This is an optimization exercise on Yosys and OpenROAD, whose aim is small area, not a production implementation. RTL that was checked went through simulation tests only; none was proved equivalent to the original. Not every run is shown, and edits may drop behaviour that the tests do not exercise. Only the layout flow was run in runs 4 to 7; the RTL was not checked for function there. Power and IR drop assume default switching activity.

### design/flow/config.mk
export PLATFORM = sky130hd
export DESIGN_NAME = multiply_matrix
export DESIGN_NICKNAME = multiply_matrix
export VERILOG_FILES = /design/flow/design.v
export SDC_FILE = /design/flow/constraint.sdc
export NUM_CORES = 8
export LEC_CHECK = 0
export CAP_MARGIN = 20
export CORE_MARGIN = 2
export CORE_UTILIZATION = 40
export SLEW_MARGIN = 20
### design/flow/constraint.sdc
create_clock -name core_clock -period 5.0 [get_ports {clk}]
set_input_delay 1.0000 -clock core_clock [delete_from_list [all_inputs] [get_ports {clk}]]
set_output_delay 1.0000 -clock core_clock [all_outputs]
set_load 0.01 [all_outputs]
### design/flow/design.v
module hadder
(
	input logic a, b,
	output logic s, o
);
always_comb
begin
	s = a ^ b;
	o = a & b;
end
endmodule
module fadder
(
	input logic a, b, c,
	output logic s, o
);
	logic h;
always_comb
begin
	h = a ^ b;
	s = h ^ c;
	o = (a & b) | (h & c);
end
endmodule
module la_adder
(
	input logic a, b, c,
	output logic s
);
always_comb
begin
	s = a ^ b ^ c;
end
endmodule
module la_logic
(
	input logic [3:0] a, b,
	input logic c,
	output logic [3:0] o
);
	logic p0, p1, p2, p3;
	logic g0, g1, g2, g3;
	logic gg;
always_comb
begin
	g0 = a[0] & b[0];
	g1 = a[1] & b[1];
	g2 = a[2] & b[2];
	g3 = a[3] & b[3];
	p0 = a[0] | b[0]; 
	p1 = a[1] | b[1];
	p2 = a[2] | b[2];
	p3 = a[3] | b[3];
	gg = g3 | (g2 & p3) | (g1 & p3 & p2) | (g0 & p3 & p2 & p1);
	o[0] = g0 | (p0 & c);
	o[1] = g1 | (p1 & o[0]);
	o[2] = g2 | (p2 & o[1]);
	o[3] = (p0 & p1 & p2 & p3 & c) | gg;
end
endmodule
module la_4
(
	input logic [3:0] a, b,
	input logic c,
	output logic [3:0] s,
	output logic o
);
	logic [3:0] c_wire;
	assign o = c_wire[3];
	la_adder unit0
	(
		.a(a[0]),
		.b(b[0]),
		.c(c),
		.s(s[0])
	);
	la_adder unit1
	(
		.a(a[1]),
		.b(b[1]),
		.c(c_wire[0]),
		.s(s[1])
	);
	la_adder unit2
	(
		.a(a[2]),
		.b(b[2]),
		.c(c_wire[1]),
		.s(s[2])
	);
	la_adder unit3
	(
		.a(a[3]),
		.b(b[3]),
		.c(c_wire[2]),
		.s(s[3])
	);
	la_logic unitA
	(
		.a(a),
		.b(b),
		.c(c),
		.o(c_wire)
	);
endmodule
module la_8
(
	input logic [7:0] a, b,
	input logic c,
	output logic [7:0] s,
	output logic o
);
	logic c_wire;
	la_4 unit0
	(
		.a(a[3:0]),
		.b(b[3:0]),
		.c(c),
		.s(s[3:0]),
		.o(c_wire)
	);
	la_4 unit1
	(
		.a(a[7:4]),
		.b(b[7:4]),
		.c(c_wire),
		.s(s[7:4]),
		.o(o)
	);
endmodule
module la_16
(
	input logic [15:0] a, b,
	input logic c,
	output logic [15:0] s,
	output logic o
);
	logic c_wire;
	la_8 unit0
	(
		.a(a[7:0]),
		.b(b[7:0]),
		.c(c),
		.s(s[7:0]),
		.o(c_wire)
	);
	la_8 unit1
	(
		.a(a[15:8]),
		.b(b[15:8]),
		.c(c_wire),
		.s(s[15:8]),
		.o(o)
	);
endmodule
module la_20
(
	input logic [19:0] a, b,
	input logic c,
	output logic [19:0] s,
	output logic o
);
	logic c_wire;
	la_16 unit0
	(
		.a(a[15:0]),
		.b(b[15:0]),
		.c(c),
		.s(s[15:0]),
		.o(c_wire)
	);
	la_4 unit1
	(
		.a(a[19:16]),
		.b(b[19:16]),
		.c(c_wire),
		.s(s[19:16]),
		.o(o)
	);
endmodule
module csa_4
(
	input logic [3:0] a, b, c,
	output logic [3:0] s, o
);
	fadder unit0
	(
		.a(a[0]),
		.b(b[0]),
		.c(c[0]),
		.s(s[0]),
		.o(o[0])
	);
	fadder unit1
	(
		.a(a[1]),
		.b(b[1]),
		.c(c[1]),
		.s(s[1]),
		.o(o[1])
	);
	fadder unit2
	(
		.a(a[2]),
		.b(b[2]),
		.c(c[2]),
		.s(s[2]),
		.o(o[2])
	);
	fadder unit3
	(
		.a(a[3]),
		.b(b[3]),
		.c(c[3]),
		.s(s[3]),
		.o(o[3])
	);	
endmodule
module csa_16
(
	input logic [15:0] a, b, c,
	output logic [15:0] s, o
);
	csa_4 unit0
	(
		.a(a[3:0]),
		.b(b[3:0]),
		.c(c[3:0]),
		.s(s[3:0]),
		.o(o[3:0])
	);
	csa_4 unit1
	(
		.a(a[7:4]),
		.b(b[7:4]),
		.c(c[7:4]),
		.s(s[7:4]),
		.o(o[7:4])
	);
	csa_4 unit2
	(
		.a(a[11:8]),
		.b(b[11:8]),
		.c(c[11:8]),
		.s(s[11:8]),
		.o(o[11:8])
	);
	csa_4 unit3
	(
		.a(a[15:12]),
		.b(b[15:12]),
		.c(c[15:12]),
		.s(s[15:12]),
		.o(o[15:12])
	);	
endmodule
module register #(parameter width = 16)
(
    input clk,
    input load,
    input [width-1:0] in,
    output logic [width-1:0] out
);
logic [width-1:0] data;
always @(posedge clk)
begin
    if (load)
    begin
        data <= in;
    end
end
always_comb
begin
    out = data;
end
endmodule
module dec_mux 
(
	input logic [2:0] sel,
	input logic [9:0] zer, p1, p2, m1, m2,
	output logic [9:0] o
);
always_comb
begin
	if (sel == 3'b000)
		o = zer;
	else if (sel == 3'b001)
		o = p1;
	else if (sel == 3'b010)
		o = p1;
	else if (sel == 3'b011)
		o = p2;
	else if (sel == 3'b100)
		o = m2;
	else if (sel == 3'b101)
		o = m1;
	else if (sel == 3'b110)
		o = m1;
	else
		o = zer;
end
endmodule
module booth_pp
(
	input logic [7:0] a, b,
	output logic [9:0] pp0, pp1, pp2, pp3
);
	logic [2:0] dec0, dec1, dec2, dec3;
	logic [7:0] invb;
	logic [7:0] negb;
	logic [9:0] zeros;
	logic negc;
	logic [9:0] p1;
	logic [9:0] p2;
	logic [9:0] m1;
	logic [9:0] m2;
	assign zeros = 10'h000;
	assign dec0[2:1] = a[1:0];
	assign dec0[0] = 1'b0;
	assign dec1 = a[3:1];
	assign dec2 = a[5:3];
	assign dec3 = a[7:5];
	assign invb = ~b;
	la_8 unitA
	(
		.a(zeros[7:0]),
		.b(invb),
		.c(1'b1),
		.s(negb),
		.o(negc)
	);
	assign p1 = {b[7], b[7], b};
	assign p2 = {b[7], b, 1'b0};	
	assign m1 = {~b[7] ^ negc, ~b[7] ^ negc, negb};
	assign m2 = {~b[7] ^ negc, negb, 1'b0};	
	dec_mux unit0
	(
		.sel(dec0),
		.zer(zeros),
		.p1(p1),
		.p2(p2),
		.m1(m1),
		.m2(m2),
		.o(pp0)
	);	
	dec_mux unit1
	(
		.sel(dec1),
		.zer(zeros),
		.p1(p1),
		.p2(p2),
		.m1(m1),
		.m2(m2),
		.o(pp1)
	);	
		dec_mux unit2
	(
		.sel(dec2),
		.zer(zeros),
		.p1(p1),
		.p2(p2),
		.m1(m1),
		.m2(m2),
		.o(pp2)
	);	
		dec_mux unit3
	(
		.sel(dec3),
		.zer(zeros),
		.p1(p1),
		.p2(p2),
		.m1(m1),
		.m2(m2),
		.o(pp3)
	);	
endmodule
module csa_12
(
	input logic [9:0] pp0, pp1, pp2, pp3,
	output logic [15:0] fp0, fp1
);
	logic [15:0] x0, x1, x2, x3;
	logic [15:0] s1, o1, s2, o2;
	assign x0 = {{6{pp0[9]}}, pp0};
	assign x1 = {{4{pp1[9]}}, pp1, 2'b00};
	assign x2 = {{2{pp2[9]}}, pp2, 4'b0000};
	assign x3 = {pp3, 6'b000000};
	csa_16 unit0 (.a(x0), .b(x1), .c(x2), .s(s1), .o(o1));
	csa_16 unit1 (.a(s1), .b({o1[14:0], 1'b0}), .c(x3), .s(s2), .o(o2));
	assign fp0 = s2;
	assign fp1 = {o2[14:0], 1'b0};
endmodule
module multi8_8
(
	input logic clk, load,
	input logic [7:0] a, b,
	output logic [15:0] m
);
	logic [9:0] pp0, pp1, pp2, pp3;
	logic [9:0] ppr0, ppr1, ppr2, ppr3;
	logic [15:0] fp0, fp1;
	booth_pp unit_0
	(
		.a(a),
		.b(b),
		.pp0(pp0),
		.pp1(pp1),
		.pp2(pp2),
		.pp3(pp3)
	);
	register #(10) unit_A
	(
		.clk(clk),
		.load(load),
		.in(pp0),
		.out(ppr0)
	);
	register #(10) unit_B
	(
		.clk(clk),
		.load(load),
		.in(pp1),
		.out(ppr1)
	);
	register #(10) unit_C
	(
		.clk(clk),
		.load(load),
		.in(pp2),
		.out(ppr2)
	);
	register #(10) unit_D
	(
		.clk(clk),
		.load(load),
		.in(pp3),
		.out(ppr3)
	);
	csa_12 unit_1
	(
		.pp0(ppr0),
		.pp1(ppr1),
		.pp2(ppr2),
		.pp3(ppr3),
		.fp0(fp0),
		.fp1(fp1)
	);
	la_16 unit_2
	(
		.a(fp0),
		.b(fp1),
		.c(1'b0),
		.s(m),
		.o()
	);	
endmodule
module accumulator_unit 
(
    input clk,
    input load,
    input [15:0] a,
	input [19:0] b,
    output logic [19:0] out
);
	logic [19:0] ase;
	logic [19:0] adder_out;
	assign ase = {a[15], a[15], a[15], a[15], a};
	la_20 unit_0
	(
		.a(ase),
		.b(b),
		.c(1'b0),
		.s(adder_out),
		.o()
	);
	register #(20) unit_1
	(
		.clk(clk),
		.load(load),
		.in(adder_out),
		.out(out)
	);
endmodule
module multiply_accumulate_unit
(
    input clk,
    input load,
    input [7:0] a, 
	input [7:0] b,
	input [19:0] c,
    output logic [19:0] out
);
	logic [15:0] multi_out;
	logic [15:0] reg_out;
	multi8_8 unit_0
	(
		.clk(clk),
		.load(load),
		.a(a),
		.b(b),
		.m(multi_out)
	);	
	register #(16) unit_1
	(
		.clk(clk),
		.load(load),
		.in(multi_out),
		.out(reg_out)
	);	
	accumulator_unit unit_2
	(
		.clk(clk),
		.load(load),
		.a(reg_out),
		.b(c),
		.out(out)
	);
endmodule
module multiply_accumulate_slice
(
    input clk,
    input load,
    input [7:0] a0, a1, a2, a3, a4, a5, a6, a7, 
	input [7:0] b0, b1, b2, b3, b4, b5, b6, b7,
	input [19:0] c,
    output logic [19:0] out
);
	logic [19:0] w01, w12, w23, w34, w45, w56, w67;
	multiply_accumulate_unit unit_0
	(
		.clk(clk),
		.load(load),
		.a(a0), 
		.b(b0),
		.c(c),
		.out(w01)
	);
	multiply_accumulate_unit unit_1
	(
		.clk(clk),
		.load(load),
		.a(a1), 
		.b(b1),
		.c(w01),
		.out(w12)
	);
	multiply_accumulate_unit unit_2
	(
		.clk(clk),
		.load(load),
		.a(a2), 
		.b(b2),
		.c(w12),
		.out(w23)
	);
	multiply_accumulate_unit unit_3
	(
		.clk(clk),
		.load(load),
		.a(a3), 
		.b(b3),
		.c(w23),
		.out(w34)
	);
	multiply_accumulate_unit unit_4
	(
		.clk(clk),
		.load(load),
		.a(a4), 
		.b(b4),
		.c(w34),
		.out(w45)
	);	
	multiply_accumulate_unit unit_5
	(
		.clk(clk),
		.load(load),
		.a(a5), 
		.b(b5),
		.c(w45),
		.out(w56)
	);
	multiply_accumulate_unit unit_6
	(
		.clk(clk),
		.load(load),
		.a(a6), 
		.b(b6),
		.c(w56),
		.out(w67)
	);
	multiply_accumulate_unit unit_7
	(
		.clk(clk),
		.load(load),
		.a(a7), 
		.b(b7),
		.c(w67),
		.out(out)
	);	
endmodule
module slice_reg
(
    input clk,
    input load,
	input load_w,
	input [19:0] c,
    input [63:0] a,
	input [63:0] b,
	output [63:0] breg,
    output logic [19:0] out
);
	register #(64) unit0
	(
		.clk(clk),
		.load(load_w),
		.in(b),
		.out(breg)
	);
	multiply_accumulate_slice unit1
	(
		.clk(clk),
		.load(load),
		.a0(a[7:0]), .a1(a[15:8]), .a2(a[23:16]), .a3(a[31:24]), .a4(a[39:32]), .a5(a[47:40]), .a6(a[55:48]), .a7(a[63:56]), 
		.b0(breg[7:0]), .b1(breg[15:8]), .b2(breg[23:16]), .b3(breg[31:24]), .b4(breg[39:32]), .b5(breg[47:40]), .b6(breg[55:48]), .b7(breg[63:56]),
		.c(c),
		.out(out)
	);
endmodule
module multiply_matrix
(
    input clk,
    input load,
	input load_w,
	input [159:0] c,
    input [63:0] a,
	input [63:0] b,
    output logic [159:0] out
);
	logic [63:0] b01, b12, b23, b34, b45, b56, b67;
	logic [63:0] ad;
	input_delay_chain inst
	(
		.clk(clk),
		.load(load),
		.a(a),
		.a_out(ad)
	);
	slice_reg unit0
	(
		.clk(clk),
		.load(load),
		.load_w(load_w),
		.c(c[19:0]),
		.a(ad),
		.b(b),
		.breg(b01),
		.out(out[19:0])
	);
	slice_reg unit1
	(
		.clk(clk),
		.load(load),
		.load_w(load_w),
		.c(c[39:20]),
		.a(ad),
		.b(b01),
		.breg(b12),
		.out(out[39:20])
	);
	slice_reg unit2
	(
		.clk(clk),
		.load(load),
		.load_w(load_w),
		.c(c[59:40]),
		.a(ad),
		.b(b12),
		.breg(b23),
		.out(out[59:40])
	);
	slice_reg unit3
	(
		.clk(clk),
		.load(load),
		.load_w(load_w),
		.c(c[79:60]),
		.a(ad),
		.b(b23),
		.breg(b34),
		.out(out[79:60])
	);
	slice_reg unit4
	(
		.clk(clk),
		.load(load),
		.load_w(load_w),
		.c(c[99:80]),
		.a(ad),
		.b(b34),
		.breg(b45),
		.out(out[99:80])
	);
	slice_reg unit5
	(
		.clk(clk),
		.load(load),
		.load_w(load_w),
		.c(c[119:100]),
		.a(ad),
		.b(b45),
		.breg(b56),
		.out(out[119:100])
	);
	slice_reg unit6
	(
		.clk(clk),
		.load(load),
		.load_w(load_w),
		.c(c[139:120]),
		.a(ad),
		.b(b56),
		.breg(b67),
		.out(out[139:120])
	);
	slice_reg unit7
	(
		.clk(clk),
		.load(load),
		.load_w(load_w),
		.c(c[159:140]),
		.a(ad),
		.b(b67),
		.breg(),
		.out(out[159:140])
	);	
endmodule
module input_delay_chain
(
    input clk,
    input load,
    input [63:0] a,
    output logic [63:0] a_out
);
	logic [7:0] a10, a11;
	logic [7:0] a20, a21, a22;
	logic [7:0] a30, a31, a32, a33;
	logic [7:0] a40, a41, a42, a43, a44;
	logic [7:0] a50, a51, a52, a53, a54, a55;
	logic [7:0] a60, a61, a62, a63, a64, a65, a66;
	logic [7:0] a70, a71, a72, a73, a74, a75, a76, a77;
	assign a10 = a[15:8];
	assign a20 = a[23:16];
	assign a30 = a[31:24];
	assign a40 = a[39:32];
	assign a50 = a[47:40];
	assign a60 = a[55:48];
	assign a70 = a[63:56];
	register #(8) unit1_0 (.clk(clk), .load(load), .in(a10), .out(a11));
	register #(8) unit2_0 (.clk(clk), .load(load), .in(a20), .out(a21));	
	register #(8) unit2_1 (.clk(clk), .load(load), .in(a21), .out(a22));
	register #(8) unit3_0 (.clk(clk), .load(load), .in(a30), .out(a31));
	register #(8) unit3_1 (.clk(clk), .load(load), .in(a31), .out(a32));
	register #(8) unit3_2 (.clk(clk), .load(load), .in(a32), .out(a33));
	register #(8) unit4_0 (.clk(clk), .load(load), .in(a40), .out(a41));
	register #(8) unit4_1 (.clk(clk), .load(load), .in(a41), .out(a42));
	register #(8) unit4_2 (.clk(clk), .load(load), .in(a42), .out(a43));
	register #(8) unit4_3 (.clk(clk), .load(load), .in(a43), .out(a44));
	register #(8) unit5_0 (.clk(clk), .load(load), .in(a50), .out(a51));
	register #(8) unit5_1 (.clk(clk), .load(load), .in(a51), .out(a52));
	register #(8) unit5_2 (.clk(clk), .load(load), .in(a52), .out(a53));
	register #(8) unit5_3 (.clk(clk), .load(load), .in(a53), .out(a54));
	register #(8) unit5_4 (.clk(clk), .load(load), .in(a54), .out(a55));
	register #(8) unit6_0 (.clk(clk), .load(load), .in(a60), .out(a61));
	register #(8) unit6_1 (.clk(clk), .load(load), .in(a61), .out(a62));
	register #(8) unit6_2 (.clk(clk), .load(load), .in(a62), .out(a63));
	register #(8) unit6_3 (.clk(clk), .load(load), .in(a63), .out(a64));
	register #(8) unit6_4 (.clk(clk), .load(load), .in(a64), .out(a65));
	register #(8) unit6_5 (.clk(clk), .load(load), .in(a65), .out(a66));
	register #(8) unit7_0 (.clk(clk), .load(load), .in(a70), .out(a71));
	register #(8) unit7_1 (.clk(clk), .load(load), .in(a71), .out(a72));
	register #(8) unit7_2 (.clk(clk), .load(load), .in(a72), .out(a73));
	register #(8) unit7_3 (.clk(clk), .load(load), .in(a73), .out(a74));
	register #(8) unit7_4 (.clk(clk), .load(load), .in(a74), .out(a75));
	register #(8) unit7_5 (.clk(clk), .load(load), .in(a75), .out(a76));
	register #(8) unit7_6 (.clk(clk), .load(load), .in(a76), .out(a77));
	assign a_out = {a77, a66, a55, a44, a33, a22, a11, a[7:0]};
endmodule
### design/flow/run.sh
#!/bin/bash
# synth_recipe.tcl (not shown) runs the flow's synth.tcl, then flattens the netlist and writes it again
# the make line also repeats each setting of config.mk as NAME=value (left out here)
make -C /OpenROAD-flow-scripts/flow DESIGN_CONFIG=/design/flow/config.mk WORK_HOME=/design/flow/orfs CLKGATE_MAP_FILE= SYNTH_SCRIPT=/design/flow/synth_recipe.tcl finish
==> results.txt, run 1 <==
======================================================================================
Beginning of the critical path                                            unit4.unit1.unit_5.unit_0.unit_A.data[9]
Fraction of layout cells with a size suffix above 1                              5.84%
Hold_sp                                                                           load
Syn Inst Count                                                                   31900
Endpoint of the lowest-slack register-to-register path                    unit4.unit1.unit_5.unit_1.data[13]
Min Tclk post-route                                                            4370 ps
Crit-path max FO                                                                     6
Largest net degree at the start of global routing                                  156
Worst Tran Pin Value                                                           1270 ps
Max incr delay on CP                                                           1000 ps
Required time reported for the critical path endpoint                          5750 ps
Setup fix buffers added after clock tree synthesis                                   0
Number of iterations in the first detailed-routing pass                             10
Most common library cell in the layout ignoring fill and taps             sky130_fd_sc_hd__inv_1
Achievable frequency                                                         0.229 GHz
Most repeated library cell on the critical path                           sky130_fd_sc_hd__fa_1
Final standard cell count with taps included and fillers excluded                44800
Maximum vdd ir drop                                                           0.340 mV
Non-clock inverter total of the final layout                                      6514
Drt initial violations                                                           29900
Outcome                                                       timing/DRC/antenna clean
Fraction of the yosys area taken by sequential cells                             44.8%
End point of the critical path                                            unit4.unit1.unit_5.unit_1.data[13]
Clock tree from TritonCTS                                                         done
Worst hold path class                                                     primary input to flip-flop
Weighted congestion reported at the end of routability-driven placement          0.918
Hold buffer count at CTS                                                             0
Met3 Track Usage GR                                                              5.19%
Worst Hold Depth                                                                     1
H-tree depth reported by CTS                                                         6
Power share of the sequential group                                              37.3%
# nets final                                                                     38200
Number of pins exceeding their max-slew limit in the final report                    0
Most used flip-flop cell after synthesis                                  sky130_fd_sc_hd__edfxtp_1
Arrival time reported for the critical path endpoint                           5120 ps
Fin worst setup slack                                                           631 ps
======================================================================================
==> run_1/routed.png <==
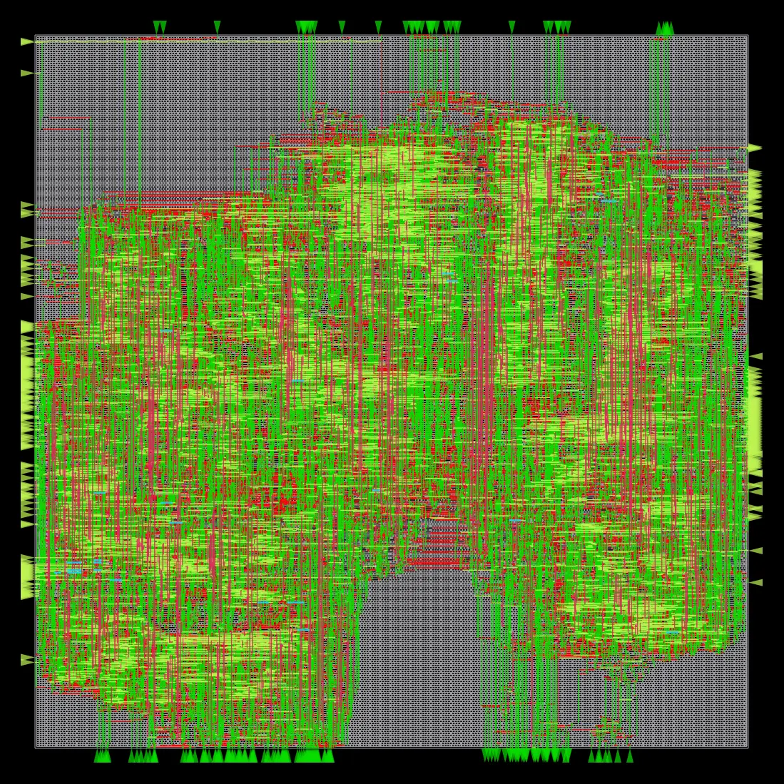
average detailed-routed wire length per instance: 25.8 um
vias after detailed routing: 248000
wire length on met2: 534000 um
met3 layer wire length in the routed design: 104000 um
drt total wl: 1150000 um

==> run_1/clock_nets.png <==
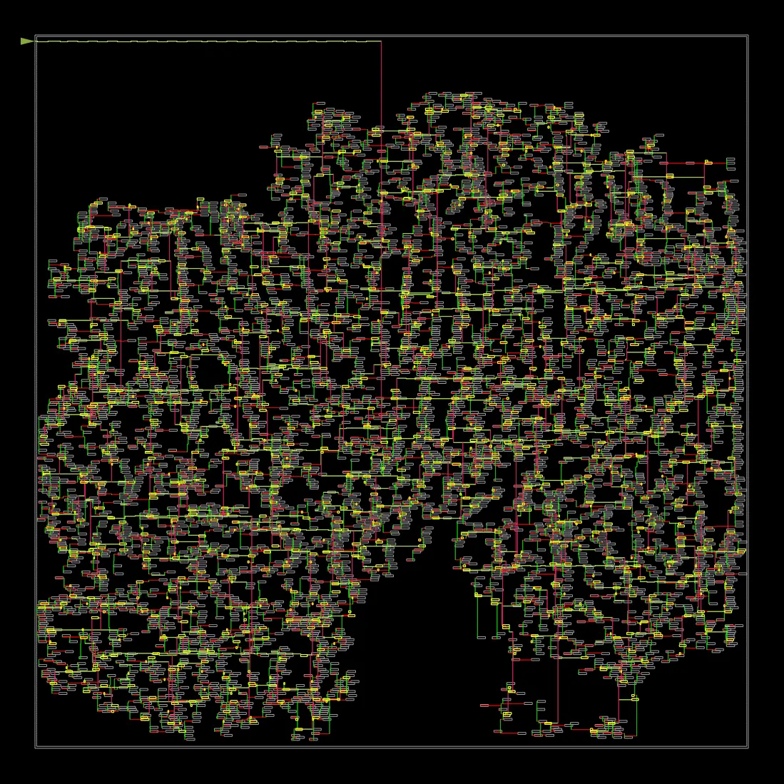
TritonCTS buffer count: 678
clock group total power: 49500 uW
number of sinks handled by clock tree synthesis: 5600
Fin Clk Skew: 110 ps

==> run_1/m2.png <==
Bar = 200 um.
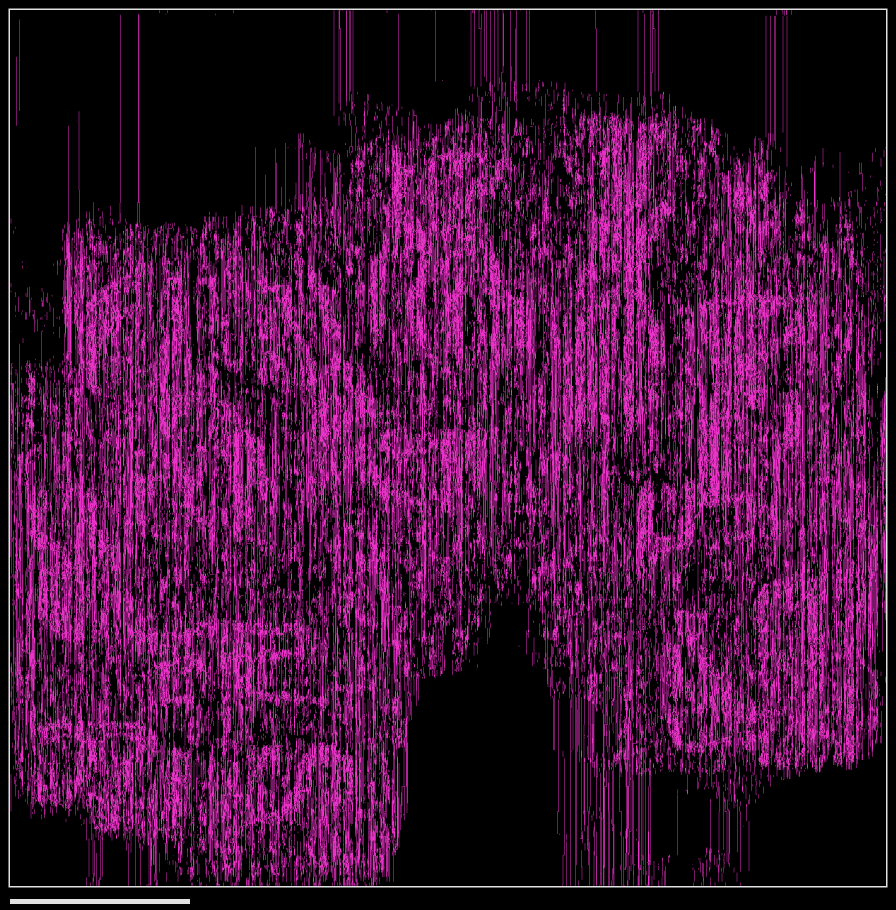
The longest straight run is 281 um. The wires run mostly vertical.

==> run_1/class_map.png <==
Bar = 200 um.
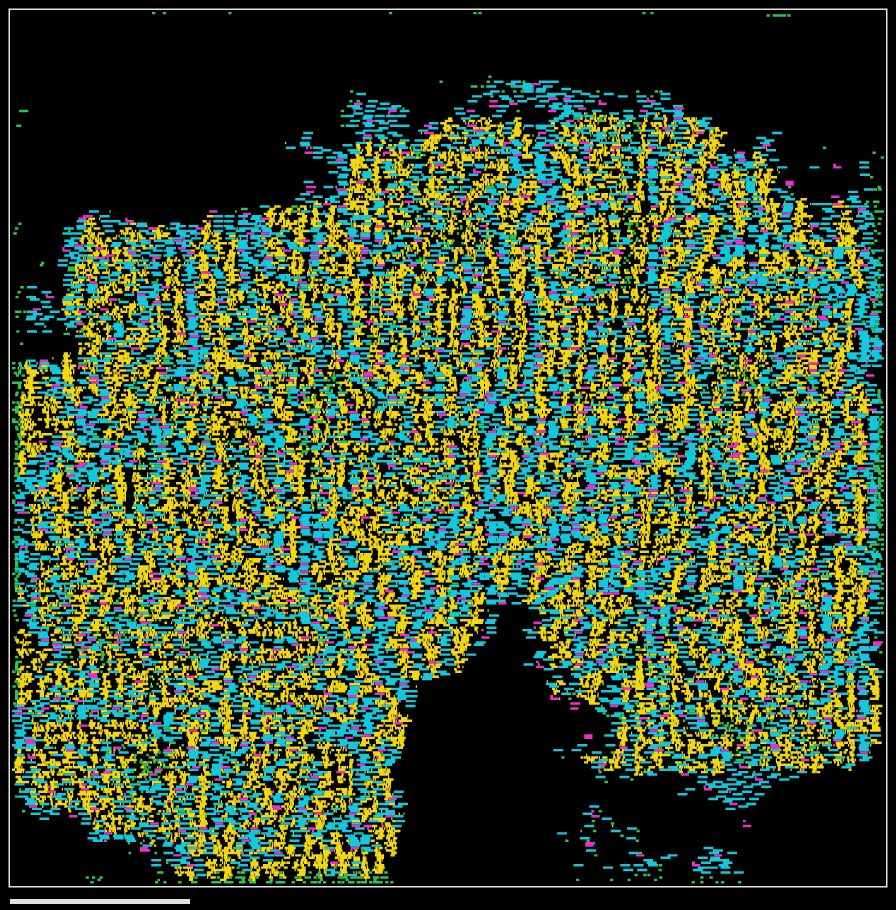

==> run 2: a larger rewrite; changed files in full <==
==> design/flow/design.v <==
module booth_sel
(
	input logic onen, twon, negn, nzn,
	input logic [7:0] w,
	output logic [8:0] p
);
	logic [7:0] tn;
	assign tn = w ^ {8{negn}};
	assign p[0] = ~((onen | tn[0]) & (twon | negn));
	genvar b;
	generate
		for (b = 1; b < 8; b = b + 1) begin : g_b
			assign p[b] = ~((onen | tn[b]) & (twon | tn[b-1]));
		end
	endgenerate
	assign p[8] = nzn | tn[7];
endmodule
module fa
(
	input logic a, b, ci,
	output logic s, co
);
	assign s = a ^ b ^ ci;
	assign co = (a & b) | (a & ci) | (b & ci);
endmodule
module ha
(
	input logic a, b,
	output logic s, co
);
	assign s = a ^ b;
	assign co = a & b;
endmodule
module booth_enc
(
	input logic [31:0] a,
	output logic [47:0] e,
	output logic [8:0] n
);
	integer k, i;
	logic x2, x1, x0;
	always_comb begin
		n = 9'd0;
		for (k = 0; k < 4; k = k + 1) begin
			for (i = 0; i < 4; i = i + 1) begin
				x2 = a[8*k + 2*i + 1];
				x1 = a[8*k + 2*i];
				x0 = (i == 0) ? 1'b0 : a[8*k + 2*i - 1];
				e[4*k + i] = ~(x1 ^ x0);
				e[16 + 4*k + i] = ~((x2 & ~x1 & ~x0) | (~x2 & x1 & x0));
				e[32 + 4*k + i] = ~(x2 & ~(x1 & x0));
				n = n + ({8'd0, x2 & ~(x1 & x0)} << (2*i));
			end
		end
	end
endmodule
module dot_lo
(
	input logic [15:0] onen, twon, negn, nzn,
	input logic [31:0] w,
	input logic [19:0] acc0,
	input logic [8:0] n,
	output logic [19:0] sa, sb
);
  wire [8:0] p0_0;
  booth_sel b0_0 (.onen(onen[0]), .twon(twon[0]), .negn(negn[0]), .nzn(nzn[0]), .w(w[0 +: 8]), .p(p0_0));
  wire [8:0] p0_1;
  booth_sel b0_1 (.onen(onen[1]), .twon(twon[1]), .negn(negn[1]), .nzn(nzn[1]), .w(w[0 +: 8]), .p(p0_1));
  wire [8:0] p0_2;
  booth_sel b0_2 (.onen(onen[2]), .twon(twon[2]), .negn(negn[2]), .nzn(nzn[2]), .w(w[0 +: 8]), .p(p0_2));
  wire [8:0] p0_3;
  booth_sel b0_3 (.onen(onen[3]), .twon(twon[3]), .negn(negn[3]), .nzn(nzn[3]), .w(w[0 +: 8]), .p(p0_3));
  wire [8:0] p1_0;
  booth_sel b1_0 (.onen(onen[4]), .twon(twon[4]), .negn(negn[4]), .nzn(nzn[4]), .w(w[8 +: 8]), .p(p1_0));
  wire [8:0] p1_1;
  booth_sel b1_1 (.onen(onen[5]), .twon(twon[5]), .negn(negn[5]), .nzn(nzn[5]), .w(w[8 +: 8]), .p(p1_1));
  wire [8:0] p1_2;
  booth_sel b1_2 (.onen(onen[6]), .twon(twon[6]), .negn(negn[6]), .nzn(nzn[6]), .w(w[8 +: 8]), .p(p1_2));
  wire [8:0] p1_3;
  booth_sel b1_3 (.onen(onen[7]), .twon(twon[7]), .negn(negn[7]), .nzn(nzn[7]), .w(w[8 +: 8]), .p(p1_3));
  wire [8:0] p2_0;
  booth_sel b2_0 (.onen(onen[8]), .twon(twon[8]), .negn(negn[8]), .nzn(nzn[8]), .w(w[16 +: 8]), .p(p2_0));
  wire [8:0] p2_1;
  booth_sel b2_1 (.onen(onen[9]), .twon(twon[9]), .negn(negn[9]), .nzn(nzn[9]), .w(w[16 +: 8]), .p(p2_1));
  wire [8:0] p2_2;
  booth_sel b2_2 (.onen(onen[10]), .twon(twon[10]), .negn(negn[10]), .nzn(nzn[10]), .w(w[16 +: 8]), .p(p2_2));
  wire [8:0] p2_3;
  booth_sel b2_3 (.onen(onen[11]), .twon(twon[11]), .negn(negn[11]), .nzn(nzn[11]), .w(w[16 +: 8]), .p(p2_3));
  wire [8:0] p3_0;
  booth_sel b3_0 (.onen(onen[12]), .twon(twon[12]), .negn(negn[12]), .nzn(nzn[12]), .w(w[24 +: 8]), .p(p3_0));
  wire [8:0] p3_1;
  booth_sel b3_1 (.onen(onen[13]), .twon(twon[13]), .negn(negn[13]), .nzn(nzn[13]), .w(w[24 +: 8]), .p(p3_1));
  wire [8:0] p3_2;
  booth_sel b3_2 (.onen(onen[14]), .twon(twon[14]), .negn(negn[14]), .nzn(nzn[14]), .w(w[24 +: 8]), .p(p3_2));
  wire [8:0] p3_3;
  booth_sel b3_3 (.onen(onen[15]), .twon(twon[15]), .negn(negn[15]), .nzn(nzn[15]), .w(w[24 +: 8]), .p(p3_3));
  wire i11_0 = ~p0_2[7];
  wire i12_0 = ~p0_2[8];
  wire i14_0 = ~p0_3[8];
  wire i16_0 = ~acc0[16];
  wire i18_0 = ~acc0[18];
  wire i19_0 = ~acc0[19];
  wire hs1, hc1;
  ha h1 (.a(n[4]), .b(p0_0[4]), .s(hs1), .co(hc1));
  wire s1, c1;
  fa f1 (.a(n[5]), .b(p0_0[5]), .ci(p0_1[3]), .s(s1), .co(c1));
  wire s2, c2;
  fa f2 (.a(n[6]), .b(p0_0[6]), .ci(p0_1[4]), .s(s2), .co(c2));
  wire s3, c3;
  fa f3 (.a(p0_2[2]), .b(p0_3[0]), .ci(p1_0[6]), .s(s3), .co(c3));
  wire s4, c4;
  fa f4 (.a(p1_1[4]), .b(p1_2[2]), .ci(p1_3[0]), .s(s4), .co(c4));
  wire s5, c5;
  fa f5 (.a(n[7]), .b(p0_0[7]), .ci(p0_1[5]), .s(s5), .co(c5));
  wire s6, c6;
  fa f6 (.a(p0_2[3]), .b(p0_3[1]), .ci(p1_0[7]), .s(s6), .co(c6));
  wire s7, c7;
  fa f7 (.a(p1_1[5]), .b(p1_2[3]), .ci(p1_3[1]), .s(s7), .co(c7));
  wire s8, c8;
  fa f8 (.a(p2_0[7]), .b(p2_1[5]), .ci(p2_2[3]), .s(s8), .co(c8));
  wire s9, c9;
  fa f9 (.a(n[8]), .b(p0_0[8]), .ci(p0_1[6]), .s(s9), .co(c9));
  wire s10, c10;
  fa f10 (.a(p0_2[4]), .b(p0_3[2]), .ci(p1_0[8]), .s(s10), .co(c10));
  wire s11, c11;
  fa f11 (.a(p1_1[6]), .b(p1_2[4]), .ci(p1_3[2]), .s(s11), .co(c11));
  wire s12, c12;
  fa f12 (.a(p2_0[8]), .b(p2_1[6]), .ci(p2_2[4]), .s(s12), .co(c12));
  wire hs2, hc2;
  ha h2 (.a(p2_3[2]), .b(p3_0[8]), .s(hs2), .co(hc2));
  wire s13, c13;
  fa f13 (.a(p0_1[7]), .b(p0_2[5]), .ci(p0_3[3]), .s(s13), .co(c13));
  wire s14, c14;
  fa f14 (.a(p1_1[7]), .b(p1_2[5]), .ci(p1_3[3]), .s(s14), .co(c14));
  wire hs3, hc3;
  ha h3 (.a(p2_1[7]), .b(p2_2[5]), .s(hs3), .co(hc3));
  wire s15, c15;
  fa f15 (.a(p0_1[8]), .b(p0_2[6]), .ci(p0_3[4]), .s(s15), .co(c15));
  wire hs4, hc4;
  ha h4 (.a(p1_1[8]), .b(p1_2[6]), .s(hs4), .co(hc4));
  wire hs5, hc5;
  ha h5 (.a(n[2]), .b(p0_0[2]), .s(hs5), .co(hc5));
  wire s16, c16;
  fa f16 (.a(n[3]), .b(p0_0[3]), .ci(p0_1[1]), .s(s16), .co(c16));
  wire s17, c17;
  fa f17 (.a(p0_1[2]), .b(p0_2[0]), .ci(p1_0[4]), .s(s17), .co(c17));
  wire s18, c18;
  fa f18 (.a(p1_1[2]), .b(p1_2[0]), .ci(p2_0[4]), .s(s18), .co(c18));
  wire hs6, hc6;
  ha h6 (.a(p2_1[2]), .b(p2_2[0]), .s(hs6), .co(hc6));
  wire s19, c19;
  fa f19 (.a(p0_2[1]), .b(p1_0[5]), .ci(p1_1[3]), .s(s19), .co(c19));
  wire s20, c20;
  fa f20 (.a(p1_2[1]), .b(p2_0[5]), .ci(p2_1[3]), .s(s20), .co(c20));
  wire s21, c21;
  fa f21 (.a(p2_2[1]), .b(p3_0[5]), .ci(p3_1[3]), .s(s21), .co(c21));
  wire hs7, hc7;
  ha h7 (.a(p3_2[1]), .b(hc1), .s(hs7), .co(hc7));
  wire s22, c22;
  fa f22 (.a(p2_0[6]), .b(p2_1[4]), .ci(p2_2[2]), .s(s22), .co(c22));
  wire s23, c23;
  fa f23 (.a(p2_3[0]), .b(p3_0[6]), .ci(p3_1[4]), .s(s23), .co(c23));
  wire s24, c24;
  fa f24 (.a(p3_2[2]), .b(p3_3[0]), .ci(acc0[6]), .s(s24), .co(c24));
  wire s25, c25;
  fa f25 (.a(c1), .b(s2), .ci(s3), .s(s25), .co(c25));
  wire s26, c26;
  fa f26 (.a(p2_3[1]), .b(p3_0[7]), .ci(p3_1[5]), .s(s26), .co(c26));
  wire s27, c27;
  fa f27 (.a(p3_2[3]), .b(p3_3[1]), .ci(acc0[7]), .s(s27), .co(c27));
  wire s28, c28;
  fa f28 (.a(c2), .b(c3), .ci(c4), .s(s28), .co(c28));
  wire s29, c29;
  fa f29 (.a(s5), .b(s6), .ci(s7), .s(s29), .co(c29));
  wire s30, c30;
  fa f30 (.a(p3_1[6]), .b(p3_2[4]), .ci(p3_3[2]), .s(s30), .co(c30));
  wire s31, c31;
  fa f31 (.a(hs2), .b(acc0[8]), .ci(c5), .s(s31), .co(c31));
  wire s32, c32;
  fa f32 (.a(c6), .b(c7), .ci(c8), .s(s32), .co(c32));
  wire s33, c33;
  fa f33 (.a(s10), .b(s11), .ci(s12), .s(s33), .co(c33));
  wire s34, c34;
  fa f34 (.a(p2_3[3]), .b(p3_1[7]), .ci(p3_2[5]), .s(s34), .co(c34));
  wire s35, c35;
  fa f35 (.a(p3_3[3]), .b(hc2), .ci(hs3), .s(s35), .co(c35));
  wire s36, c36;
  fa f36 (.a(acc0[9]), .b(c10), .ci(c11), .s(s36), .co(c36));
  wire s37, c37;
  fa f37 (.a(c12), .b(c9), .ci(s13), .s(s37), .co(c37));
  wire s38, c38;
  fa f38 (.a(p1_3[4]), .b(p2_1[8]), .ci(p2_2[6]), .s(s38), .co(c38));
  wire s39, c39;
  fa f39 (.a(p2_3[4]), .b(p3_1[8]), .ci(p3_2[6]), .s(s39), .co(c39));
  wire s40, c40;
  fa f40 (.a(p3_3[4]), .b(hc3), .ci(hs4), .s(s40), .co(c40));
  wire s41, c41;
  fa f41 (.a(acc0[10]), .b(c13), .ci(c14), .s(s41), .co(c41));
  wire s42, c42;
  fa f42 (.a(p0_3[5]), .b(p1_2[7]), .ci(p1_3[5]), .s(s42), .co(c42));
  wire s43, c43;
  fa f43 (.a(p2_2[7]), .b(p2_3[5]), .ci(p3_2[7]), .s(s43), .co(c43));
  wire s44, c44;
  fa f44 (.a(p3_3[5]), .b(i11_0), .ci(hc4), .s(s44), .co(c44));
  wire s45, c45;
  fa f45 (.a(p0_2[7]), .b(p0_3[6]), .ci(p1_2[8]), .s(s45), .co(c45));
  wire s46, c46;
  fa f46 (.a(p1_3[6]), .b(p2_2[8]), .ci(p2_3[6]), .s(s46), .co(c46));
  wire s47, c47;
  fa f47 (.a(p0_1[0]), .b(p1_0[2]), .ci(p1_1[0]), .s(s47), .co(c47));
  wire hs8, hc8;
  ha h8 (.a(p2_0[2]), .b(p2_1[0]), .s(hs8), .co(hc8));
  wire s48, c48;
  fa f48 (.a(p1_0[3]), .b(p1_1[1]), .ci(p2_0[3]), .s(s48), .co(c48));
  wire s49, c49;
  fa f49 (.a(p2_1[1]), .b(p3_0[3]), .ci(p3_1[1]), .s(s49), .co(c49));
  wire hs9, hc9;
  ha h9 (.a(hc5), .b(acc0[3]), .s(hs9), .co(hc9));
  wire s50, c50;
  fa f50 (.a(p3_0[4]), .b(p3_1[2]), .ci(p3_2[0]), .s(s50), .co(c50));
  wire s51, c51;
  fa f51 (.a(hs1), .b(hs6), .ci(acc0[4]), .s(s51), .co(c51));
  wire s52, c52;
  fa f52 (.a(c16), .b(s17), .ci(s18), .s(s52), .co(c52));
  wire s53, c53;
  fa f53 (.a(hc6), .b(acc0[5]), .ci(c17), .s(s53), .co(c53));
  wire s54, c54;
  fa f54 (.a(c18), .b(s1), .ci(s19), .s(s54), .co(c54));
  wire s55, c55;
  fa f55 (.a(s20), .b(s21), .ci(hs7), .s(s55), .co(c55));
  wire s56, c56;
  fa f56 (.a(c19), .b(c20), .ci(c21), .s(s56), .co(c56));
  wire s57, c57;
  fa f57 (.a(s22), .b(s23), .ci(s4), .s(s57), .co(c57));
  wire s58, c58;
  fa f58 (.a(hc7), .b(s24), .ci(s25), .s(s58), .co(c58));
  wire s59, c59;
  fa f59 (.a(c22), .b(c23), .ci(s26), .s(s59), .co(c59));
  wire s60, c60;
  fa f60 (.a(s8), .b(c24), .ci(s27), .s(s60), .co(c60));
  wire s61, c61;
  fa f61 (.a(c25), .b(s28), .ci(s29), .s(s61), .co(c61));
  wire s62, c62;
  fa f62 (.a(c26), .b(s30), .ci(s9), .s(s62), .co(c62));
  wire s63, c63;
  fa f63 (.a(c27), .b(c28), .ci(s31), .s(s63), .co(c63));
  wire s64, c64;
  fa f64 (.a(c29), .b(s32), .ci(s33), .s(s64), .co(c64));
  wire s65, c65;
  fa f65 (.a(c30), .b(s14), .ci(s34), .s(s65), .co(c65));
  wire s66, c66;
  fa f66 (.a(c31), .b(c32), .ci(s35), .s(s66), .co(c66));
  wire s67, c67;
  fa f67 (.a(c33), .b(s36), .ci(s37), .s(s67), .co(c67));
  wire s68, c68;
  fa f68 (.a(c34), .b(s15), .ci(s38), .s(s68), .co(c68));
  wire s69, c69;
  fa f69 (.a(s39), .b(c35), .ci(c36), .s(s69), .co(c69));
  wire s70, c70;
  fa f70 (.a(s40), .b(c37), .ci(s41), .s(s70), .co(c70));
  wire s71, c71;
  fa f71 (.a(acc0[11]), .b(c15), .ci(c38), .s(s71), .co(c71));
  wire s72, c72;
  fa f72 (.a(c39), .b(s42), .ci(s43), .s(s72), .co(c72));
  wire s73, c73;
  fa f73 (.a(c40), .b(s44), .ci(c41), .s(s73), .co(c73));
  wire s74, c74;
  fa f74 (.a(p3_2[8]), .b(p3_3[6]), .ci(i12_0), .s(s74), .co(c74));
  wire s75, c75;
  fa f75 (.a(acc0[12]), .b(c42), .ci(c43), .s(s75), .co(c75));
  wire s76, c76;
  fa f76 (.a(s45), .b(s46), .ci(c44), .s(s76), .co(c76));
  wire s77, c77;
  fa f77 (.a(p0_2[8]), .b(p0_3[7]), .ci(p1_3[7]), .s(s77), .co(c77));
  wire s78, c78;
  fa f78 (.a(p2_3[7]), .b(p3_3[7]), .ci(acc0[13]), .s(s78), .co(c78));
  wire hs10, hc10;
  ha h10 (.a(c45), .b(c46), .s(hs10), .co(hc10));
  wire s79, c79;
  fa f79 (.a(p1_3[8]), .b(p2_3[8]), .ci(p3_3[8]), .s(s79), .co(c79));
  wire s80, c80;
  fa f80 (.a(n[0]), .b(p0_0[0]), .ci(p1_0[0]), .s(s80), .co(c80));
  wire s81, c81;
  fa f81 (.a(n[1]), .b(p0_0[1]), .ci(p1_0[1]), .s(s81), .co(c81));
  wire hs11, hc11;
  ha h11 (.a(p2_0[1]), .b(p3_0[1]), .s(hs11), .co(hc11));
  wire s82, c82;
  fa f82 (.a(p3_0[2]), .b(p3_1[0]), .ci(hs5), .s(s82), .co(c82));
  wire s83, c83;
  fa f83 (.a(hs8), .b(acc0[2]), .ci(s47), .s(s83), .co(c83));
  wire s84, c84;
  fa f84 (.a(hc8), .b(c47), .ci(s16), .s(s84), .co(c84));
  wire s85, c85;
  fa f85 (.a(s48), .b(s49), .ci(hs9), .s(s85), .co(c85));
  wire s86, c86;
  fa f86 (.a(c48), .b(c49), .ci(s50), .s(s86), .co(c86));
  wire s87, c87;
  fa f87 (.a(hc9), .b(s51), .ci(s52), .s(s87), .co(c87));
  wire s88, c88;
  fa f88 (.a(c50), .b(c51), .ci(s53), .s(s88), .co(c88));
  wire s89, c89;
  fa f89 (.a(c52), .b(s54), .ci(s55), .s(s89), .co(c89));
  wire s90, c90;
  fa f90 (.a(c53), .b(c54), .ci(s56), .s(s90), .co(c90));
  wire s91, c91;
  fa f91 (.a(s57), .b(c55), .ci(s58), .s(s91), .co(c91));
  wire s92, c92;
  fa f92 (.a(c56), .b(c57), .ci(s59), .s(s92), .co(c92));
  wire s93, c93;
  fa f93 (.a(s60), .b(c58), .ci(s61), .s(s93), .co(c93));
  wire s94, c94;
  fa f94 (.a(c59), .b(s62), .ci(c60), .s(s94), .co(c94));
  wire s95, c95;
  fa f95 (.a(s63), .b(c61), .ci(s64), .s(s95), .co(c95));
  wire s96, c96;
  fa f96 (.a(c62), .b(s65), .ci(c63), .s(s96), .co(c96));
  wire s97, c97;
  fa f97 (.a(s66), .b(c64), .ci(s67), .s(s97), .co(c97));
  wire s98, c98;
  fa f98 (.a(c65), .b(s68), .ci(c66), .s(s98), .co(c98));
  wire s99, c99;
  fa f99 (.a(s69), .b(c67), .ci(s70), .s(s99), .co(c99));
  wire s100, c100;
  fa f100 (.a(c68), .b(s71), .ci(s72), .s(s100), .co(c100));
  wire s101, c101;
  fa f101 (.a(c69), .b(s73), .ci(c70), .s(s101), .co(c101));
  wire s102, c102;
  fa f102 (.a(s74), .b(c71), .ci(c72), .s(s102), .co(c102));
  wire s103, c103;
  fa f103 (.a(s75), .b(s76), .ci(c73), .s(s103), .co(c103));
  wire s104, c104;
  fa f104 (.a(c74), .b(s77), .ci(hs10), .s(s104), .co(c104));
  wire s105, c105;
  fa f105 (.a(s78), .b(c75), .ci(c76), .s(s105), .co(c105));
  wire s106, c106;
  fa f106 (.a(i14_0), .b(acc0[14]), .ci(c77), .s(s106), .co(c106));
  wire s107, c107;
  fa f107 (.a(s79), .b(hc10), .ci(c78), .s(s107), .co(c107));
  wire hs12, hc12;
  ha h12 (.a(p0_3[8]), .b(acc0[15]), .s(hs12), .co(hc12));
  wire hs13, hc13;
  ha h13 (.a(p2_0[0]), .b(p3_0[0]), .s(hs13), .co(hc13));
  wire s108, c108;
  fa f108 (.a(hs11), .b(acc0[1]), .ci(c80), .s(s108), .co(c108));
  wire s109, c109;
  fa f109 (.a(hc11), .b(c81), .ci(s82), .s(s109), .co(c109));
  wire s110, c110;
  fa f110 (.a(c82), .b(c83), .ci(s84), .s(s110), .co(c110));
  wire s111, c111;
  fa f111 (.a(c84), .b(s86), .ci(c85), .s(s111), .co(c111));
  wire s112, c112;
  fa f112 (.a(c86), .b(s88), .ci(c87), .s(s112), .co(c112));
  wire s113, c113;
  fa f113 (.a(c88), .b(s90), .ci(c89), .s(s113), .co(c113));
  wire s114, c114;
  fa f114 (.a(c90), .b(s92), .ci(c91), .s(s114), .co(c114));
  wire s115, c115;
  fa f115 (.a(c92), .b(s94), .ci(c93), .s(s115), .co(c115));
  wire s116, c116;
  fa f116 (.a(c94), .b(s96), .ci(c95), .s(s116), .co(c116));
  wire s117, c117;
  fa f117 (.a(c96), .b(s98), .ci(c97), .s(s117), .co(c117));
  wire s118, c118;
  fa f118 (.a(s100), .b(c98), .ci(s101), .s(s118), .co(c118));
  wire s119, c119;
  fa f119 (.a(s102), .b(c100), .ci(s103), .s(s119), .co(c119));
  wire s120, c120;
  fa f120 (.a(s104), .b(c102), .ci(s105), .s(s120), .co(c120));
  wire s121, c121;
  fa f121 (.a(s106), .b(c104), .ci(s107), .s(s121), .co(c121));
  wire s122, c122;
  fa f122 (.a(c79), .b(hs12), .ci(c106), .s(s122), .co(c122));
  wire hs14, hc14;
  ha h14 (.a(hs13), .b(acc0[0]), .s(hs14), .co(hc14));
  wire s123, c123;
  fa f123 (.a(hc13), .b(s81), .ci(s108), .s(s123), .co(c123));
  wire s124, c124;
  fa f124 (.a(c108), .b(s83), .ci(s109), .s(s124), .co(c124));
  wire s125, c125;
  fa f125 (.a(s85), .b(c109), .ci(s110), .s(s125), .co(c125));
  wire s126, c126;
  fa f126 (.a(c110), .b(s87), .ci(s111), .s(s126), .co(c126));
  wire s127, c127;
  fa f127 (.a(c111), .b(s89), .ci(s112), .s(s127), .co(c127));
  wire s128, c128;
  fa f128 (.a(c112), .b(s113), .ci(s91), .s(s128), .co(c128));
  wire s129, c129;
  fa f129 (.a(c113), .b(s93), .ci(s114), .s(s129), .co(c129));
  wire s130, c130;
  fa f130 (.a(s95), .b(c114), .ci(s115), .s(s130), .co(c130));
  wire s131, c131;
  fa f131 (.a(s97), .b(c115), .ci(s116), .s(s131), .co(c131));
  wire s132, c132;
  fa f132 (.a(s99), .b(c116), .ci(s117), .s(s132), .co(c132));
  wire s133, c133;
  fa f133 (.a(c99), .b(c117), .ci(s118), .s(s133), .co(c133));
  wire s134, c134;
  fa f134 (.a(c101), .b(s119), .ci(c118), .s(s134), .co(c134));
  wire s135, c135;
  fa f135 (.a(c103), .b(s120), .ci(c119), .s(s135), .co(c135));
  wire s136, c136;
  fa f136 (.a(c105), .b(s121), .ci(c120), .s(s136), .co(c136));
  wire s137, c137;
  fa f137 (.a(c107), .b(s122), .ci(c121), .s(s137), .co(c137));
  wire s138, c138;
  fa f138 (.a(i16_0), .b(hc12), .ci(c122), .s(s138), .co(c138));
  wire hs15, hc15;
  ha h15 (.a(acc0[16]), .b(acc0[17]), .s(hs15), .co(hc15));
  assign sa = {acc0[18], hc15, c138, c137, c136, c135, c134, c133, c132, c131, c130, c129, c128, c127, c126, c125, c124, c123, hc14, hs14};
  assign sb = {i19_0, i18_0, hs15, s138, s137, s136, s135, s134, s133, s132, s131, s130, s129, s128, s127, s126, s125, s124, s123, s80};
endmodule
module dot_hi
(
	input logic [15:0] onen, twon, negn, nzn,
	input logic [31:0] w,
	input logic [19:0] acc0,
	input logic [19:0] acc1,
	input logic [8:0] n,
	output logic [19:0] sa, sb
);
  wire [8:0] p0_0;
  booth_sel b0_0 (.onen(onen[0]), .twon(twon[0]), .negn(negn[0]), .nzn(nzn[0]), .w(w[0 +: 8]), .p(p0_0));
  wire [8:0] p0_1;
  booth_sel b0_1 (.onen(onen[1]), .twon(twon[1]), .negn(negn[1]), .nzn(nzn[1]), .w(w[0 +: 8]), .p(p0_1));
  wire [8:0] p0_2;
  booth_sel b0_2 (.onen(onen[2]), .twon(twon[2]), .negn(negn[2]), .nzn(nzn[2]), .w(w[0 +: 8]), .p(p0_2));
  wire [8:0] p0_3;
  booth_sel b0_3 (.onen(onen[3]), .twon(twon[3]), .negn(negn[3]), .nzn(nzn[3]), .w(w[0 +: 8]), .p(p0_3));
  wire [8:0] p1_0;
  booth_sel b1_0 (.onen(onen[4]), .twon(twon[4]), .negn(negn[4]), .nzn(nzn[4]), .w(w[8 +: 8]), .p(p1_0));
  wire [8:0] p1_1;
  booth_sel b1_1 (.onen(onen[5]), .twon(twon[5]), .negn(negn[5]), .nzn(nzn[5]), .w(w[8 +: 8]), .p(p1_1));
  wire [8:0] p1_2;
  booth_sel b1_2 (.onen(onen[6]), .twon(twon[6]), .negn(negn[6]), .nzn(nzn[6]), .w(w[8 +: 8]), .p(p1_2));
  wire [8:0] p1_3;
  booth_sel b1_3 (.onen(onen[7]), .twon(twon[7]), .negn(negn[7]), .nzn(nzn[7]), .w(w[8 +: 8]), .p(p1_3));
  wire [8:0] p2_0;
  booth_sel b2_0 (.onen(onen[8]), .twon(twon[8]), .negn(negn[8]), .nzn(nzn[8]), .w(w[16 +: 8]), .p(p2_0));
  wire [8:0] p2_1;
  booth_sel b2_1 (.onen(onen[9]), .twon(twon[9]), .negn(negn[9]), .nzn(nzn[9]), .w(w[16 +: 8]), .p(p2_1));
  wire [8:0] p2_2;
  booth_sel b2_2 (.onen(onen[10]), .twon(twon[10]), .negn(negn[10]), .nzn(nzn[10]), .w(w[16 +: 8]), .p(p2_2));
  wire [8:0] p2_3;
  booth_sel b2_3 (.onen(onen[11]), .twon(twon[11]), .negn(negn[11]), .nzn(nzn[11]), .w(w[16 +: 8]), .p(p2_3));
  wire [8:0] p3_0;
  booth_sel b3_0 (.onen(onen[12]), .twon(twon[12]), .negn(negn[12]), .nzn(nzn[12]), .w(w[24 +: 8]), .p(p3_0));
  wire [8:0] p3_1;
  booth_sel b3_1 (.onen(onen[13]), .twon(twon[13]), .negn(negn[13]), .nzn(nzn[13]), .w(w[24 +: 8]), .p(p3_1));
  wire [8:0] p3_2;
  booth_sel b3_2 (.onen(onen[14]), .twon(twon[14]), .negn(negn[14]), .nzn(nzn[14]), .w(w[24 +: 8]), .p(p3_2));
  wire [8:0] p3_3;
  booth_sel b3_3 (.onen(onen[15]), .twon(twon[15]), .negn(negn[15]), .nzn(nzn[15]), .w(w[24 +: 8]), .p(p3_3));
  wire s1, c1;
  fa f1 (.a(acc0[4]), .b(acc1[4]), .ci(n[4]), .s(s1), .co(c1));
  wire s2, c2;
  fa f2 (.a(acc0[5]), .b(acc1[5]), .ci(n[5]), .s(s2), .co(c2));
  wire hs1, hc1;
  ha h1 (.a(p0_0[5]), .b(p0_1[3]), .s(hs1), .co(hc1));
  wire s3, c3;
  fa f3 (.a(acc0[6]), .b(acc1[6]), .ci(n[6]), .s(s3), .co(c3));
  wire s4, c4;
  fa f4 (.a(p0_0[6]), .b(p0_1[4]), .ci(p0_2[2]), .s(s4), .co(c4));
  wire s5, c5;
  fa f5 (.a(p0_3[0]), .b(p1_0[6]), .ci(p1_1[4]), .s(s5), .co(c5));
  wire s6, c6;
  fa f6 (.a(p1_2[2]), .b(p1_3[0]), .ci(p2_0[6]), .s(s6), .co(c6));
  wire s7, c7;
  fa f7 (.a(acc0[7]), .b(acc1[7]), .ci(n[7]), .s(s7), .co(c7));
  wire s8, c8;
  fa f8 (.a(p0_0[7]), .b(p0_1[5]), .ci(p0_2[3]), .s(s8), .co(c8));
  wire s9, c9;
  fa f9 (.a(p0_3[1]), .b(p1_0[7]), .ci(p1_1[5]), .s(s9), .co(c9));
  wire s10, c10;
  fa f10 (.a(p1_2[3]), .b(p1_3[1]), .ci(p2_0[7]), .s(s10), .co(c10));
  wire s11, c11;
  fa f11 (.a(p2_1[5]), .b(p2_2[3]), .ci(p2_3[1]), .s(s11), .co(c11));
  wire s12, c12;
  fa f12 (.a(acc0[8]), .b(acc1[8]), .ci(n[8]), .s(s12), .co(c12));
  wire s13, c13;
  fa f13 (.a(p0_0[8]), .b(p0_1[6]), .ci(p0_2[4]), .s(s13), .co(c13));
  wire s14, c14;
  fa f14 (.a(p0_3[2]), .b(p1_0[8]), .ci(p1_1[6]), .s(s14), .co(c14));
  wire s15, c15;
  fa f15 (.a(p1_2[4]), .b(p1_3[2]), .ci(p2_0[8]), .s(s15), .co(c15));
  wire s16, c16;
  fa f16 (.a(p2_1[6]), .b(p2_2[4]), .ci(p2_3[2]), .s(s16), .co(c16));
  wire hs2, hc2;
  ha h2 (.a(p3_0[8]), .b(p3_1[6]), .s(hs2), .co(hc2));
  wire s17, c17;
  fa f17 (.a(acc0[9]), .b(acc1[9]), .ci(p0_1[7]), .s(s17), .co(c17));
  wire s18, c18;
  fa f18 (.a(p0_2[5]), .b(p0_3[3]), .ci(p1_1[7]), .s(s18), .co(c18));
  wire s19, c19;
  fa f19 (.a(p1_2[5]), .b(p1_3[3]), .ci(p2_1[7]), .s(s19), .co(c19));
  wire hs3, hc3;
  ha h3 (.a(p2_2[5]), .b(p2_3[3]), .s(hs3), .co(hc3));
  wire s20, c20;
  fa f20 (.a(acc0[10]), .b(acc1[10]), .ci(p0_1[8]), .s(s20), .co(c20));
  wire s21, c21;
  fa f21 (.a(p0_2[6]), .b(p0_3[4]), .ci(p1_1[8]), .s(s21), .co(c21));
  wire hs4, hc4;
  ha h4 (.a(p1_2[6]), .b(p1_3[4]), .s(hs4), .co(hc4));
  wire s22, c22;
  fa f22 (.a(acc0[2]), .b(acc1[2]), .ci(n[2]), .s(s22), .co(c22));
  wire s23, c23;
  fa f23 (.a(acc0[3]), .b(acc1[3]), .ci(n[3]), .s(s23), .co(c23));
  wire hs5, hc5;
  ha h5 (.a(p0_0[3]), .b(p0_1[1]), .s(hs5), .co(hc5));
  wire s24, c24;
  fa f24 (.a(p0_0[4]), .b(p0_1[2]), .ci(p0_2[0]), .s(s24), .co(c24));
  wire s25, c25;
  fa f25 (.a(p1_0[4]), .b(p1_1[2]), .ci(p1_2[0]), .s(s25), .co(c25));
  wire s26, c26;
  fa f26 (.a(p2_0[4]), .b(p2_1[2]), .ci(p2_2[0]), .s(s26), .co(c26));
  wire s27, c27;
  fa f27 (.a(p0_2[1]), .b(p1_0[5]), .ci(p1_1[3]), .s(s27), .co(c27));
  wire s28, c28;
  fa f28 (.a(p1_2[1]), .b(p2_0[5]), .ci(p2_1[3]), .s(s28), .co(c28));
  wire s29, c29;
  fa f29 (.a(p2_2[1]), .b(p3_0[5]), .ci(p3_1[3]), .s(s29), .co(c29));
  wire hs6, hc6;
  ha h6 (.a(p3_2[1]), .b(c1), .s(hs6), .co(hc6));
  wire s30, c30;
  fa f30 (.a(p2_1[4]), .b(p2_2[2]), .ci(p2_3[0]), .s(s30), .co(c30));
  wire s31, c31;
  fa f31 (.a(p3_0[6]), .b(p3_1[4]), .ci(p3_2[2]), .s(s31), .co(c31));
  wire s32, c32;
  fa f32 (.a(p3_3[0]), .b(c2), .ci(s3), .s(s32), .co(c32));
  wire s33, c33;
  fa f33 (.a(hc1), .b(s4), .ci(s5), .s(s33), .co(c33));
  wire s34, c34;
  fa f34 (.a(p3_0[7]), .b(p3_1[5]), .ci(p3_2[3]), .s(s34), .co(c34));
  wire s35, c35;
  fa f35 (.a(p3_3[1]), .b(c3), .ci(s7), .s(s35), .co(c35));
  wire s36, c36;
  fa f36 (.a(c4), .b(c5), .ci(c6), .s(s36), .co(c36));
  wire s37, c37;
  fa f37 (.a(s10), .b(s11), .ci(s8), .s(s37), .co(c37));
  wire s38, c38;
  fa f38 (.a(p3_2[4]), .b(p3_3[2]), .ci(c7), .s(s38), .co(c38));
  wire s39, c39;
  fa f39 (.a(s12), .b(hs2), .ci(c10), .s(s39), .co(c39));
  wire s40, c40;
  fa f40 (.a(c11), .b(c8), .ci(c9), .s(s40), .co(c40));
  wire s41, c41;
  fa f41 (.a(s13), .b(s14), .ci(s15), .s(s41), .co(c41));
  wire s42, c42;
  fa f42 (.a(p3_1[7]), .b(p3_2[5]), .ci(p3_3[3]), .s(s42), .co(c42));
  wire s43, c43;
  fa f43 (.a(c12), .b(hc2), .ci(hs3), .s(s43), .co(c43));
  wire s44, c44;
  fa f44 (.a(c13), .b(c14), .ci(c15), .s(s44), .co(c44));
  wire s45, c45;
  fa f45 (.a(c16), .b(s17), .ci(s18), .s(s45), .co(c45));
  wire s46, c46;
  fa f46 (.a(p2_1[8]), .b(p2_2[6]), .ci(p2_3[4]), .s(s46), .co(c46));
  wire s47, c47;
  fa f47 (.a(p3_1[8]), .b(p3_2[6]), .ci(p3_3[4]), .s(s47), .co(c47));
  wire s48, c48;
  fa f48 (.a(hc3), .b(hs4), .ci(c17), .s(s48), .co(c48));
  wire s49, c49;
  fa f49 (.a(c18), .b(c19), .ci(s20), .s(s49), .co(c49));
  wire s50, c50;
  fa f50 (.a(acc0[11]), .b(acc1[11]), .ci(p0_2[7]), .s(s50), .co(c50));
  wire s51, c51;
  fa f51 (.a(p0_3[5]), .b(p1_2[7]), .ci(p1_3[5]), .s(s51), .co(c51));
  wire s52, c52;
  fa f52 (.a(p2_2[7]), .b(p2_3[5]), .ci(p3_2[7]), .s(s52), .co(c52));
  wire s53, c53;
  fa f53 (.a(p3_3[5]), .b(hc4), .ci(c20), .s(s53), .co(c53));
  wire s54, c54;
  fa f54 (.a(acc0[12]), .b(acc1[12]), .ci(p0_2[8]), .s(s54), .co(c54));
  wire s55, c55;
  fa f55 (.a(p0_3[6]), .b(p1_2[8]), .ci(p1_3[6]), .s(s55), .co(c55));
  wire hs7, hc7;
  ha h7 (.a(p2_2[8]), .b(p2_3[6]), .s(hs7), .co(hc7));
  wire hs8, hc8;
  ha h8 (.a(acc0[0]), .b(acc1[0]), .s(hs8), .co(hc8));
  wire s56, c56;
  fa f56 (.a(acc0[1]), .b(acc1[1]), .ci(n[1]), .s(s56), .co(c56));
  wire s57, c57;
  fa f57 (.a(p0_0[2]), .b(p0_1[0]), .ci(p1_0[2]), .s(s57), .co(c57));
  wire s58, c58;
  fa f58 (.a(p1_1[0]), .b(p2_0[2]), .ci(p2_1[0]), .s(s58), .co(c58));
  wire s59, c59;
  fa f59 (.a(p1_0[3]), .b(p1_1[1]), .ci(p2_0[3]), .s(s59), .co(c59));
  wire s60, c60;
  fa f60 (.a(p2_1[1]), .b(p3_0[3]), .ci(p3_1[1]), .s(s60), .co(c60));
  wire hs9, hc9;
  ha h9 (.a(c22), .b(s23), .s(hs9), .co(hc9));
  wire s61, c61;
  fa f61 (.a(p3_0[4]), .b(p3_1[2]), .ci(p3_2[0]), .s(s61), .co(c61));
  wire s62, c62;
  fa f62 (.a(c23), .b(s1), .ci(hc5), .s(s62), .co(c62));
  wire s63, c63;
  fa f63 (.a(s24), .b(s25), .ci(s26), .s(s63), .co(c63));
  wire s64, c64;
  fa f64 (.a(s2), .b(hs1), .ci(hs6), .s(s64), .co(c64));
  wire s65, c65;
  fa f65 (.a(c24), .b(c25), .ci(c26), .s(s65), .co(c65));
  wire s66, c66;
  fa f66 (.a(s27), .b(s28), .ci(s29), .s(s66), .co(c66));
  wire s67, c67;
  fa f67 (.a(hc6), .b(c27), .ci(c28), .s(s67), .co(c67));
  wire s68, c68;
  fa f68 (.a(c29), .b(s30), .ci(s31), .s(s68), .co(c68));
  wire s69, c69;
  fa f69 (.a(s6), .b(s32), .ci(s33), .s(s69), .co(c69));
  wire s70, c70;
  fa f70 (.a(c30), .b(c31), .ci(s34), .s(s70), .co(c70));
  wire s71, c71;
  fa f71 (.a(s9), .b(c32), .ci(s35), .s(s71), .co(c71));
  wire s72, c72;
  fa f72 (.a(c33), .b(s36), .ci(s37), .s(s72), .co(c72));
  wire s73, c73;
  fa f73 (.a(c34), .b(s16), .ci(s38), .s(s73), .co(c73));
  wire s74, c74;
  fa f74 (.a(c35), .b(c36), .ci(s39), .s(s74), .co(c74));
  wire s75, c75;
  fa f75 (.a(c37), .b(s40), .ci(s41), .s(s75), .co(c75));
  wire s76, c76;
  fa f76 (.a(c38), .b(s19), .ci(s42), .s(s76), .co(c76));
  wire s77, c77;
  fa f77 (.a(c39), .b(c40), .ci(s43), .s(s77), .co(c77));
  wire s78, c78;
  fa f78 (.a(c41), .b(s44), .ci(s45), .s(s78), .co(c78));
  wire s79, c79;
  fa f79 (.a(c42), .b(s21), .ci(s46), .s(s79), .co(c79));
  wire s80, c80;
  fa f80 (.a(s47), .b(c43), .ci(c44), .s(s80), .co(c80));
  wire s81, c81;
  fa f81 (.a(s48), .b(c45), .ci(s49), .s(s81), .co(c81));
  wire s82, c82;
  fa f82 (.a(c21), .b(c46), .ci(c47), .s(s82), .co(c82));
  wire s83, c83;
  fa f83 (.a(s50), .b(s51), .ci(s52), .s(s83), .co(c83));
  wire s84, c84;
  fa f84 (.a(c48), .b(c49), .ci(s53), .s(s84), .co(c84));
  wire s85, c85;
  fa f85 (.a(p3_2[8]), .b(p3_3[6]), .ci(hs7), .s(s85), .co(c85));
  wire s86, c86;
  fa f86 (.a(c50), .b(c51), .ci(c52), .s(s86), .co(c86));
  wire s87, c87;
  fa f87 (.a(s54), .b(s55), .ci(c53), .s(s87), .co(c87));
  wire s88, c88;
  fa f88 (.a(acc0[13]), .b(acc1[13]), .ci(p0_3[7]), .s(s88), .co(c88));
  wire s89, c89;
  fa f89 (.a(p1_3[7]), .b(p2_3[7]), .ci(p3_3[7]), .s(s89), .co(c89));
  wire s90, c90;
  fa f90 (.a(hc7), .b(c54), .ci(c55), .s(s90), .co(c90));
  wire s91, c91;
  fa f91 (.a(acc0[14]), .b(acc1[14]), .ci(p0_3[8]), .s(s91), .co(c91));
  wire hs10, hc10;
  ha h10 (.a(p1_3[8]), .b(p2_3[8]), .s(hs10), .co(hc10));
  wire s92, c92;
  fa f92 (.a(n[0]), .b(hs8), .ci(p0_0[0]), .s(s92), .co(c92));
  wire s93, c93;
  fa f93 (.a(hc8), .b(p0_0[1]), .ci(p1_0[1]), .s(s93), .co(c93));
  wire hs11, hc11;
  ha h11 (.a(p2_0[1]), .b(p3_0[1]), .s(hs11), .co(hc11));
  wire s94, c94;
  fa f94 (.a(p3_0[2]), .b(p3_1[0]), .ci(c56), .s(s94), .co(c94));
  wire s95, c95;
  fa f95 (.a(s22), .b(s57), .ci(s58), .s(s95), .co(c95));
  wire s96, c96;
  fa f96 (.a(hs5), .b(c57), .ci(c58), .s(s96), .co(c96));
  wire s97, c97;
  fa f97 (.a(hs9), .b(s59), .ci(s60), .s(s97), .co(c97));
  wire s98, c98;
  fa f98 (.a(c59), .b(c60), .ci(hc9), .s(s98), .co(c98));
  wire s99, c99;
  fa f99 (.a(s61), .b(s62), .ci(s63), .s(s99), .co(c99));
  wire s100, c100;
  fa f100 (.a(c61), .b(c62), .ci(s64), .s(s100), .co(c100));
  wire s101, c101;
  fa f101 (.a(c63), .b(s65), .ci(s66), .s(s101), .co(c101));
  wire s102, c102;
  fa f102 (.a(c64), .b(c65), .ci(c66), .s(s102), .co(c102));
  wire s103, c103;
  fa f103 (.a(s67), .b(s68), .ci(s69), .s(s103), .co(c103));
  wire s104, c104;
  fa f104 (.a(c67), .b(c68), .ci(s70), .s(s104), .co(c104));
  wire s105, c105;
  fa f105 (.a(s71), .b(c69), .ci(s72), .s(s105), .co(c105));
  wire s106, c106;
  fa f106 (.a(c70), .b(c71), .ci(s73), .s(s106), .co(c106));
  wire s107, c107;
  fa f107 (.a(s74), .b(c72), .ci(s75), .s(s107), .co(c107));
  wire s108, c108;
  fa f108 (.a(c73), .b(s76), .ci(c74), .s(s108), .co(c108));
  wire s109, c109;
  fa f109 (.a(s77), .b(c75), .ci(s78), .s(s109), .co(c109));
  wire s110, c110;
  fa f110 (.a(c76), .b(s79), .ci(c77), .s(s110), .co(c110));
  wire s111, c111;
  fa f111 (.a(s80), .b(c78), .ci(s81), .s(s111), .co(c111));
  wire s112, c112;
  fa f112 (.a(c79), .b(s82), .ci(s83), .s(s112), .co(c112));
  wire s113, c113;
  fa f113 (.a(c80), .b(c81), .ci(s84), .s(s113), .co(c113));
  wire s114, c114;
  fa f114 (.a(s85), .b(c82), .ci(c83), .s(s114), .co(c114));
  wire s115, c115;
  fa f115 (.a(s86), .b(c84), .ci(s87), .s(s115), .co(c115));
  wire s116, c116;
  fa f116 (.a(s88), .b(s89), .ci(c85), .s(s116), .co(c116));
  wire s117, c117;
  fa f117 (.a(c86), .b(s90), .ci(c87), .s(s117), .co(c117));
  wire s118, c118;
  fa f118 (.a(p3_3[8]), .b(hs10), .ci(c88), .s(s118), .co(c118));
  wire s119, c119;
  fa f119 (.a(c89), .b(s91), .ci(c90), .s(s119), .co(c119));
  wire s120, c120;
  fa f120 (.a(acc0[15]), .b(acc1[15]), .ci(hc10), .s(s120), .co(c120));
  wire hs12, hc12;
  ha h12 (.a(p1_0[0]), .b(p2_0[0]), .s(hs12), .co(hc12));
  wire s121, c121;
  fa f121 (.a(s56), .b(hs11), .ci(c92), .s(s121), .co(c121));
  wire s122, c122;
  fa f122 (.a(hc11), .b(c93), .ci(s94), .s(s122), .co(c122));
  wire s123, c123;
  fa f123 (.a(c94), .b(c95), .ci(s96), .s(s123), .co(c123));
  wire s124, c124;
  fa f124 (.a(c96), .b(c97), .ci(s98), .s(s124), .co(c124));
  wire s125, c125;
  fa f125 (.a(c98), .b(s100), .ci(c99), .s(s125), .co(c125));
  wire s126, c126;
  fa f126 (.a(c100), .b(s102), .ci(c101), .s(s126), .co(c126));
  wire s127, c127;
  fa f127 (.a(c102), .b(s104), .ci(c103), .s(s127), .co(c127));
  wire s128, c128;
  fa f128 (.a(c104), .b(s106), .ci(c105), .s(s128), .co(c128));
  wire s129, c129;
  fa f129 (.a(c106), .b(s108), .ci(c107), .s(s129), .co(c129));
  wire s130, c130;
  fa f130 (.a(c108), .b(s110), .ci(c109), .s(s130), .co(c130));
  wire s131, c131;
  fa f131 (.a(s112), .b(c110), .ci(c111), .s(s131), .co(c131));
  wire s132, c132;
  fa f132 (.a(s114), .b(c112), .ci(c113), .s(s132), .co(c132));
  wire s133, c133;
  fa f133 (.a(s116), .b(c114), .ci(c115), .s(s133), .co(c133));
  wire s134, c134;
  fa f134 (.a(s118), .b(c116), .ci(s119), .s(s134), .co(c134));
  wire s135, c135;
  fa f135 (.a(c91), .b(s120), .ci(c118), .s(s135), .co(c135));
  wire hs13, hc13;
  ha h13 (.a(acc0[16]), .b(acc1[16]), .s(hs13), .co(hc13));
  wire hs14, hc14;
  ha h14 (.a(p3_0[0]), .b(hs12), .s(hs14), .co(hc14));
  wire s136, c136;
  fa f136 (.a(hc12), .b(s93), .ci(s121), .s(s136), .co(c136));
  wire s137, c137;
  fa f137 (.a(c121), .b(s122), .ci(s95), .s(s137), .co(c137));
  wire s138, c138;
  fa f138 (.a(c122), .b(s97), .ci(s123), .s(s138), .co(c138));
  wire s139, c139;
  fa f139 (.a(c123), .b(s124), .ci(s99), .s(s139), .co(c139));
  wire s140, c140;
  fa f140 (.a(c124), .b(s101), .ci(s125), .s(s140), .co(c140));
  wire s141, c141;
  fa f141 (.a(c125), .b(s126), .ci(s103), .s(s141), .co(c141));
  wire s142, c142;
  fa f142 (.a(c126), .b(s105), .ci(s127), .s(s142), .co(c142));
  wire s143, c143;
  fa f143 (.a(s107), .b(c127), .ci(s128), .s(s143), .co(c143));
  wire s144, c144;
  fa f144 (.a(s109), .b(c128), .ci(s129), .s(s144), .co(c144));
  wire s145, c145;
  fa f145 (.a(s111), .b(c129), .ci(s130), .s(s145), .co(c145));
  wire s146, c146;
  fa f146 (.a(s113), .b(c130), .ci(s131), .s(s146), .co(c146));
  wire s147, c147;
  fa f147 (.a(s115), .b(c131), .ci(s132), .s(s147), .co(c147));
  wire s148, c148;
  fa f148 (.a(s117), .b(s133), .ci(c132), .s(s148), .co(c148));
  wire s149, c149;
  fa f149 (.a(c117), .b(s134), .ci(c133), .s(s149), .co(c149));
  wire s150, c150;
  fa f150 (.a(c119), .b(s135), .ci(c134), .s(s150), .co(c150));
  wire s151, c151;
  fa f151 (.a(hs13), .b(c120), .ci(c135), .s(s151), .co(c151));
  wire s152, c152;
  fa f152 (.a(acc0[17]), .b(acc1[17]), .ci(hc13), .s(s152), .co(c152));
  wire hs15, hc15;
  ha h15 (.a(acc0[18]), .b(acc1[18]), .s(hs15), .co(hc15));
  wire hs16, hc16;
  ha h16 (.a(acc0[19]), .b(acc1[19]), .s(hs16), .co(hc16));
  assign sa = {hc15, c152, c151, c150, c149, c148, c147, c146, c145, c144, c143, c142, c141, c140, c139, c138, c137, c136, hc14, hs14};
  assign sb = {hs16, hs15, s152, s151, s150, s149, s148, s147, s146, s145, s144, s143, s142, s141, s140, s139, s138, s137, s136, s92};
endmodule
module cpa20
(
	input logic [19:0] a, b,
	output logic [19:0] s
);
  wire [19:0] r, g;
  ha h0 (.a(a[0]), .b(b[0]), .s(r[0]), .co(g[0]));
  fa f1 (.a(a[1]), .b(b[1]), .ci(g[0]), .s(r[1]), .co(g[1]));
  fa f2 (.a(a[2]), .b(b[2]), .ci(g[1]), .s(r[2]), .co(g[2]));
  fa f3 (.a(a[3]), .b(b[3]), .ci(g[2]), .s(r[3]), .co(g[3]));
  fa f4 (.a(a[4]), .b(b[4]), .ci(g[3]), .s(r[4]), .co(g[4]));
  fa f5 (.a(a[5]), .b(b[5]), .ci(g[4]), .s(r[5]), .co(g[5]));
  fa f6 (.a(a[6]), .b(b[6]), .ci(g[5]), .s(r[6]), .co(g[6]));
  assign s[6:0] = r[6:0];
  wire c1 = g[6];
  ha h7 (.a(a[7]), .b(b[7]), .s(r[7]), .co(g[7]));
  fa f8 (.a(a[8]), .b(b[8]), .ci(g[7]), .s(r[8]), .co(g[8]));
  fa f9 (.a(a[9]), .b(b[9]), .ci(g[8]), .s(r[9]), .co(g[9]));
  fa f10 (.a(a[10]), .b(b[10]), .ci(g[9]), .s(r[10]), .co(g[10]));
  fa f11 (.a(a[11]), .b(b[11]), .ci(g[10]), .s(r[11]), .co(g[11]));
  fa f12 (.a(a[12]), .b(b[12]), .ci(g[11]), .s(r[12]), .co(g[12]));
  fa f13 (.a(a[13]), .b(b[13]), .ci(g[12]), .s(r[13]), .co(g[13]));
  wire [7:0] p1;
  assign p1[0] = 1'b1;
  assign p1[1] = p1[0] & r[7];
  assign s[7] = r[7] ^ (c1 & p1[0]);
  assign p1[2] = p1[1] & r[8];
  assign s[8] = r[8] ^ (c1 & p1[1]);
  assign p1[3] = p1[2] & r[9];
  assign s[9] = r[9] ^ (c1 & p1[2]);
  assign p1[4] = p1[3] & r[10];
  assign s[10] = r[10] ^ (c1 & p1[3]);
  assign p1[5] = p1[4] & r[11];
  assign s[11] = r[11] ^ (c1 & p1[4]);
  assign p1[6] = p1[5] & r[12];
  assign s[12] = r[12] ^ (c1 & p1[5]);
  assign p1[7] = p1[6] & r[13];
  assign s[13] = r[13] ^ (c1 & p1[6]);
  wire c2 = g[13] | (c1 & p1[7]);
  ha h14 (.a(a[14]), .b(b[14]), .s(r[14]), .co(g[14]));
  fa f15 (.a(a[15]), .b(b[15]), .ci(g[14]), .s(r[15]), .co(g[15]));
  fa f16 (.a(a[16]), .b(b[16]), .ci(g[15]), .s(r[16]), .co(g[16]));
  fa f17 (.a(a[17]), .b(b[17]), .ci(g[16]), .s(r[17]), .co(g[17]));
  fa f18 (.a(a[18]), .b(b[18]), .ci(g[17]), .s(r[18]), .co(g[18]));
  fa f19 (.a(a[19]), .b(b[19]), .ci(g[18]), .s(r[19]), .co(g[19]));
  wire [6:0] p2;
  assign p2[0] = 1'b1;
  assign p2[1] = p2[0] & r[14];
  assign s[14] = r[14] ^ (c2 & p2[0]);
  assign p2[2] = p2[1] & r[15];
  assign s[15] = r[15] ^ (c2 & p2[1]);
  assign p2[3] = p2[2] & r[16];
  assign s[16] = r[16] ^ (c2 & p2[2]);
  assign p2[4] = p2[3] & r[17];
  assign s[17] = r[17] ^ (c2 & p2[3]);
  assign p2[5] = p2[4] & r[18];
  assign s[18] = r[18] ^ (c2 & p2[4]);
  assign p2[6] = p2[5] & r[19];
  assign s[19] = r[19] ^ (c2 & p2[5]);
  wire c3 = g[19] | (c2 & p2[6]);
endmodule
module multiply_matrix
(
    input clk,
    input load,
	input load_w,
	input [159:0] c,
    input [63:0] a,
	input [63:0] b,
    output logic [159:0] out
);
	logic [63:0] w [0:7];
	logic [63:0] a1;
	logic [31:0] a2;
	logic [47:0] e2, e3;
	logic [8:0] n2, n3;
	logic [159:0] s0a, s0b, s1a, s1b;
	logic [159:0] s [2:7];
	logic [47:0] e_lo, e_hi;
	logic [8:0] n_lo, n_hi;
	booth_enc enc_lo (.a(a1[31:0]), .e(e_lo), .n(n_lo));
	booth_enc enc_hi (.a(a2), .e(e_hi), .n(n_hi));
	logic [15:0] nzn2, nzn3;
	assign nzn2 = e2[15:0] & e2[31:16];
	assign nzn3 = e3[15:0] & e3[31:16];
	logic [159:0] t0a, t0b, t1a, t1b, sum;
	genvar j;
	generate
		for (j = 0; j < 8; j = j + 1) begin : g_dot
			dot_lo dl (.onen(e2[15:0]), .twon(e2[31:16]), .negn(e2[47:32]), .nzn(nzn2), .w(w[j][31:0]),
				.acc0(c[20*j +: 20]), .n(n2), .sa(t0a[20*j +: 20]), .sb(t0b[20*j +: 20]));
			dot_hi dh (.onen(e3[15:0]), .twon(e3[31:16]), .negn(e3[47:32]), .nzn(nzn3), .w(w[j][63:32]),
				.acc0(s0a[20*j +: 20]), .acc1(s0b[20*j +: 20]), .n(n3),
				.sa(t1a[20*j +: 20]), .sb(t1b[20*j +: 20]));
			cpa20 ad (.a(s1a[20*j +: 20]), .b(s1b[20*j +: 20]), .s(sum[20*j +: 20]));
		end
	endgenerate
	integer i;
	always @(posedge clk) begin
		if (load_w) begin
			w[0] <= b;
			for (i = 1; i < 8; i = i + 1)
				w[i] <= w[i-1];
		end
		if (load) begin
			a1 <= a;
			e2 <= e_lo;
			n2 <= n_lo;
			a2 <= a1[63:32];
			e3 <= e_hi;
			n3 <= n_hi;
			s0a <= t0a;
			s0b <= t0b;
			s1a <= t1a;
			s1b <= t1b;
			s[2] <= sum;
			for (i = 3; i < 8; i = i + 1)
				s[i] <= s[i-1];
		end
	end
	assign out = s[7];
endmodule
==> design/flow/config.mk <==
export PLATFORM = sky130hd
export DESIGN_NAME = multiply_matrix
export DESIGN_NICKNAME = multiply_matrix
export VERILOG_FILES = /design/flow/design.v
export SDC_FILE = /design/flow/constraint.sdc
export NUM_CORES = 8
export LEC_CHECK = 0
export CAP_MARGIN = 20
export CORE_MARGIN = 2
export CORE_UTILIZATION = 40
export CTS_BUF_LIST = sky130_fd_sc_hd__clkbuf_4 sky130_fd_sc_hd__clkbuf_8
export CTS_CLUSTER_DIAMETER = 60
export CTS_CLUSTER_SIZE = 20
export SLEW_MARGIN = 20
export SYNTH_HIERARCHICAL = 1
==> run_2/class_map.png <==
Bar = 200 um.
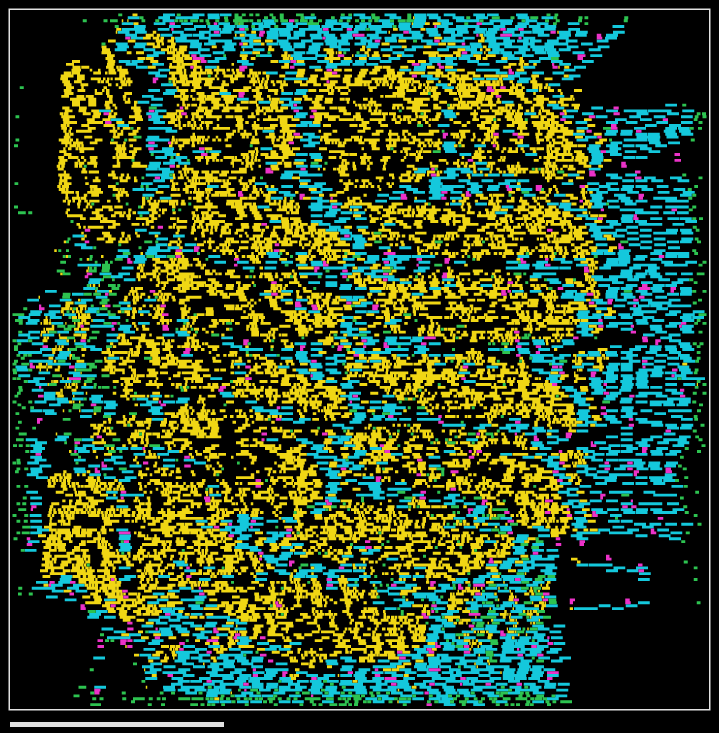
Cyan is registers, cells 2322. Green is remaining buffers and delay cells, cells 918. Yellow is remaining logic cells, cells 7654. Magenta is clock drivers and dummy loads, cells 511.

==> run_2/routed.png <==
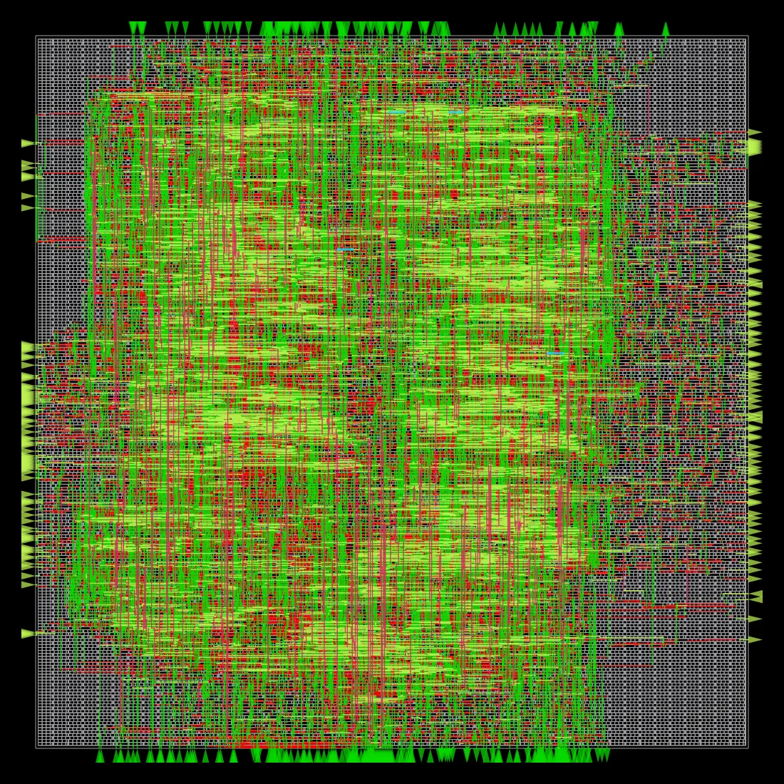
Metal-1 WL: 254000 um
met3 layer wire length in the routed design: 71700 um
GRT Total Usage: 28.5%
average detailed-routed wire length per instance: 35.9 um
drt total wl: 611000 um

==> results.txt, run 2 <==
======================================================================================
Most used flip-flop cell after synthesis                                  sky130_fd_sc_hd__edfxtp_1
Power share of the sequential group                                              26.8%
Clock tree from TritonCTS                                                         done
Number of pins exceeding their max-slew limit in the final report                    0
Min Tclk post-route                                                            4850 ps
Number of sinks handled by clock tree synthesis                                   2322
H-tree depth reported by CTS                                                         5
Adder-cell share of the synthesized area                                         31.7%
Simple-gate share of the synthesized area                                        1.78%
Core occupancy in the finished layout                                            43.4%
Worst hold path class                                                     primary input to flip-flop
Beginning of the critical path                                                  e2[33]
Final standard cell count with taps included and fillers excluded                17000
Max incr delay on CP                                                            650 ps
Fraction of layout cells with a size suffix above 1                              8.98%
Vias after detailed routing                                                      99500
Most common library cell in the layout ignoring fill and taps             sky130_fd_sc_hd__fa_1
Non-clock inverter total of the final layout                                       124
Hold buffer count at CTS                                                             0
Outcome                                                       timing/DRC/antenna clean
Clk cell area share                                                              3.62%
Number of iterations in the first detailed-routing pass                              6
Worst Tran Pin Value                                                           1040 ps
Maximum vdd ir drop                                                           0.759 mV
Crit-path max FO                                                                    53
Starting Density                                                                 40.2%
End point of the critical path                                                 s0b[67]
Most repeated library cell on the critical path                           sky130_fd_sc_hd__fa_1
TritonCTS buffer count                                                             279
Endpoint of the lowest-slack register-to-register path                         s0b[67]
Unrepaired setup endpoints after global routing                                  false
Fraction of the yosys area taken by sequential cells                             41.4%
Wire length on met2                                                          258000 um
Weighted congestion reported at the end of routability-driven placement           1.01
Setup fix buffers added after clock tree synthesis                                   0
# setup viols final                                                                  0
Required time reported for the critical path endpoint                          5900 ps
Fin Clk Skew                                                                    113 ps
Type of destination of the critical path                                     flip-flop
Vias per std cell                                                                 5.86
Flip-flop count of the largest register, all copies and words added                960
# nets final                                                                     14300
Met3 Track Usage GR                                                              9.66%
Clock group total power                                                       15900 uW
Arrival time reported for the critical path endpoint                           5750 ps
Drt initial violations                                                           12500
Largest net degree at the start of global routing                                  156
Number of routed nets with antenna violations                                        0
Hold_sp                                                                          a[14]
Worst Hold Depth                                                                     1
Achievable frequency                                                         0.206 GHz
======================================================================================
==> run_2/clock_nets.png <==
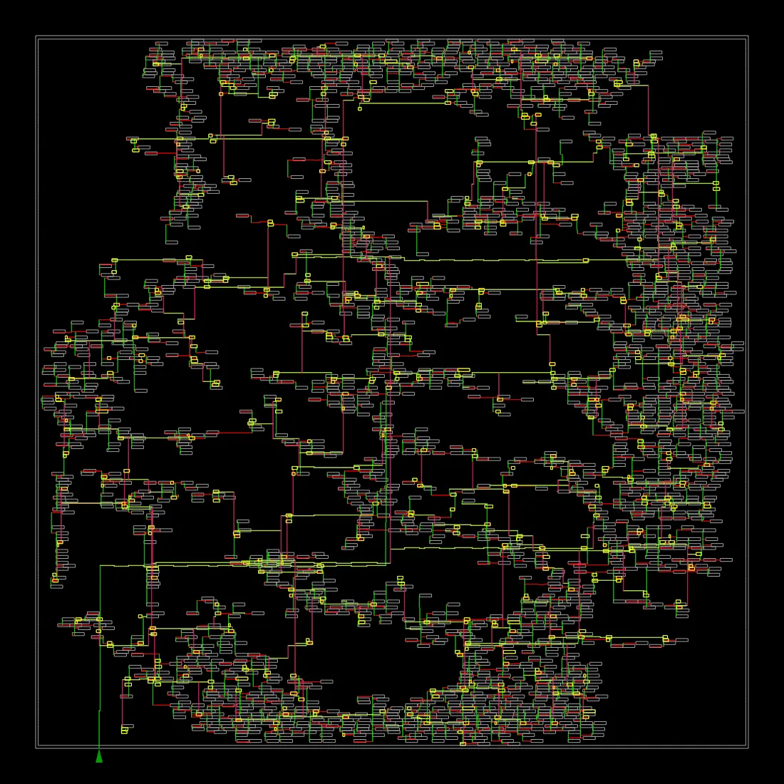

## Run 3: what changed since run 2
--- a/design/flow/config.mk
+++ b/design/flow/config.mk
@@ -10,5 +10,2 @@
 export CORE_UTILIZATION = 40
-export CTS_BUF_LIST = sky130_fd_sc_hd__clkbuf_4 sky130_fd_sc_hd__clkbuf_8
-export CTS_CLUSTER_DIAMETER = 60
-export CTS_CLUSTER_SIZE = 20
 export SLEW_MARGIN = 20
==> run_3/clock_nets.png <==
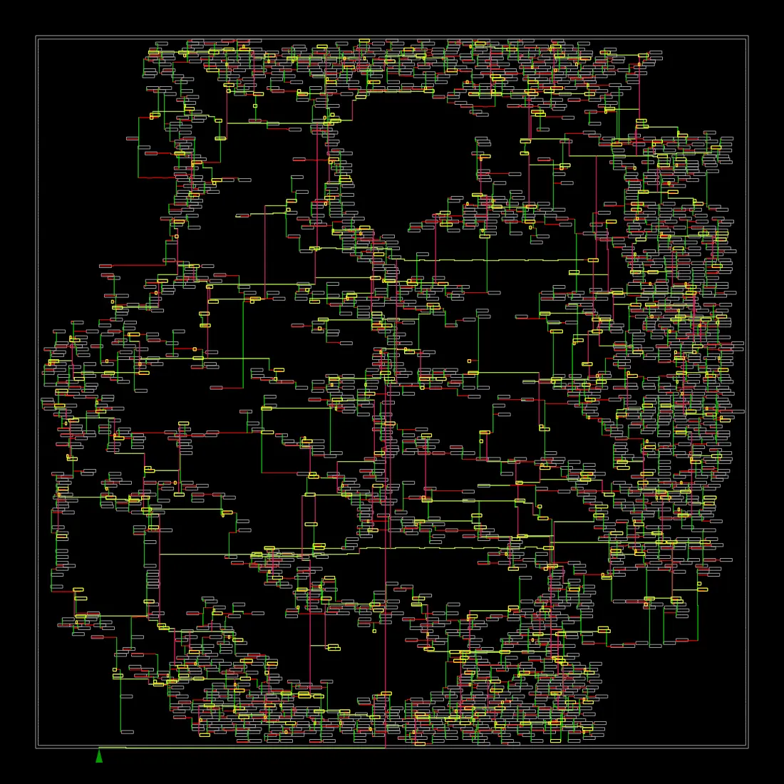
clock group total power: 20800 uW
TritonCTS buffer count: 281
Fin Clk Skew: 55.2 ps

==> results.txt, run 3 <==
==================================================================================
Top delay family on crit path                                          adder cells
Core occupancy in the finished layout                                        44.0%
Unrepaired setup endpoints after global routing                              false
Worst hold path class                                                 flip-flop to flip-flop
Most common library cell in the layout ignoring fill and taps         sky130_fd_sc_hd__fa_1
Beginning of the critical path                                              e2[37]
Required time reported for the critical path endpoint                      5670 ps
Vias per std cell                                                             5.86
Hold buffer count at CTS                                                         0
Clock tree from TritonCTS                                                     done
Starting Density                                                             40.2%
GRT Total Usage                                                              28.6%
Number of iterations in the first detailed-routing pass                          6
Hold_sp                                                                   s[2][65]
Most repeated library cell on the critical path                       sky130_fd_sc_hd__fa_1
Max incr delay on CP                                                        600 ps
Number of routed nets with antenna violations                                    0
Type of destination of the critical path                                 flip-flop
End point of the critical path                                             s0b[49]
Fin worst setup slack                                                       174 ps
Metal-1 WL                                                               256000 um
Number of sinks handled by clock tree synthesis                               2322
Met3 Track Usage GR                                                          9.58%
Number of enable-type register cells in the synthesized netlist               2322
Min Tclk post-route                                                        4830 ps
Syn Inst Count                                                               11400
Most used flip-flop cell after synthesis                              sky130_fd_sc_hd__edfxtp_1
Non-clock inverter total of the final layout                                   124
Simple-gate share of the synthesized area                                    1.78%
Arrival time reported for the critical path endpoint                       5500 ps
Vias after detailed routing                                                  99500
Setup fix buffers added after clock tree synthesis                               0
Wire length on met2                                                      255000 um
Dominant class by area                                                multi-input gates
Fraction of the yosys area taken by sequential cells                         41.4%
Clk cell area share                                                          5.00%
Crit-path max FO                                                                30
Drt total wl                                                             612000 um
# nets final                                                                 14300
Worst Tran Pin Value                                                       1050 ps
Flip-flop count of the largest register, all copies and words added            960
Outcome                                                   timing/DRC/antenna clean
Largest net degree at the start of global routing                              156
# setup viols final                                                              0
Fraction of layout cells with a size suffix above 1                          8.20%
Adder-cell share of the synthesized area                                     31.7%
Endpoint of the lowest-slack register-to-register path                     s0b[49]
Achievable frequency                                                     0.207 GHz
==================================================================================
==> run_3/class_map.png <==
Bar = 200 um.
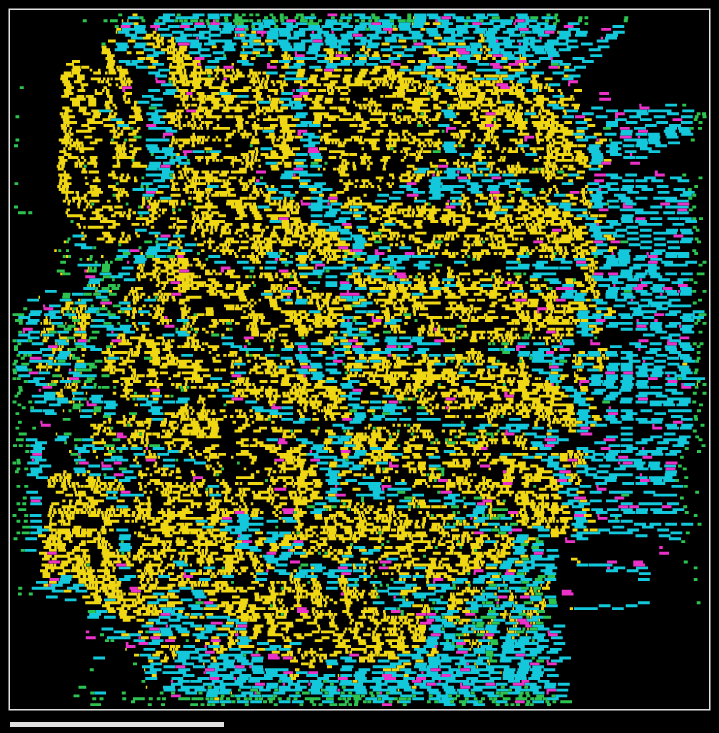
Yellow is remaining logic cells, cells 7654. Green is remaining buffers and delay cells, cells 918. Magenta is clock drivers and dummy loads, cells 496. Cyan is registers, cells 2322.

==> run_3/routed.png <==
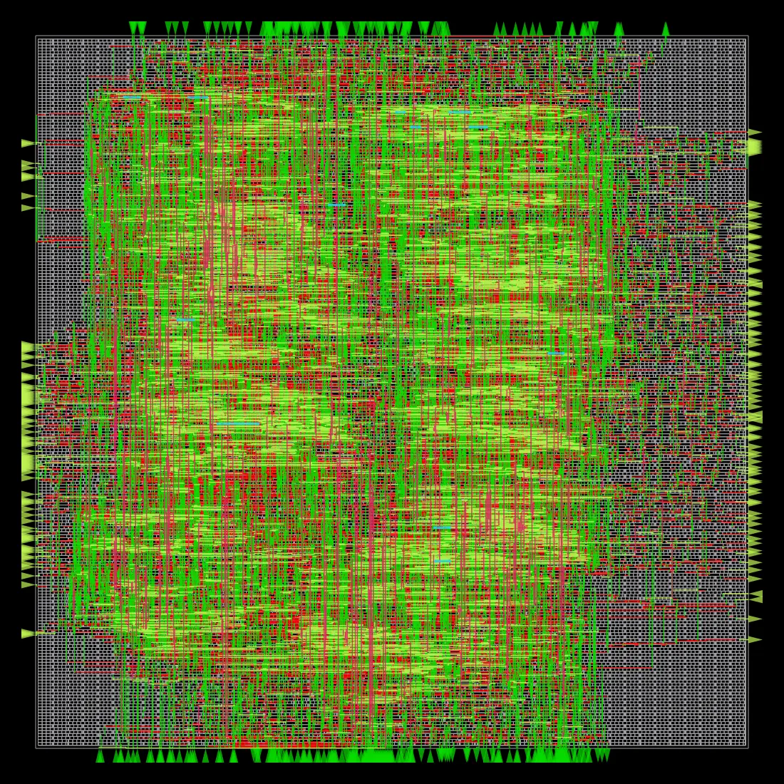

==> run 4: too many edits to list; what changed since run 3 <==
design/flow/design.v: 913 -> 893 lines; modules unchanged: 6
  dot_lo: edited, 355 -> 343 lines
  dot_hi: edited, 380 -> 372 lines
--- a/design/flow/config.mk
+++ b/design/flow/config.mk
@@ -8,5 +8,9 @@
 export CAP_MARGIN = 20
 export CORE_MARGIN = 2
-export CORE_UTILIZATION = 40
+export CORE_UTILIZATION = 60
+export CTS_BUF_LIST = sky130_fd_sc_hd__clkbuf_4 sky130_fd_sc_hd__clkbuf_8
+export CTS_CLUSTER_DIAMETER = 60
+export CTS_CLUSTER_SIZE = 20
+export PLACE_DENSITY = 0.72
 export SLEW_MARGIN = 20
 export SYNTH_HIERARCHICAL = 1
==> run_4/routed.png <==
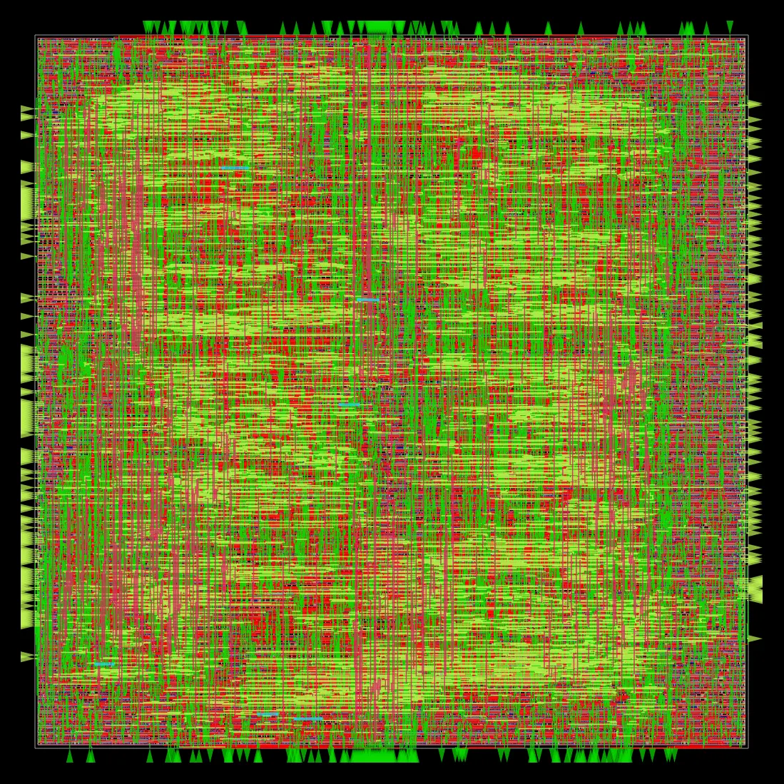
average detailed-routed wire length per instance: 38.5 um
GRT Total Usage: 41.0%

==> run_4/clock_nets.png <==
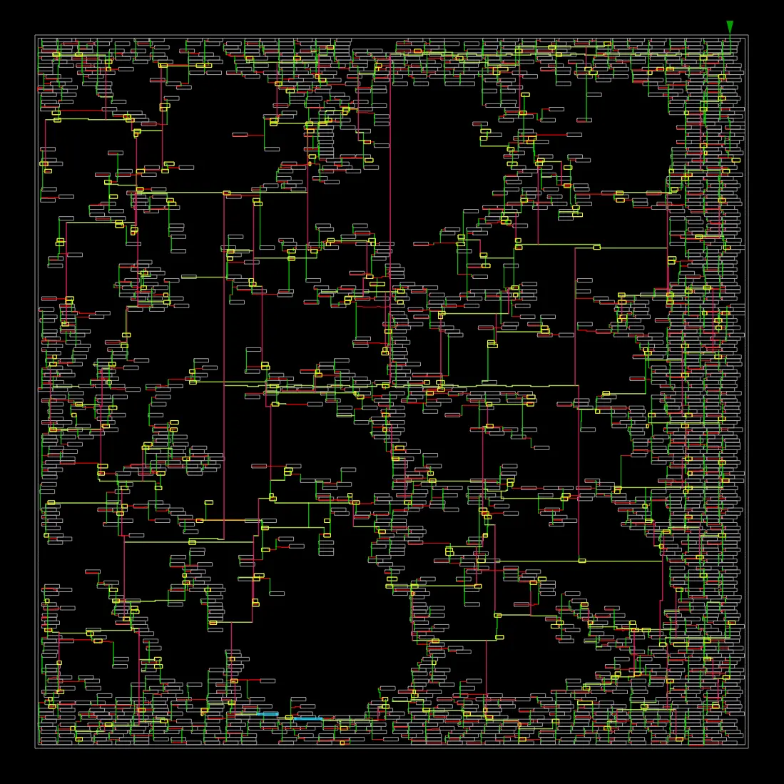
Fin Clk Skew: 110 ps
Seq cells: 2322
TritonCTS buffer count: 206
clock group total power: 12500 uW
count of clock buffers in the final design: 216

==> results.txt, run 4 <==
==================================================================================
Outcome                                                   timing/DRC/antenna clean
Most common library cell in the layout ignoring fill and taps         sky130_fd_sc_hd__fa_1
Power share of the sequential group                                          27.7%
Crit-path max FO                                                                31
Metal-1 WL                                                               224000 um
Beginning of the critical path                                              e3[37]
Met3 layer wire length in the routed design                               83400 um
Met3 Track Usage GR                                                          15.9%
Clock tree from TritonCTS                                                     done
Hold buffer count at CTS                                                         0
Top delay family on crit path                                          adder cells
Number of enable-type register cells in the synthesized netlist               2322
Simple-gate share of the synthesized area                                    1.79%
Number of iterations in the first detailed-routing pass                          7
Worst hold path class                                                 flip-flop to flip-flop
Achievable frequency                                                     0.210 GHz
Fraction of the yosys area taken by sequential cells                         41.6%
Max incr delay on CP                                                        620 ps
Dominant class by area                                                multi-input gates
Number of sinks handled by clock tree synthesis                               2322
Most used flip-flop cell after synthesis                              sky130_fd_sc_hd__edfxtp_1
Flip-flop count of the largest register, all copies and words added            960
Core occupancy in the finished layout                                        63.7%
Wire length on met2                                                      236000 um
Adder-cell share of the synthesized area                                     31.3%
Hold_sp                                                                    s[2][5]
Setup fix buffers added after clock tree synthesis                               0
Non-clock inverter total of the final layout                                   124
Min Tclk post-route                                                        4770 ps
Most repeated library cell on the critical path                       sky130_fd_sc_hd__fa_1
Number of pins exceeding their max-slew limit in the final report                0
Final standard cell count with taps included and fillers excluded            15000
Maximum vdd ir drop                                                       0.737 mV
==================================================================================
==> run_4/class_map.png <==
Bar = 200 um.
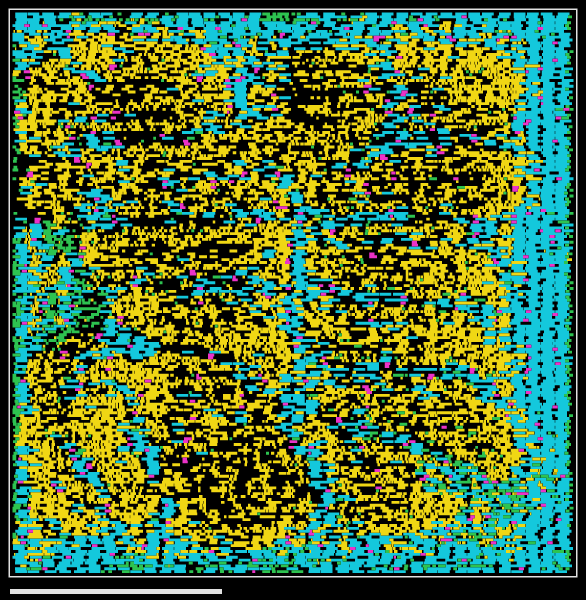

==> run 5: too many edits to list; what changed since run 4 <==
design/flow/design.v: 893 -> 898 lines; modules unchanged: 4
  fac: new, 8 lines
  booth_enc: edited, 23 -> 20 lines
  negsum: new, 19 lines
  dot_lo: edited, 343 -> 347 lines
  dot_hi: edited, 372 -> 349 lines
  multiply_matrix: edited, 61 -> 61 lines
==> module negsum as of run 5 <==
module negsum
(
	input logic [63:0] a,
	output logic [9:0] n
);
	integer k, i;
	logic x2, x1, x0;
	always_comb begin
		n = 10'd0;
		for (k = 0; k < 8; k = k + 1) begin
			for (i = 0; i < 4; i = i + 1) begin
				x2 = a[8*k + 2*i + 1];
				x1 = a[8*k + 2*i];
				x0 = (i == 0) ? 1'b0 : a[8*k + 2*i - 1];
				n = n + ({9'd0, x2 & ~(x1 & x0)} << (2*i));
			end
		end
	end
endmodule
==> module multiply_matrix as of run 5 <==
module multiply_matrix
(
    input clk,
    input load,
	input load_w,
	input [159:0] c,
    input [63:0] a,
	input [63:0] b,
    output logic [159:0] out
);
	logic [63:0] w [0:7];
	logic [63:0] a1;
	logic [31:0] a2;
	logic [47:0] e2, e3;
	logic [9:0] n2;
	logic [159:0] s0a, s0b, s1a, s1b;
	logic [159:0] s [2:7];
	logic [47:0] e_lo, e_hi;
	logic [9:0] n1;
	booth_enc enc_lo (.a(a1[31:0]), .e(e_lo));
	booth_enc enc_hi (.a(a2), .e(e_hi));
	negsum ns (.a(a1), .n(n1));
	logic [15:0] nzn2, nzn3;
	assign nzn2 = e2[15:0] & e2[31:16];
	assign nzn3 = e3[15:0] & e3[31:16];
	logic [159:0] t0a, t0b, t1a, t1b, sum;
	genvar j;
	generate
		for (j = 0; j < 8; j = j + 1) begin : g_dot
			dot_lo dl (.onen(e2[15:0]), .twon(e2[31:16]), .negn(e2[47:32]), .nzn(nzn2), .w(w[j][31:0]),
				.acc0(c[20*j +: 20]), .n(n2), .sa(t0a[20*j +: 20]), .sb(t0b[20*j +: 20]));
			dot_hi dh (.onen(e3[15:0]), .twon(e3[31:16]), .negn(e3[47:32]), .nzn(nzn3), .w(w[j][63:32]),
				.acc0(s0a[20*j +: 20]), .acc1(s0b[20*j +: 20]),
				.sa(t1a[20*j +: 20]), .sb(t1b[20*j +: 20]));
			cpa20 ad (.a(s1a[20*j +: 20]), .b(s1b[20*j +: 20]), .s(sum[20*j +: 20]));
		end
	endgenerate
	integer i;
	always @(posedge clk) begin
		if (load_w) begin
			w[0] <= b;
			for (i = 1; i < 8; i = i + 1)
				w[i] <= w[i-1];
		end
		if (load) begin
			a1 <= a;
			e2 <= e_lo;
			n2 <= n1;
			a2 <= a1[63:32];
			e3 <= e_hi;
			s0a <= t0a;
			s0b <= t0b;
			s1a <= t1a;
			s1b <= t1b;
			s[2] <= sum;
			for (i = 3; i < 8; i = i + 1)
				s[i] <= s[i-1];
		end
	end
	assign out = s[7];
endmodule
==> module booth_enc as of run 5 <==
module booth_enc
(
	input logic [31:0] a,
	output logic [47:0] e
);
	integer k, i;
	logic x2, x1, x0;
	always_comb begin
		for (k = 0; k < 4; k = k + 1) begin
			for (i = 0; i < 4; i = i + 1) begin
				x2 = a[8*k + 2*i + 1];
				x1 = a[8*k + 2*i];
				x0 = (i == 0) ? 1'b0 : a[8*k + 2*i - 1];
				e[4*k + i] = ~(x1 ^ x0);
				e[16 + 4*k + i] = ~((x2 & ~x1 & ~x0) | (~x2 & x1 & x0));
				e[32 + 4*k + i] = ~(x2 & ~(x1 & x0));
			end
		end
	end
endmodule
==> module fac as of run 5 <==
module fac
(
	input logic a, b,
	output logic s, co
);
	assign s = ~(a ^ b);
	assign co = a | b;
endmodule
--- a/design/flow/config.mk
+++ b/design/flow/config.mk
@@ -8,9 +8,8 @@
 export CAP_MARGIN = 20
 export CORE_MARGIN = 2
-export CORE_UTILIZATION = 60
+export CORE_UTILIZATION = 40
 export CTS_BUF_LIST = sky130_fd_sc_hd__clkbuf_4 sky130_fd_sc_hd__clkbuf_8
 export CTS_CLUSTER_DIAMETER = 60
 export CTS_CLUSTER_SIZE = 20
-export PLACE_DENSITY = 0.72
 export SLEW_MARGIN = 20
 export SYNTH_HIERARCHICAL = 1
==> run_5/class_map.png <==
Bar = 200 um.
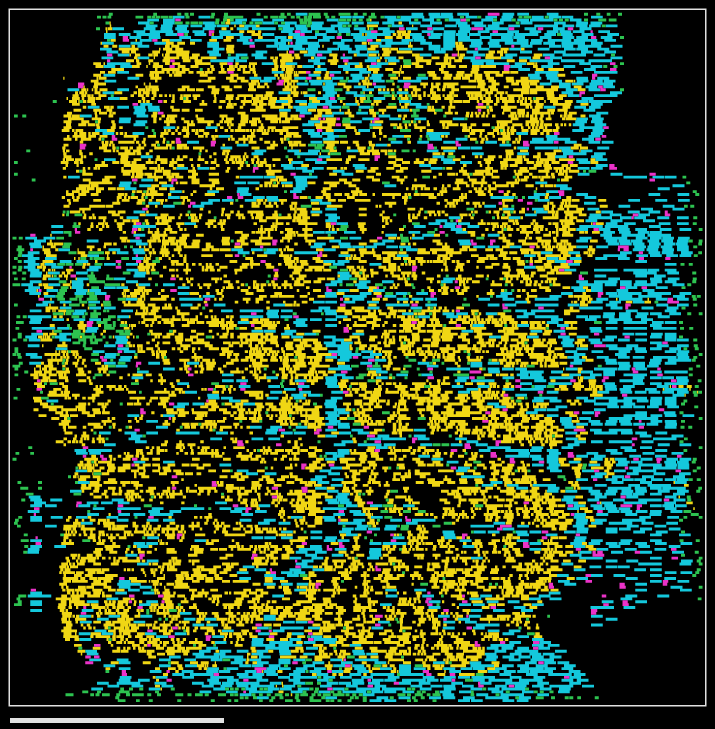
Yellow is remaining logic cells, cells 7637. Cyan is registers, cells 2314. Green is remaining buffers and delay cells, cells 997. Magenta is clock drivers and dummy loads, cells 489.

==> run_5/m1.png <==
Cells faint in the background.
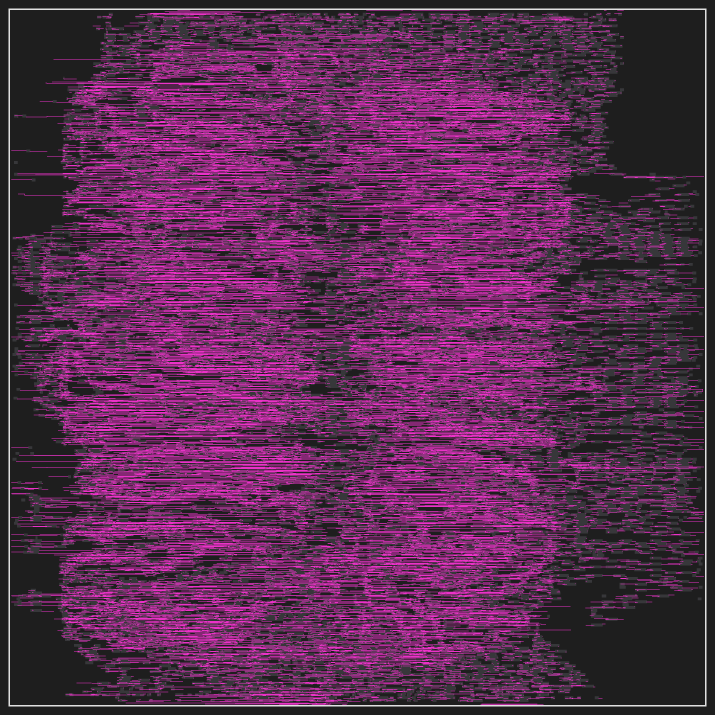
The longest straight run is 202 um. The layer holds 43% of the routed length. The wires run mostly horizontal. The layer carries 263 mm of wire. 13278 nets have wire on it.

==> results.txt, run 5 <==
==================================================================================
Met3 Track Usage GR                                                          9.07%
Core occupancy in the finished layout                                        43.5%
Min Tclk post-route                                                        4870 ps
Flip-flop count of the largest register, all copies and words added            960
Type of destination of the critical path                                 flip-flop
Syn Inst Count                                                               11400
# nets final                                                                 14200
Vias per std cell                                                             5.81
GRT Total Usage                                                              28.9%
Max incr delay on CP                                                        600 ps
Outcome                                                   timing/DRC/antenna clean
Clk cell area share                                                          3.40%
Drt total wl                                                             616000 um
Met3 layer wire length in the routed design                               67700 um
Average detailed-routed wire length per instance                           36.3 um
H-tree depth reported by CTS                                                     5
Hold buffer count at CTS                                                         0
Number of pins exceeding their max-slew limit in the final report                0
Fin Clk Skew                                                                111 ps
Worst Hold Depth                                                                 1
Endpoint of the lowest-slack register-to-register path                     s0b[51]
Crit-path max FO                                                                38
Power share of the sequential group                                          26.6%
Starting Density                                                             40.1%
Top delay family on crit path                                          adder cells
Drt initial violations                                                       12500
Most repeated library cell on the critical path                       sky130_fd_sc_hd__fa_1
Arrival time reported for the critical path endpoint                       5740 ps
Final standard cell count with taps included and fillers excluded            17000
Fin worst setup slack                                                       130 ps
End point of the critical path                                             s0b[51]
Worst Tran Pin Value                                                       1170 ps
Required time reported for the critical path endpoint                      5870 ps
Seq cells                                                                     2314
==================================================================================
==> run_5/clock_nets.png <==
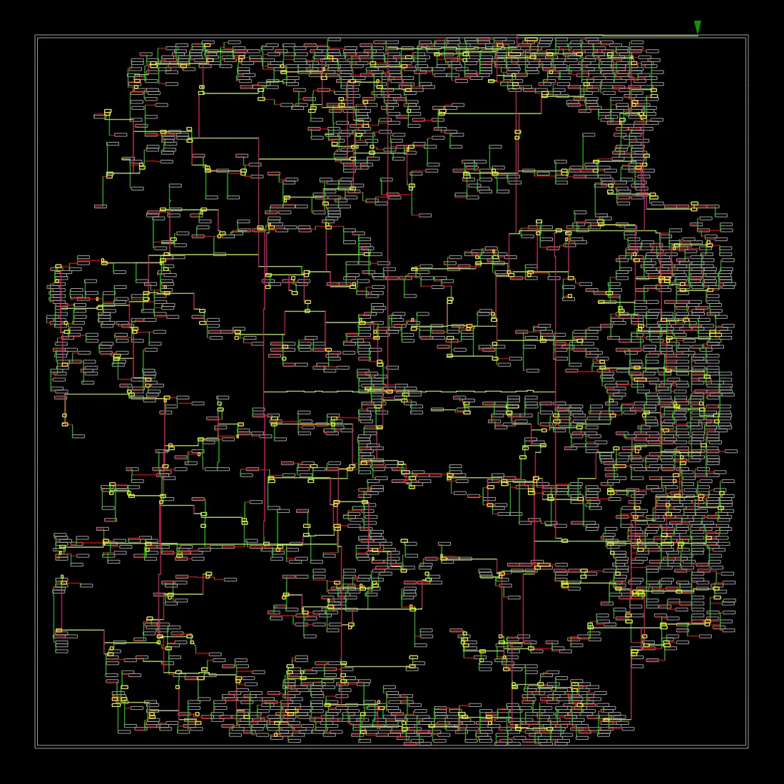

## Run 6: what changed since run 5
--- a/design/flow/config.mk
+++ b/design/flow/config.mk
@@ -9,6 +9,7 @@
 export CORE_MARGIN = 2
-export CORE_UTILIZATION = 40
-export CTS_BUF_LIST = sky130_fd_sc_hd__clkbuf_4 sky130_fd_sc_hd__clkbuf_8
+export CORE_UTILIZATION = 60
+export CTS_BUF_LIST = sky130_fd_sc_hd__clkbuf_8 sky130_fd_sc_hd__clkbuf_16
 export CTS_CLUSTER_DIAMETER = 60
 export CTS_CLUSTER_SIZE = 20
+export PLACE_DENSITY = 0.72
 export SLEW_MARGIN = 20
==> run_6/clock_nets.png <==
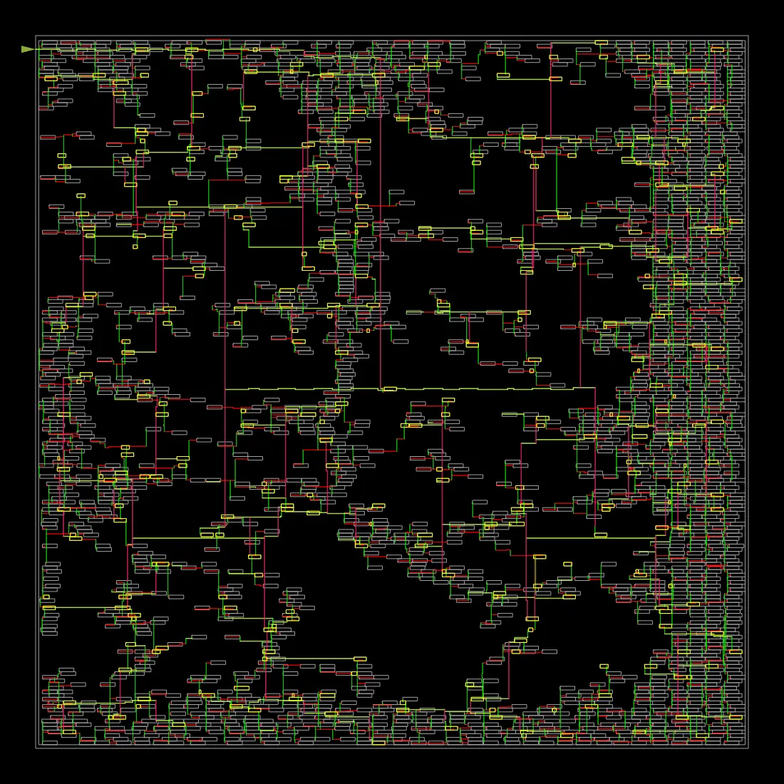
number of sinks handled by clock tree synthesis: 2314
Fin Clk Skew: 61.1 ps
clock group total power: 16700 uW

==> run_6/m2.png <==
Bar = 200 um.
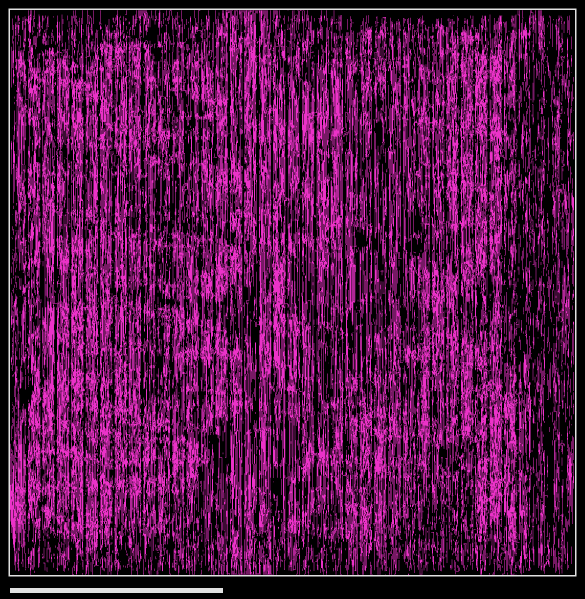
The layer carries 240 mm of wire. The wires run mostly vertical. 12660 nets have wire on it. The layer holds 41% of the routed length. The longest straight run is 162 um.

==> results.txt, run 6 <==
======================================================================================
Seq cells                                                                         2314
Fraction of layout cells with a size suffix above 1                              7.62%
Hold_sp                                                                      s[2][109]
Power share of the sequential group                                              26.7%
Setup fix buffers added after clock tree synthesis                                   0
Clock tree from TritonCTS                                                         done
Clk cell area share                                                              3.85%
Weighted congestion reported at the end of routability-driven placement           1.06
Most repeated library cell on the critical path                           sky130_fd_sc_hd__fa_1
IO buf count                                                                       450
Max incr delay on CP                                                            610 ps
Vias per std cell                                                                 6.78
Number of iterations in the first detailed-routing pass                              9
Worst hold path class                                                     flip-flop to flip-flop
Non-clock inverter total of the final layout                                       207
Met3 Track Usage GR                                                              16.9%
Worst Hold Depth                                                                     0
Arrival time reported for the critical path endpoint                           5530 ps
Outcome                                                       timing/DRC/antenna clean
TritonCTS buffer count                                                             201
Crit-path max FO                                                                    31
Worst Tran Pin Value                                                           1050 ps
Min Tclk post-route                                                            4870 ps
# nets final                                                                     14000
Endpoint of the lowest-slack register-to-register path                        s1b[130]
Number of routed nets with antenna violations                                        0
H-tree depth reported by CTS                                                         4
Required time reported for the critical path endpoint                          5660 ps
# setup viols final                                                                  0
Hold buffer count at CTS                                                             0
Most common library cell in the layout ignoring fill and taps             sky130_fd_sc_hd__fa_1
Average detailed-routed wire length per instance                               39.4 um
Beginning of the critical path                                                  e3[43]
Drt initial violations                                                           15400
Starting Density                                                                 60.4%
Maximum vdd ir drop                                                            1.07 mV
Fin worst setup slack                                                           126 ps
Top delay family on crit path                                              adder cells
Drt total wl                                                                 589000 um
GRT Total Usage                                                                  41.9%
Core occupancy in the finished layout                                            64.5%
End point of the critical path                                                s1b[130]
Metal-1 WL                                                                   230000 um
Unrepaired setup endpoints after global routing                                  false
Count of clock buffers in the final design                                         203
Syn Inst Count                                                                   11400
Vias after detailed routing                                                     101000
Flip-flop count of the largest register, all copies and words added                960
Achievable frequency                                                         0.205 GHz
======================================================================================
==> run_6/routed.png <==
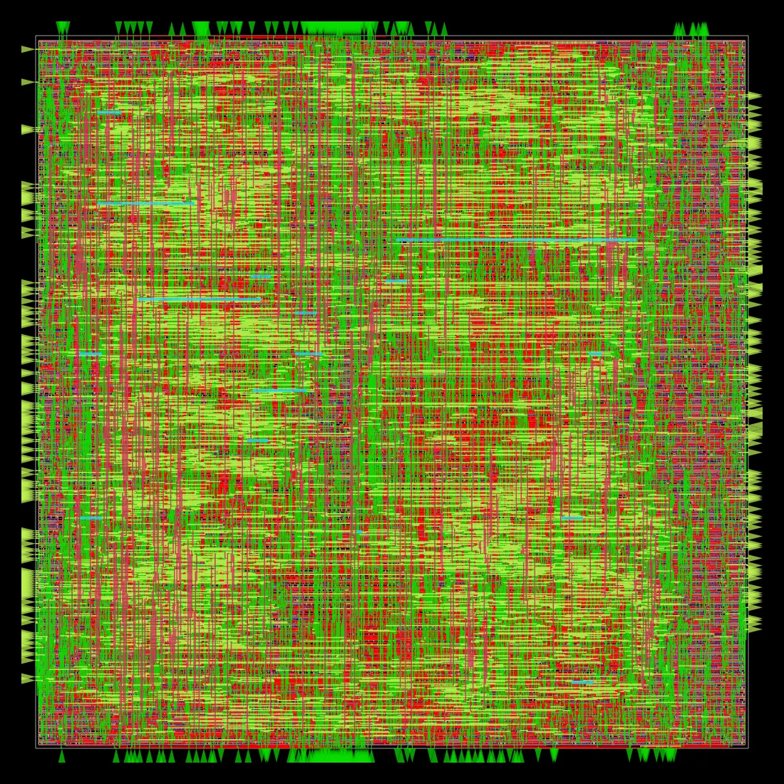

## Run 7: what changed since run 6
==> design/flow/flow/run.sh (new file) <==
#!/bin/bash
# Layout: the standard flow (standard.sh, unchanged synthesis and steps),
# with the input and output port buffers made of sky130_fd_sc_hd__buf_1.
set -euo pipefail
export BUFFER_PORTS_ARGS="-buffer_cell sky130_fd_sc_hd__buf_1"
bash standard.sh > standard_flow.log 2>&1
==> design/flow/standard.sh (new file) <==
#!/bin/bash
# synth_recipe.tcl (not shown) runs the flow's synth.tcl, then flattens the netlist and writes it again
# the make line also repeats each setting of config.mk as NAME=value (left out here)
make -C /OpenROAD-flow-scripts/flow DESIGN_CONFIG=/design/flow/config.mk WORK_HOME=/design/flow/orfs CLKGATE_MAP_FILE= SYNTH_SCRIPT=/design/flow/synth_recipe.tcl "${@:-finish}"
removed: design/flow/run.sh
==> run_7/routed.png <==
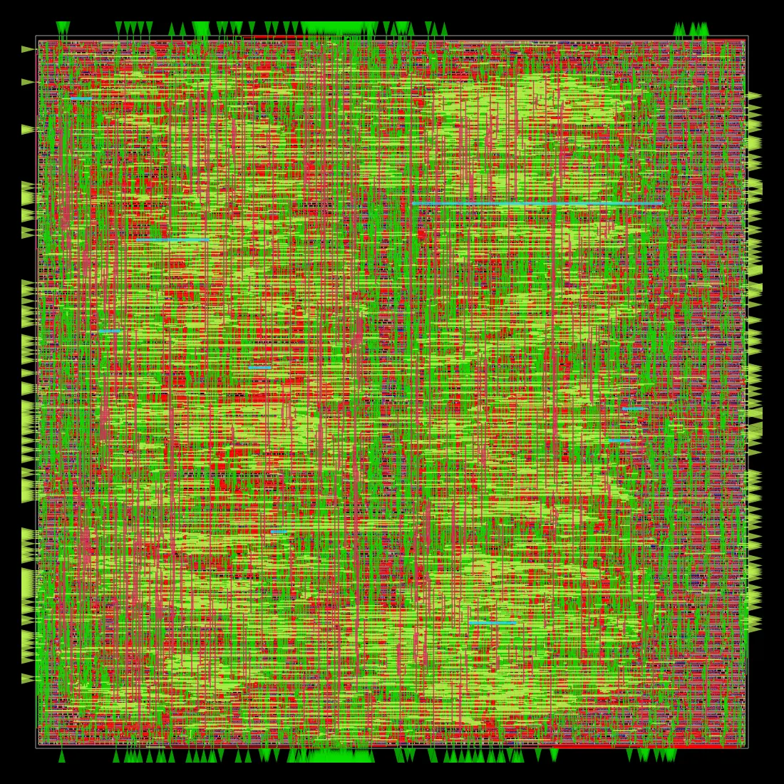
drt total wl: 565000 um
Metal-1 WL: 223000 um

==> run_7/m1.png <==
Cells faint in the background.
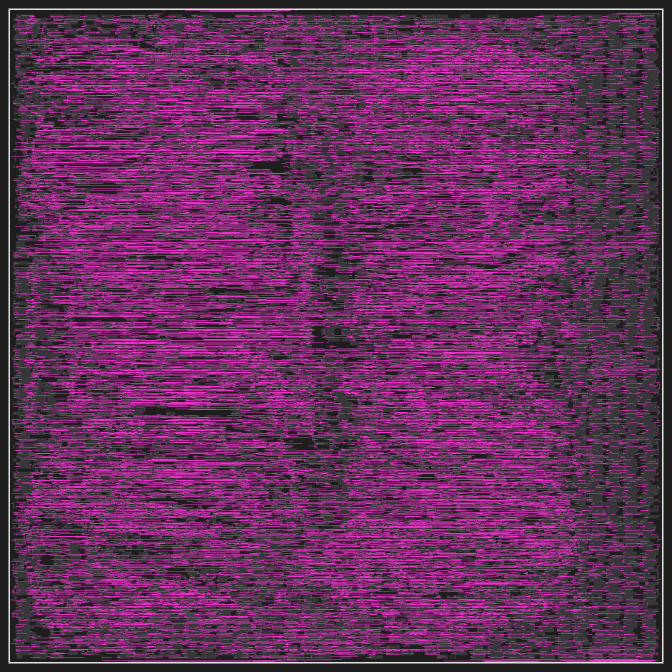
The longest straight run is 155 um. 13027 nets have wire on it. The layer carries 223 mm of wire. The wires run mostly horizontal. The layer holds 39% of the routed length.

==> results.txt, run 7 <==
======================================================================================
Clock tree from TritonCTS                                                         done
Number of pins exceeding their max-slew limit in the final report                    0
Weighted congestion reported at the end of routability-driven placement           1.06
Number of sinks handled by clock tree synthesis                                   2314
Unrepaired setup endpoints after global routing                                  false
Worst hold path class                                                     primary input to flip-flop
Required time reported for the critical path endpoint                          5610 ps
Min Tclk post-route                                                            4790 ps
GRT Total Usage                                                                  40.2%
Number of global-route vias before repair                                       104000
Dominant class by area                                                    multi-input gates
Non-clock inverter total of the final layout                                       207
Clock group total power                                                       17700 uW
End point of the critical path                                                s0a[111]
Endpoint of the lowest-slack register-to-register path                        s0a[111]
Top delay family on crit path                                              adder cells
Outcome                                                       timing/DRC/antenna clean
Final standard cell count with taps included and fillers excluded                15000
Core occupancy in the finished layout                                            63.8%
Drt initial violations                                                           14600
Worst Tran Pin Value                                                           1190 ps
Setup fix buffers added after clock tree synthesis                                   0
# setup viols final                                                                  0
Fin worst setup slack                                                           209 ps
Beginning of the critical path                                                  e2[35]
Fraction of area in registers                                                    39.4%
Achievable frequency                                                         0.209 GHz
Clk cell area share                                                              4.24%
Fin Clk Skew                                                                   51.8 ps
Hold buffer count at CTS                                                             0
Max incr delay on CP                                                            580 ps
Type of destination of the critical path                                     flip-flop
Crit-path max FO                                                                    30
Most common library cell in the layout ignoring fill and taps             sky130_fd_sc_hd__fa_1
Vias per std cell                                                                 6.67
Hold_sp                                                                          b[12]
Number of routed nets with antenna violations                                        0
Chain of cells forming the critical path                                  buf_12, xor2_1, o22ai_1, fa_1, fa_1, fa_1, fa_1, fa_1, fa_1
Flip-flop count of the largest register, all copies and words added                960
Most repeated library cell on the critical path                           sky130_fd_sc_hd__fa_1
Syn Inst Count                                                                   11400
H-tree depth reported by CTS                                                         4
IO buf count                                                                       450
Starting Density                                                                 60.4%
TritonCTS buffer count                                                             217
Largest net degree at the start of global routing                                  166
Arrival time reported for the critical path endpoint                           5410 ps
Count of clock buffers in the final design                                         222
======================================================================================

==> what the ideal ports hide <==
No port has a modelled driver above. Below, the same layouts with a new extraction and two added sets of constraints.
Step 1 assumes that a clkbuf_16 drives the clock port and a buf_2 every other input.
Step 2 adds t to the input delays and takes it off the output delays; t is the mean of the earliest and latest rising clock arrival at the registers after step 1. Input paths then give back, and output paths get back, about the clock's delay inside the block.
a / b / c = no drivers / after step 1 / after step 2; a / b = the first two.
run	t, ns	setup slack, ns	hold WS [ns]	latest minus earliest clock arrival (ns)	worst data-port slew with drivers (ns)
run 1	1.260	0.631 / 0.631 / 0.159	0.322 / 0.253 / 0.363	0.123 / 0.123	0.32
run 2	1.233	0.154 / 0.154 / 0.154	0.348 / 0.271 / 0.364	0.127 / 0.127	0.32
run 3	1.044	0.174 / 0.174 / 0.174	0.394 / 0.394 / 0.394	0.065 / 0.065	0.29
run 4	1.197	0.228 / 0.228 / 0.228	0.373 / 0.354 / 0.373	0.115 / 0.116	0.17
run 5	1.236	0.130 / 0.130 / 0.130	0.326 / 0.274 / 0.396	0.130 / 0.129	0.29
run 6	1.014	0.126 / 0.126 / 0.126	0.410 / 0.410 / 0.410	0.068 / 0.068	0.19
run 7	1.028	0.209 / 0.209 / 0.209	0.220 / 0.134 / 0.416	0.060 / 0.060	0.17
After both steps every run listed still meets setup and hold. The setup slack of run 1, which loses most, moves by 0.000 ns with the drivers and by -0.472 ns with both steps.
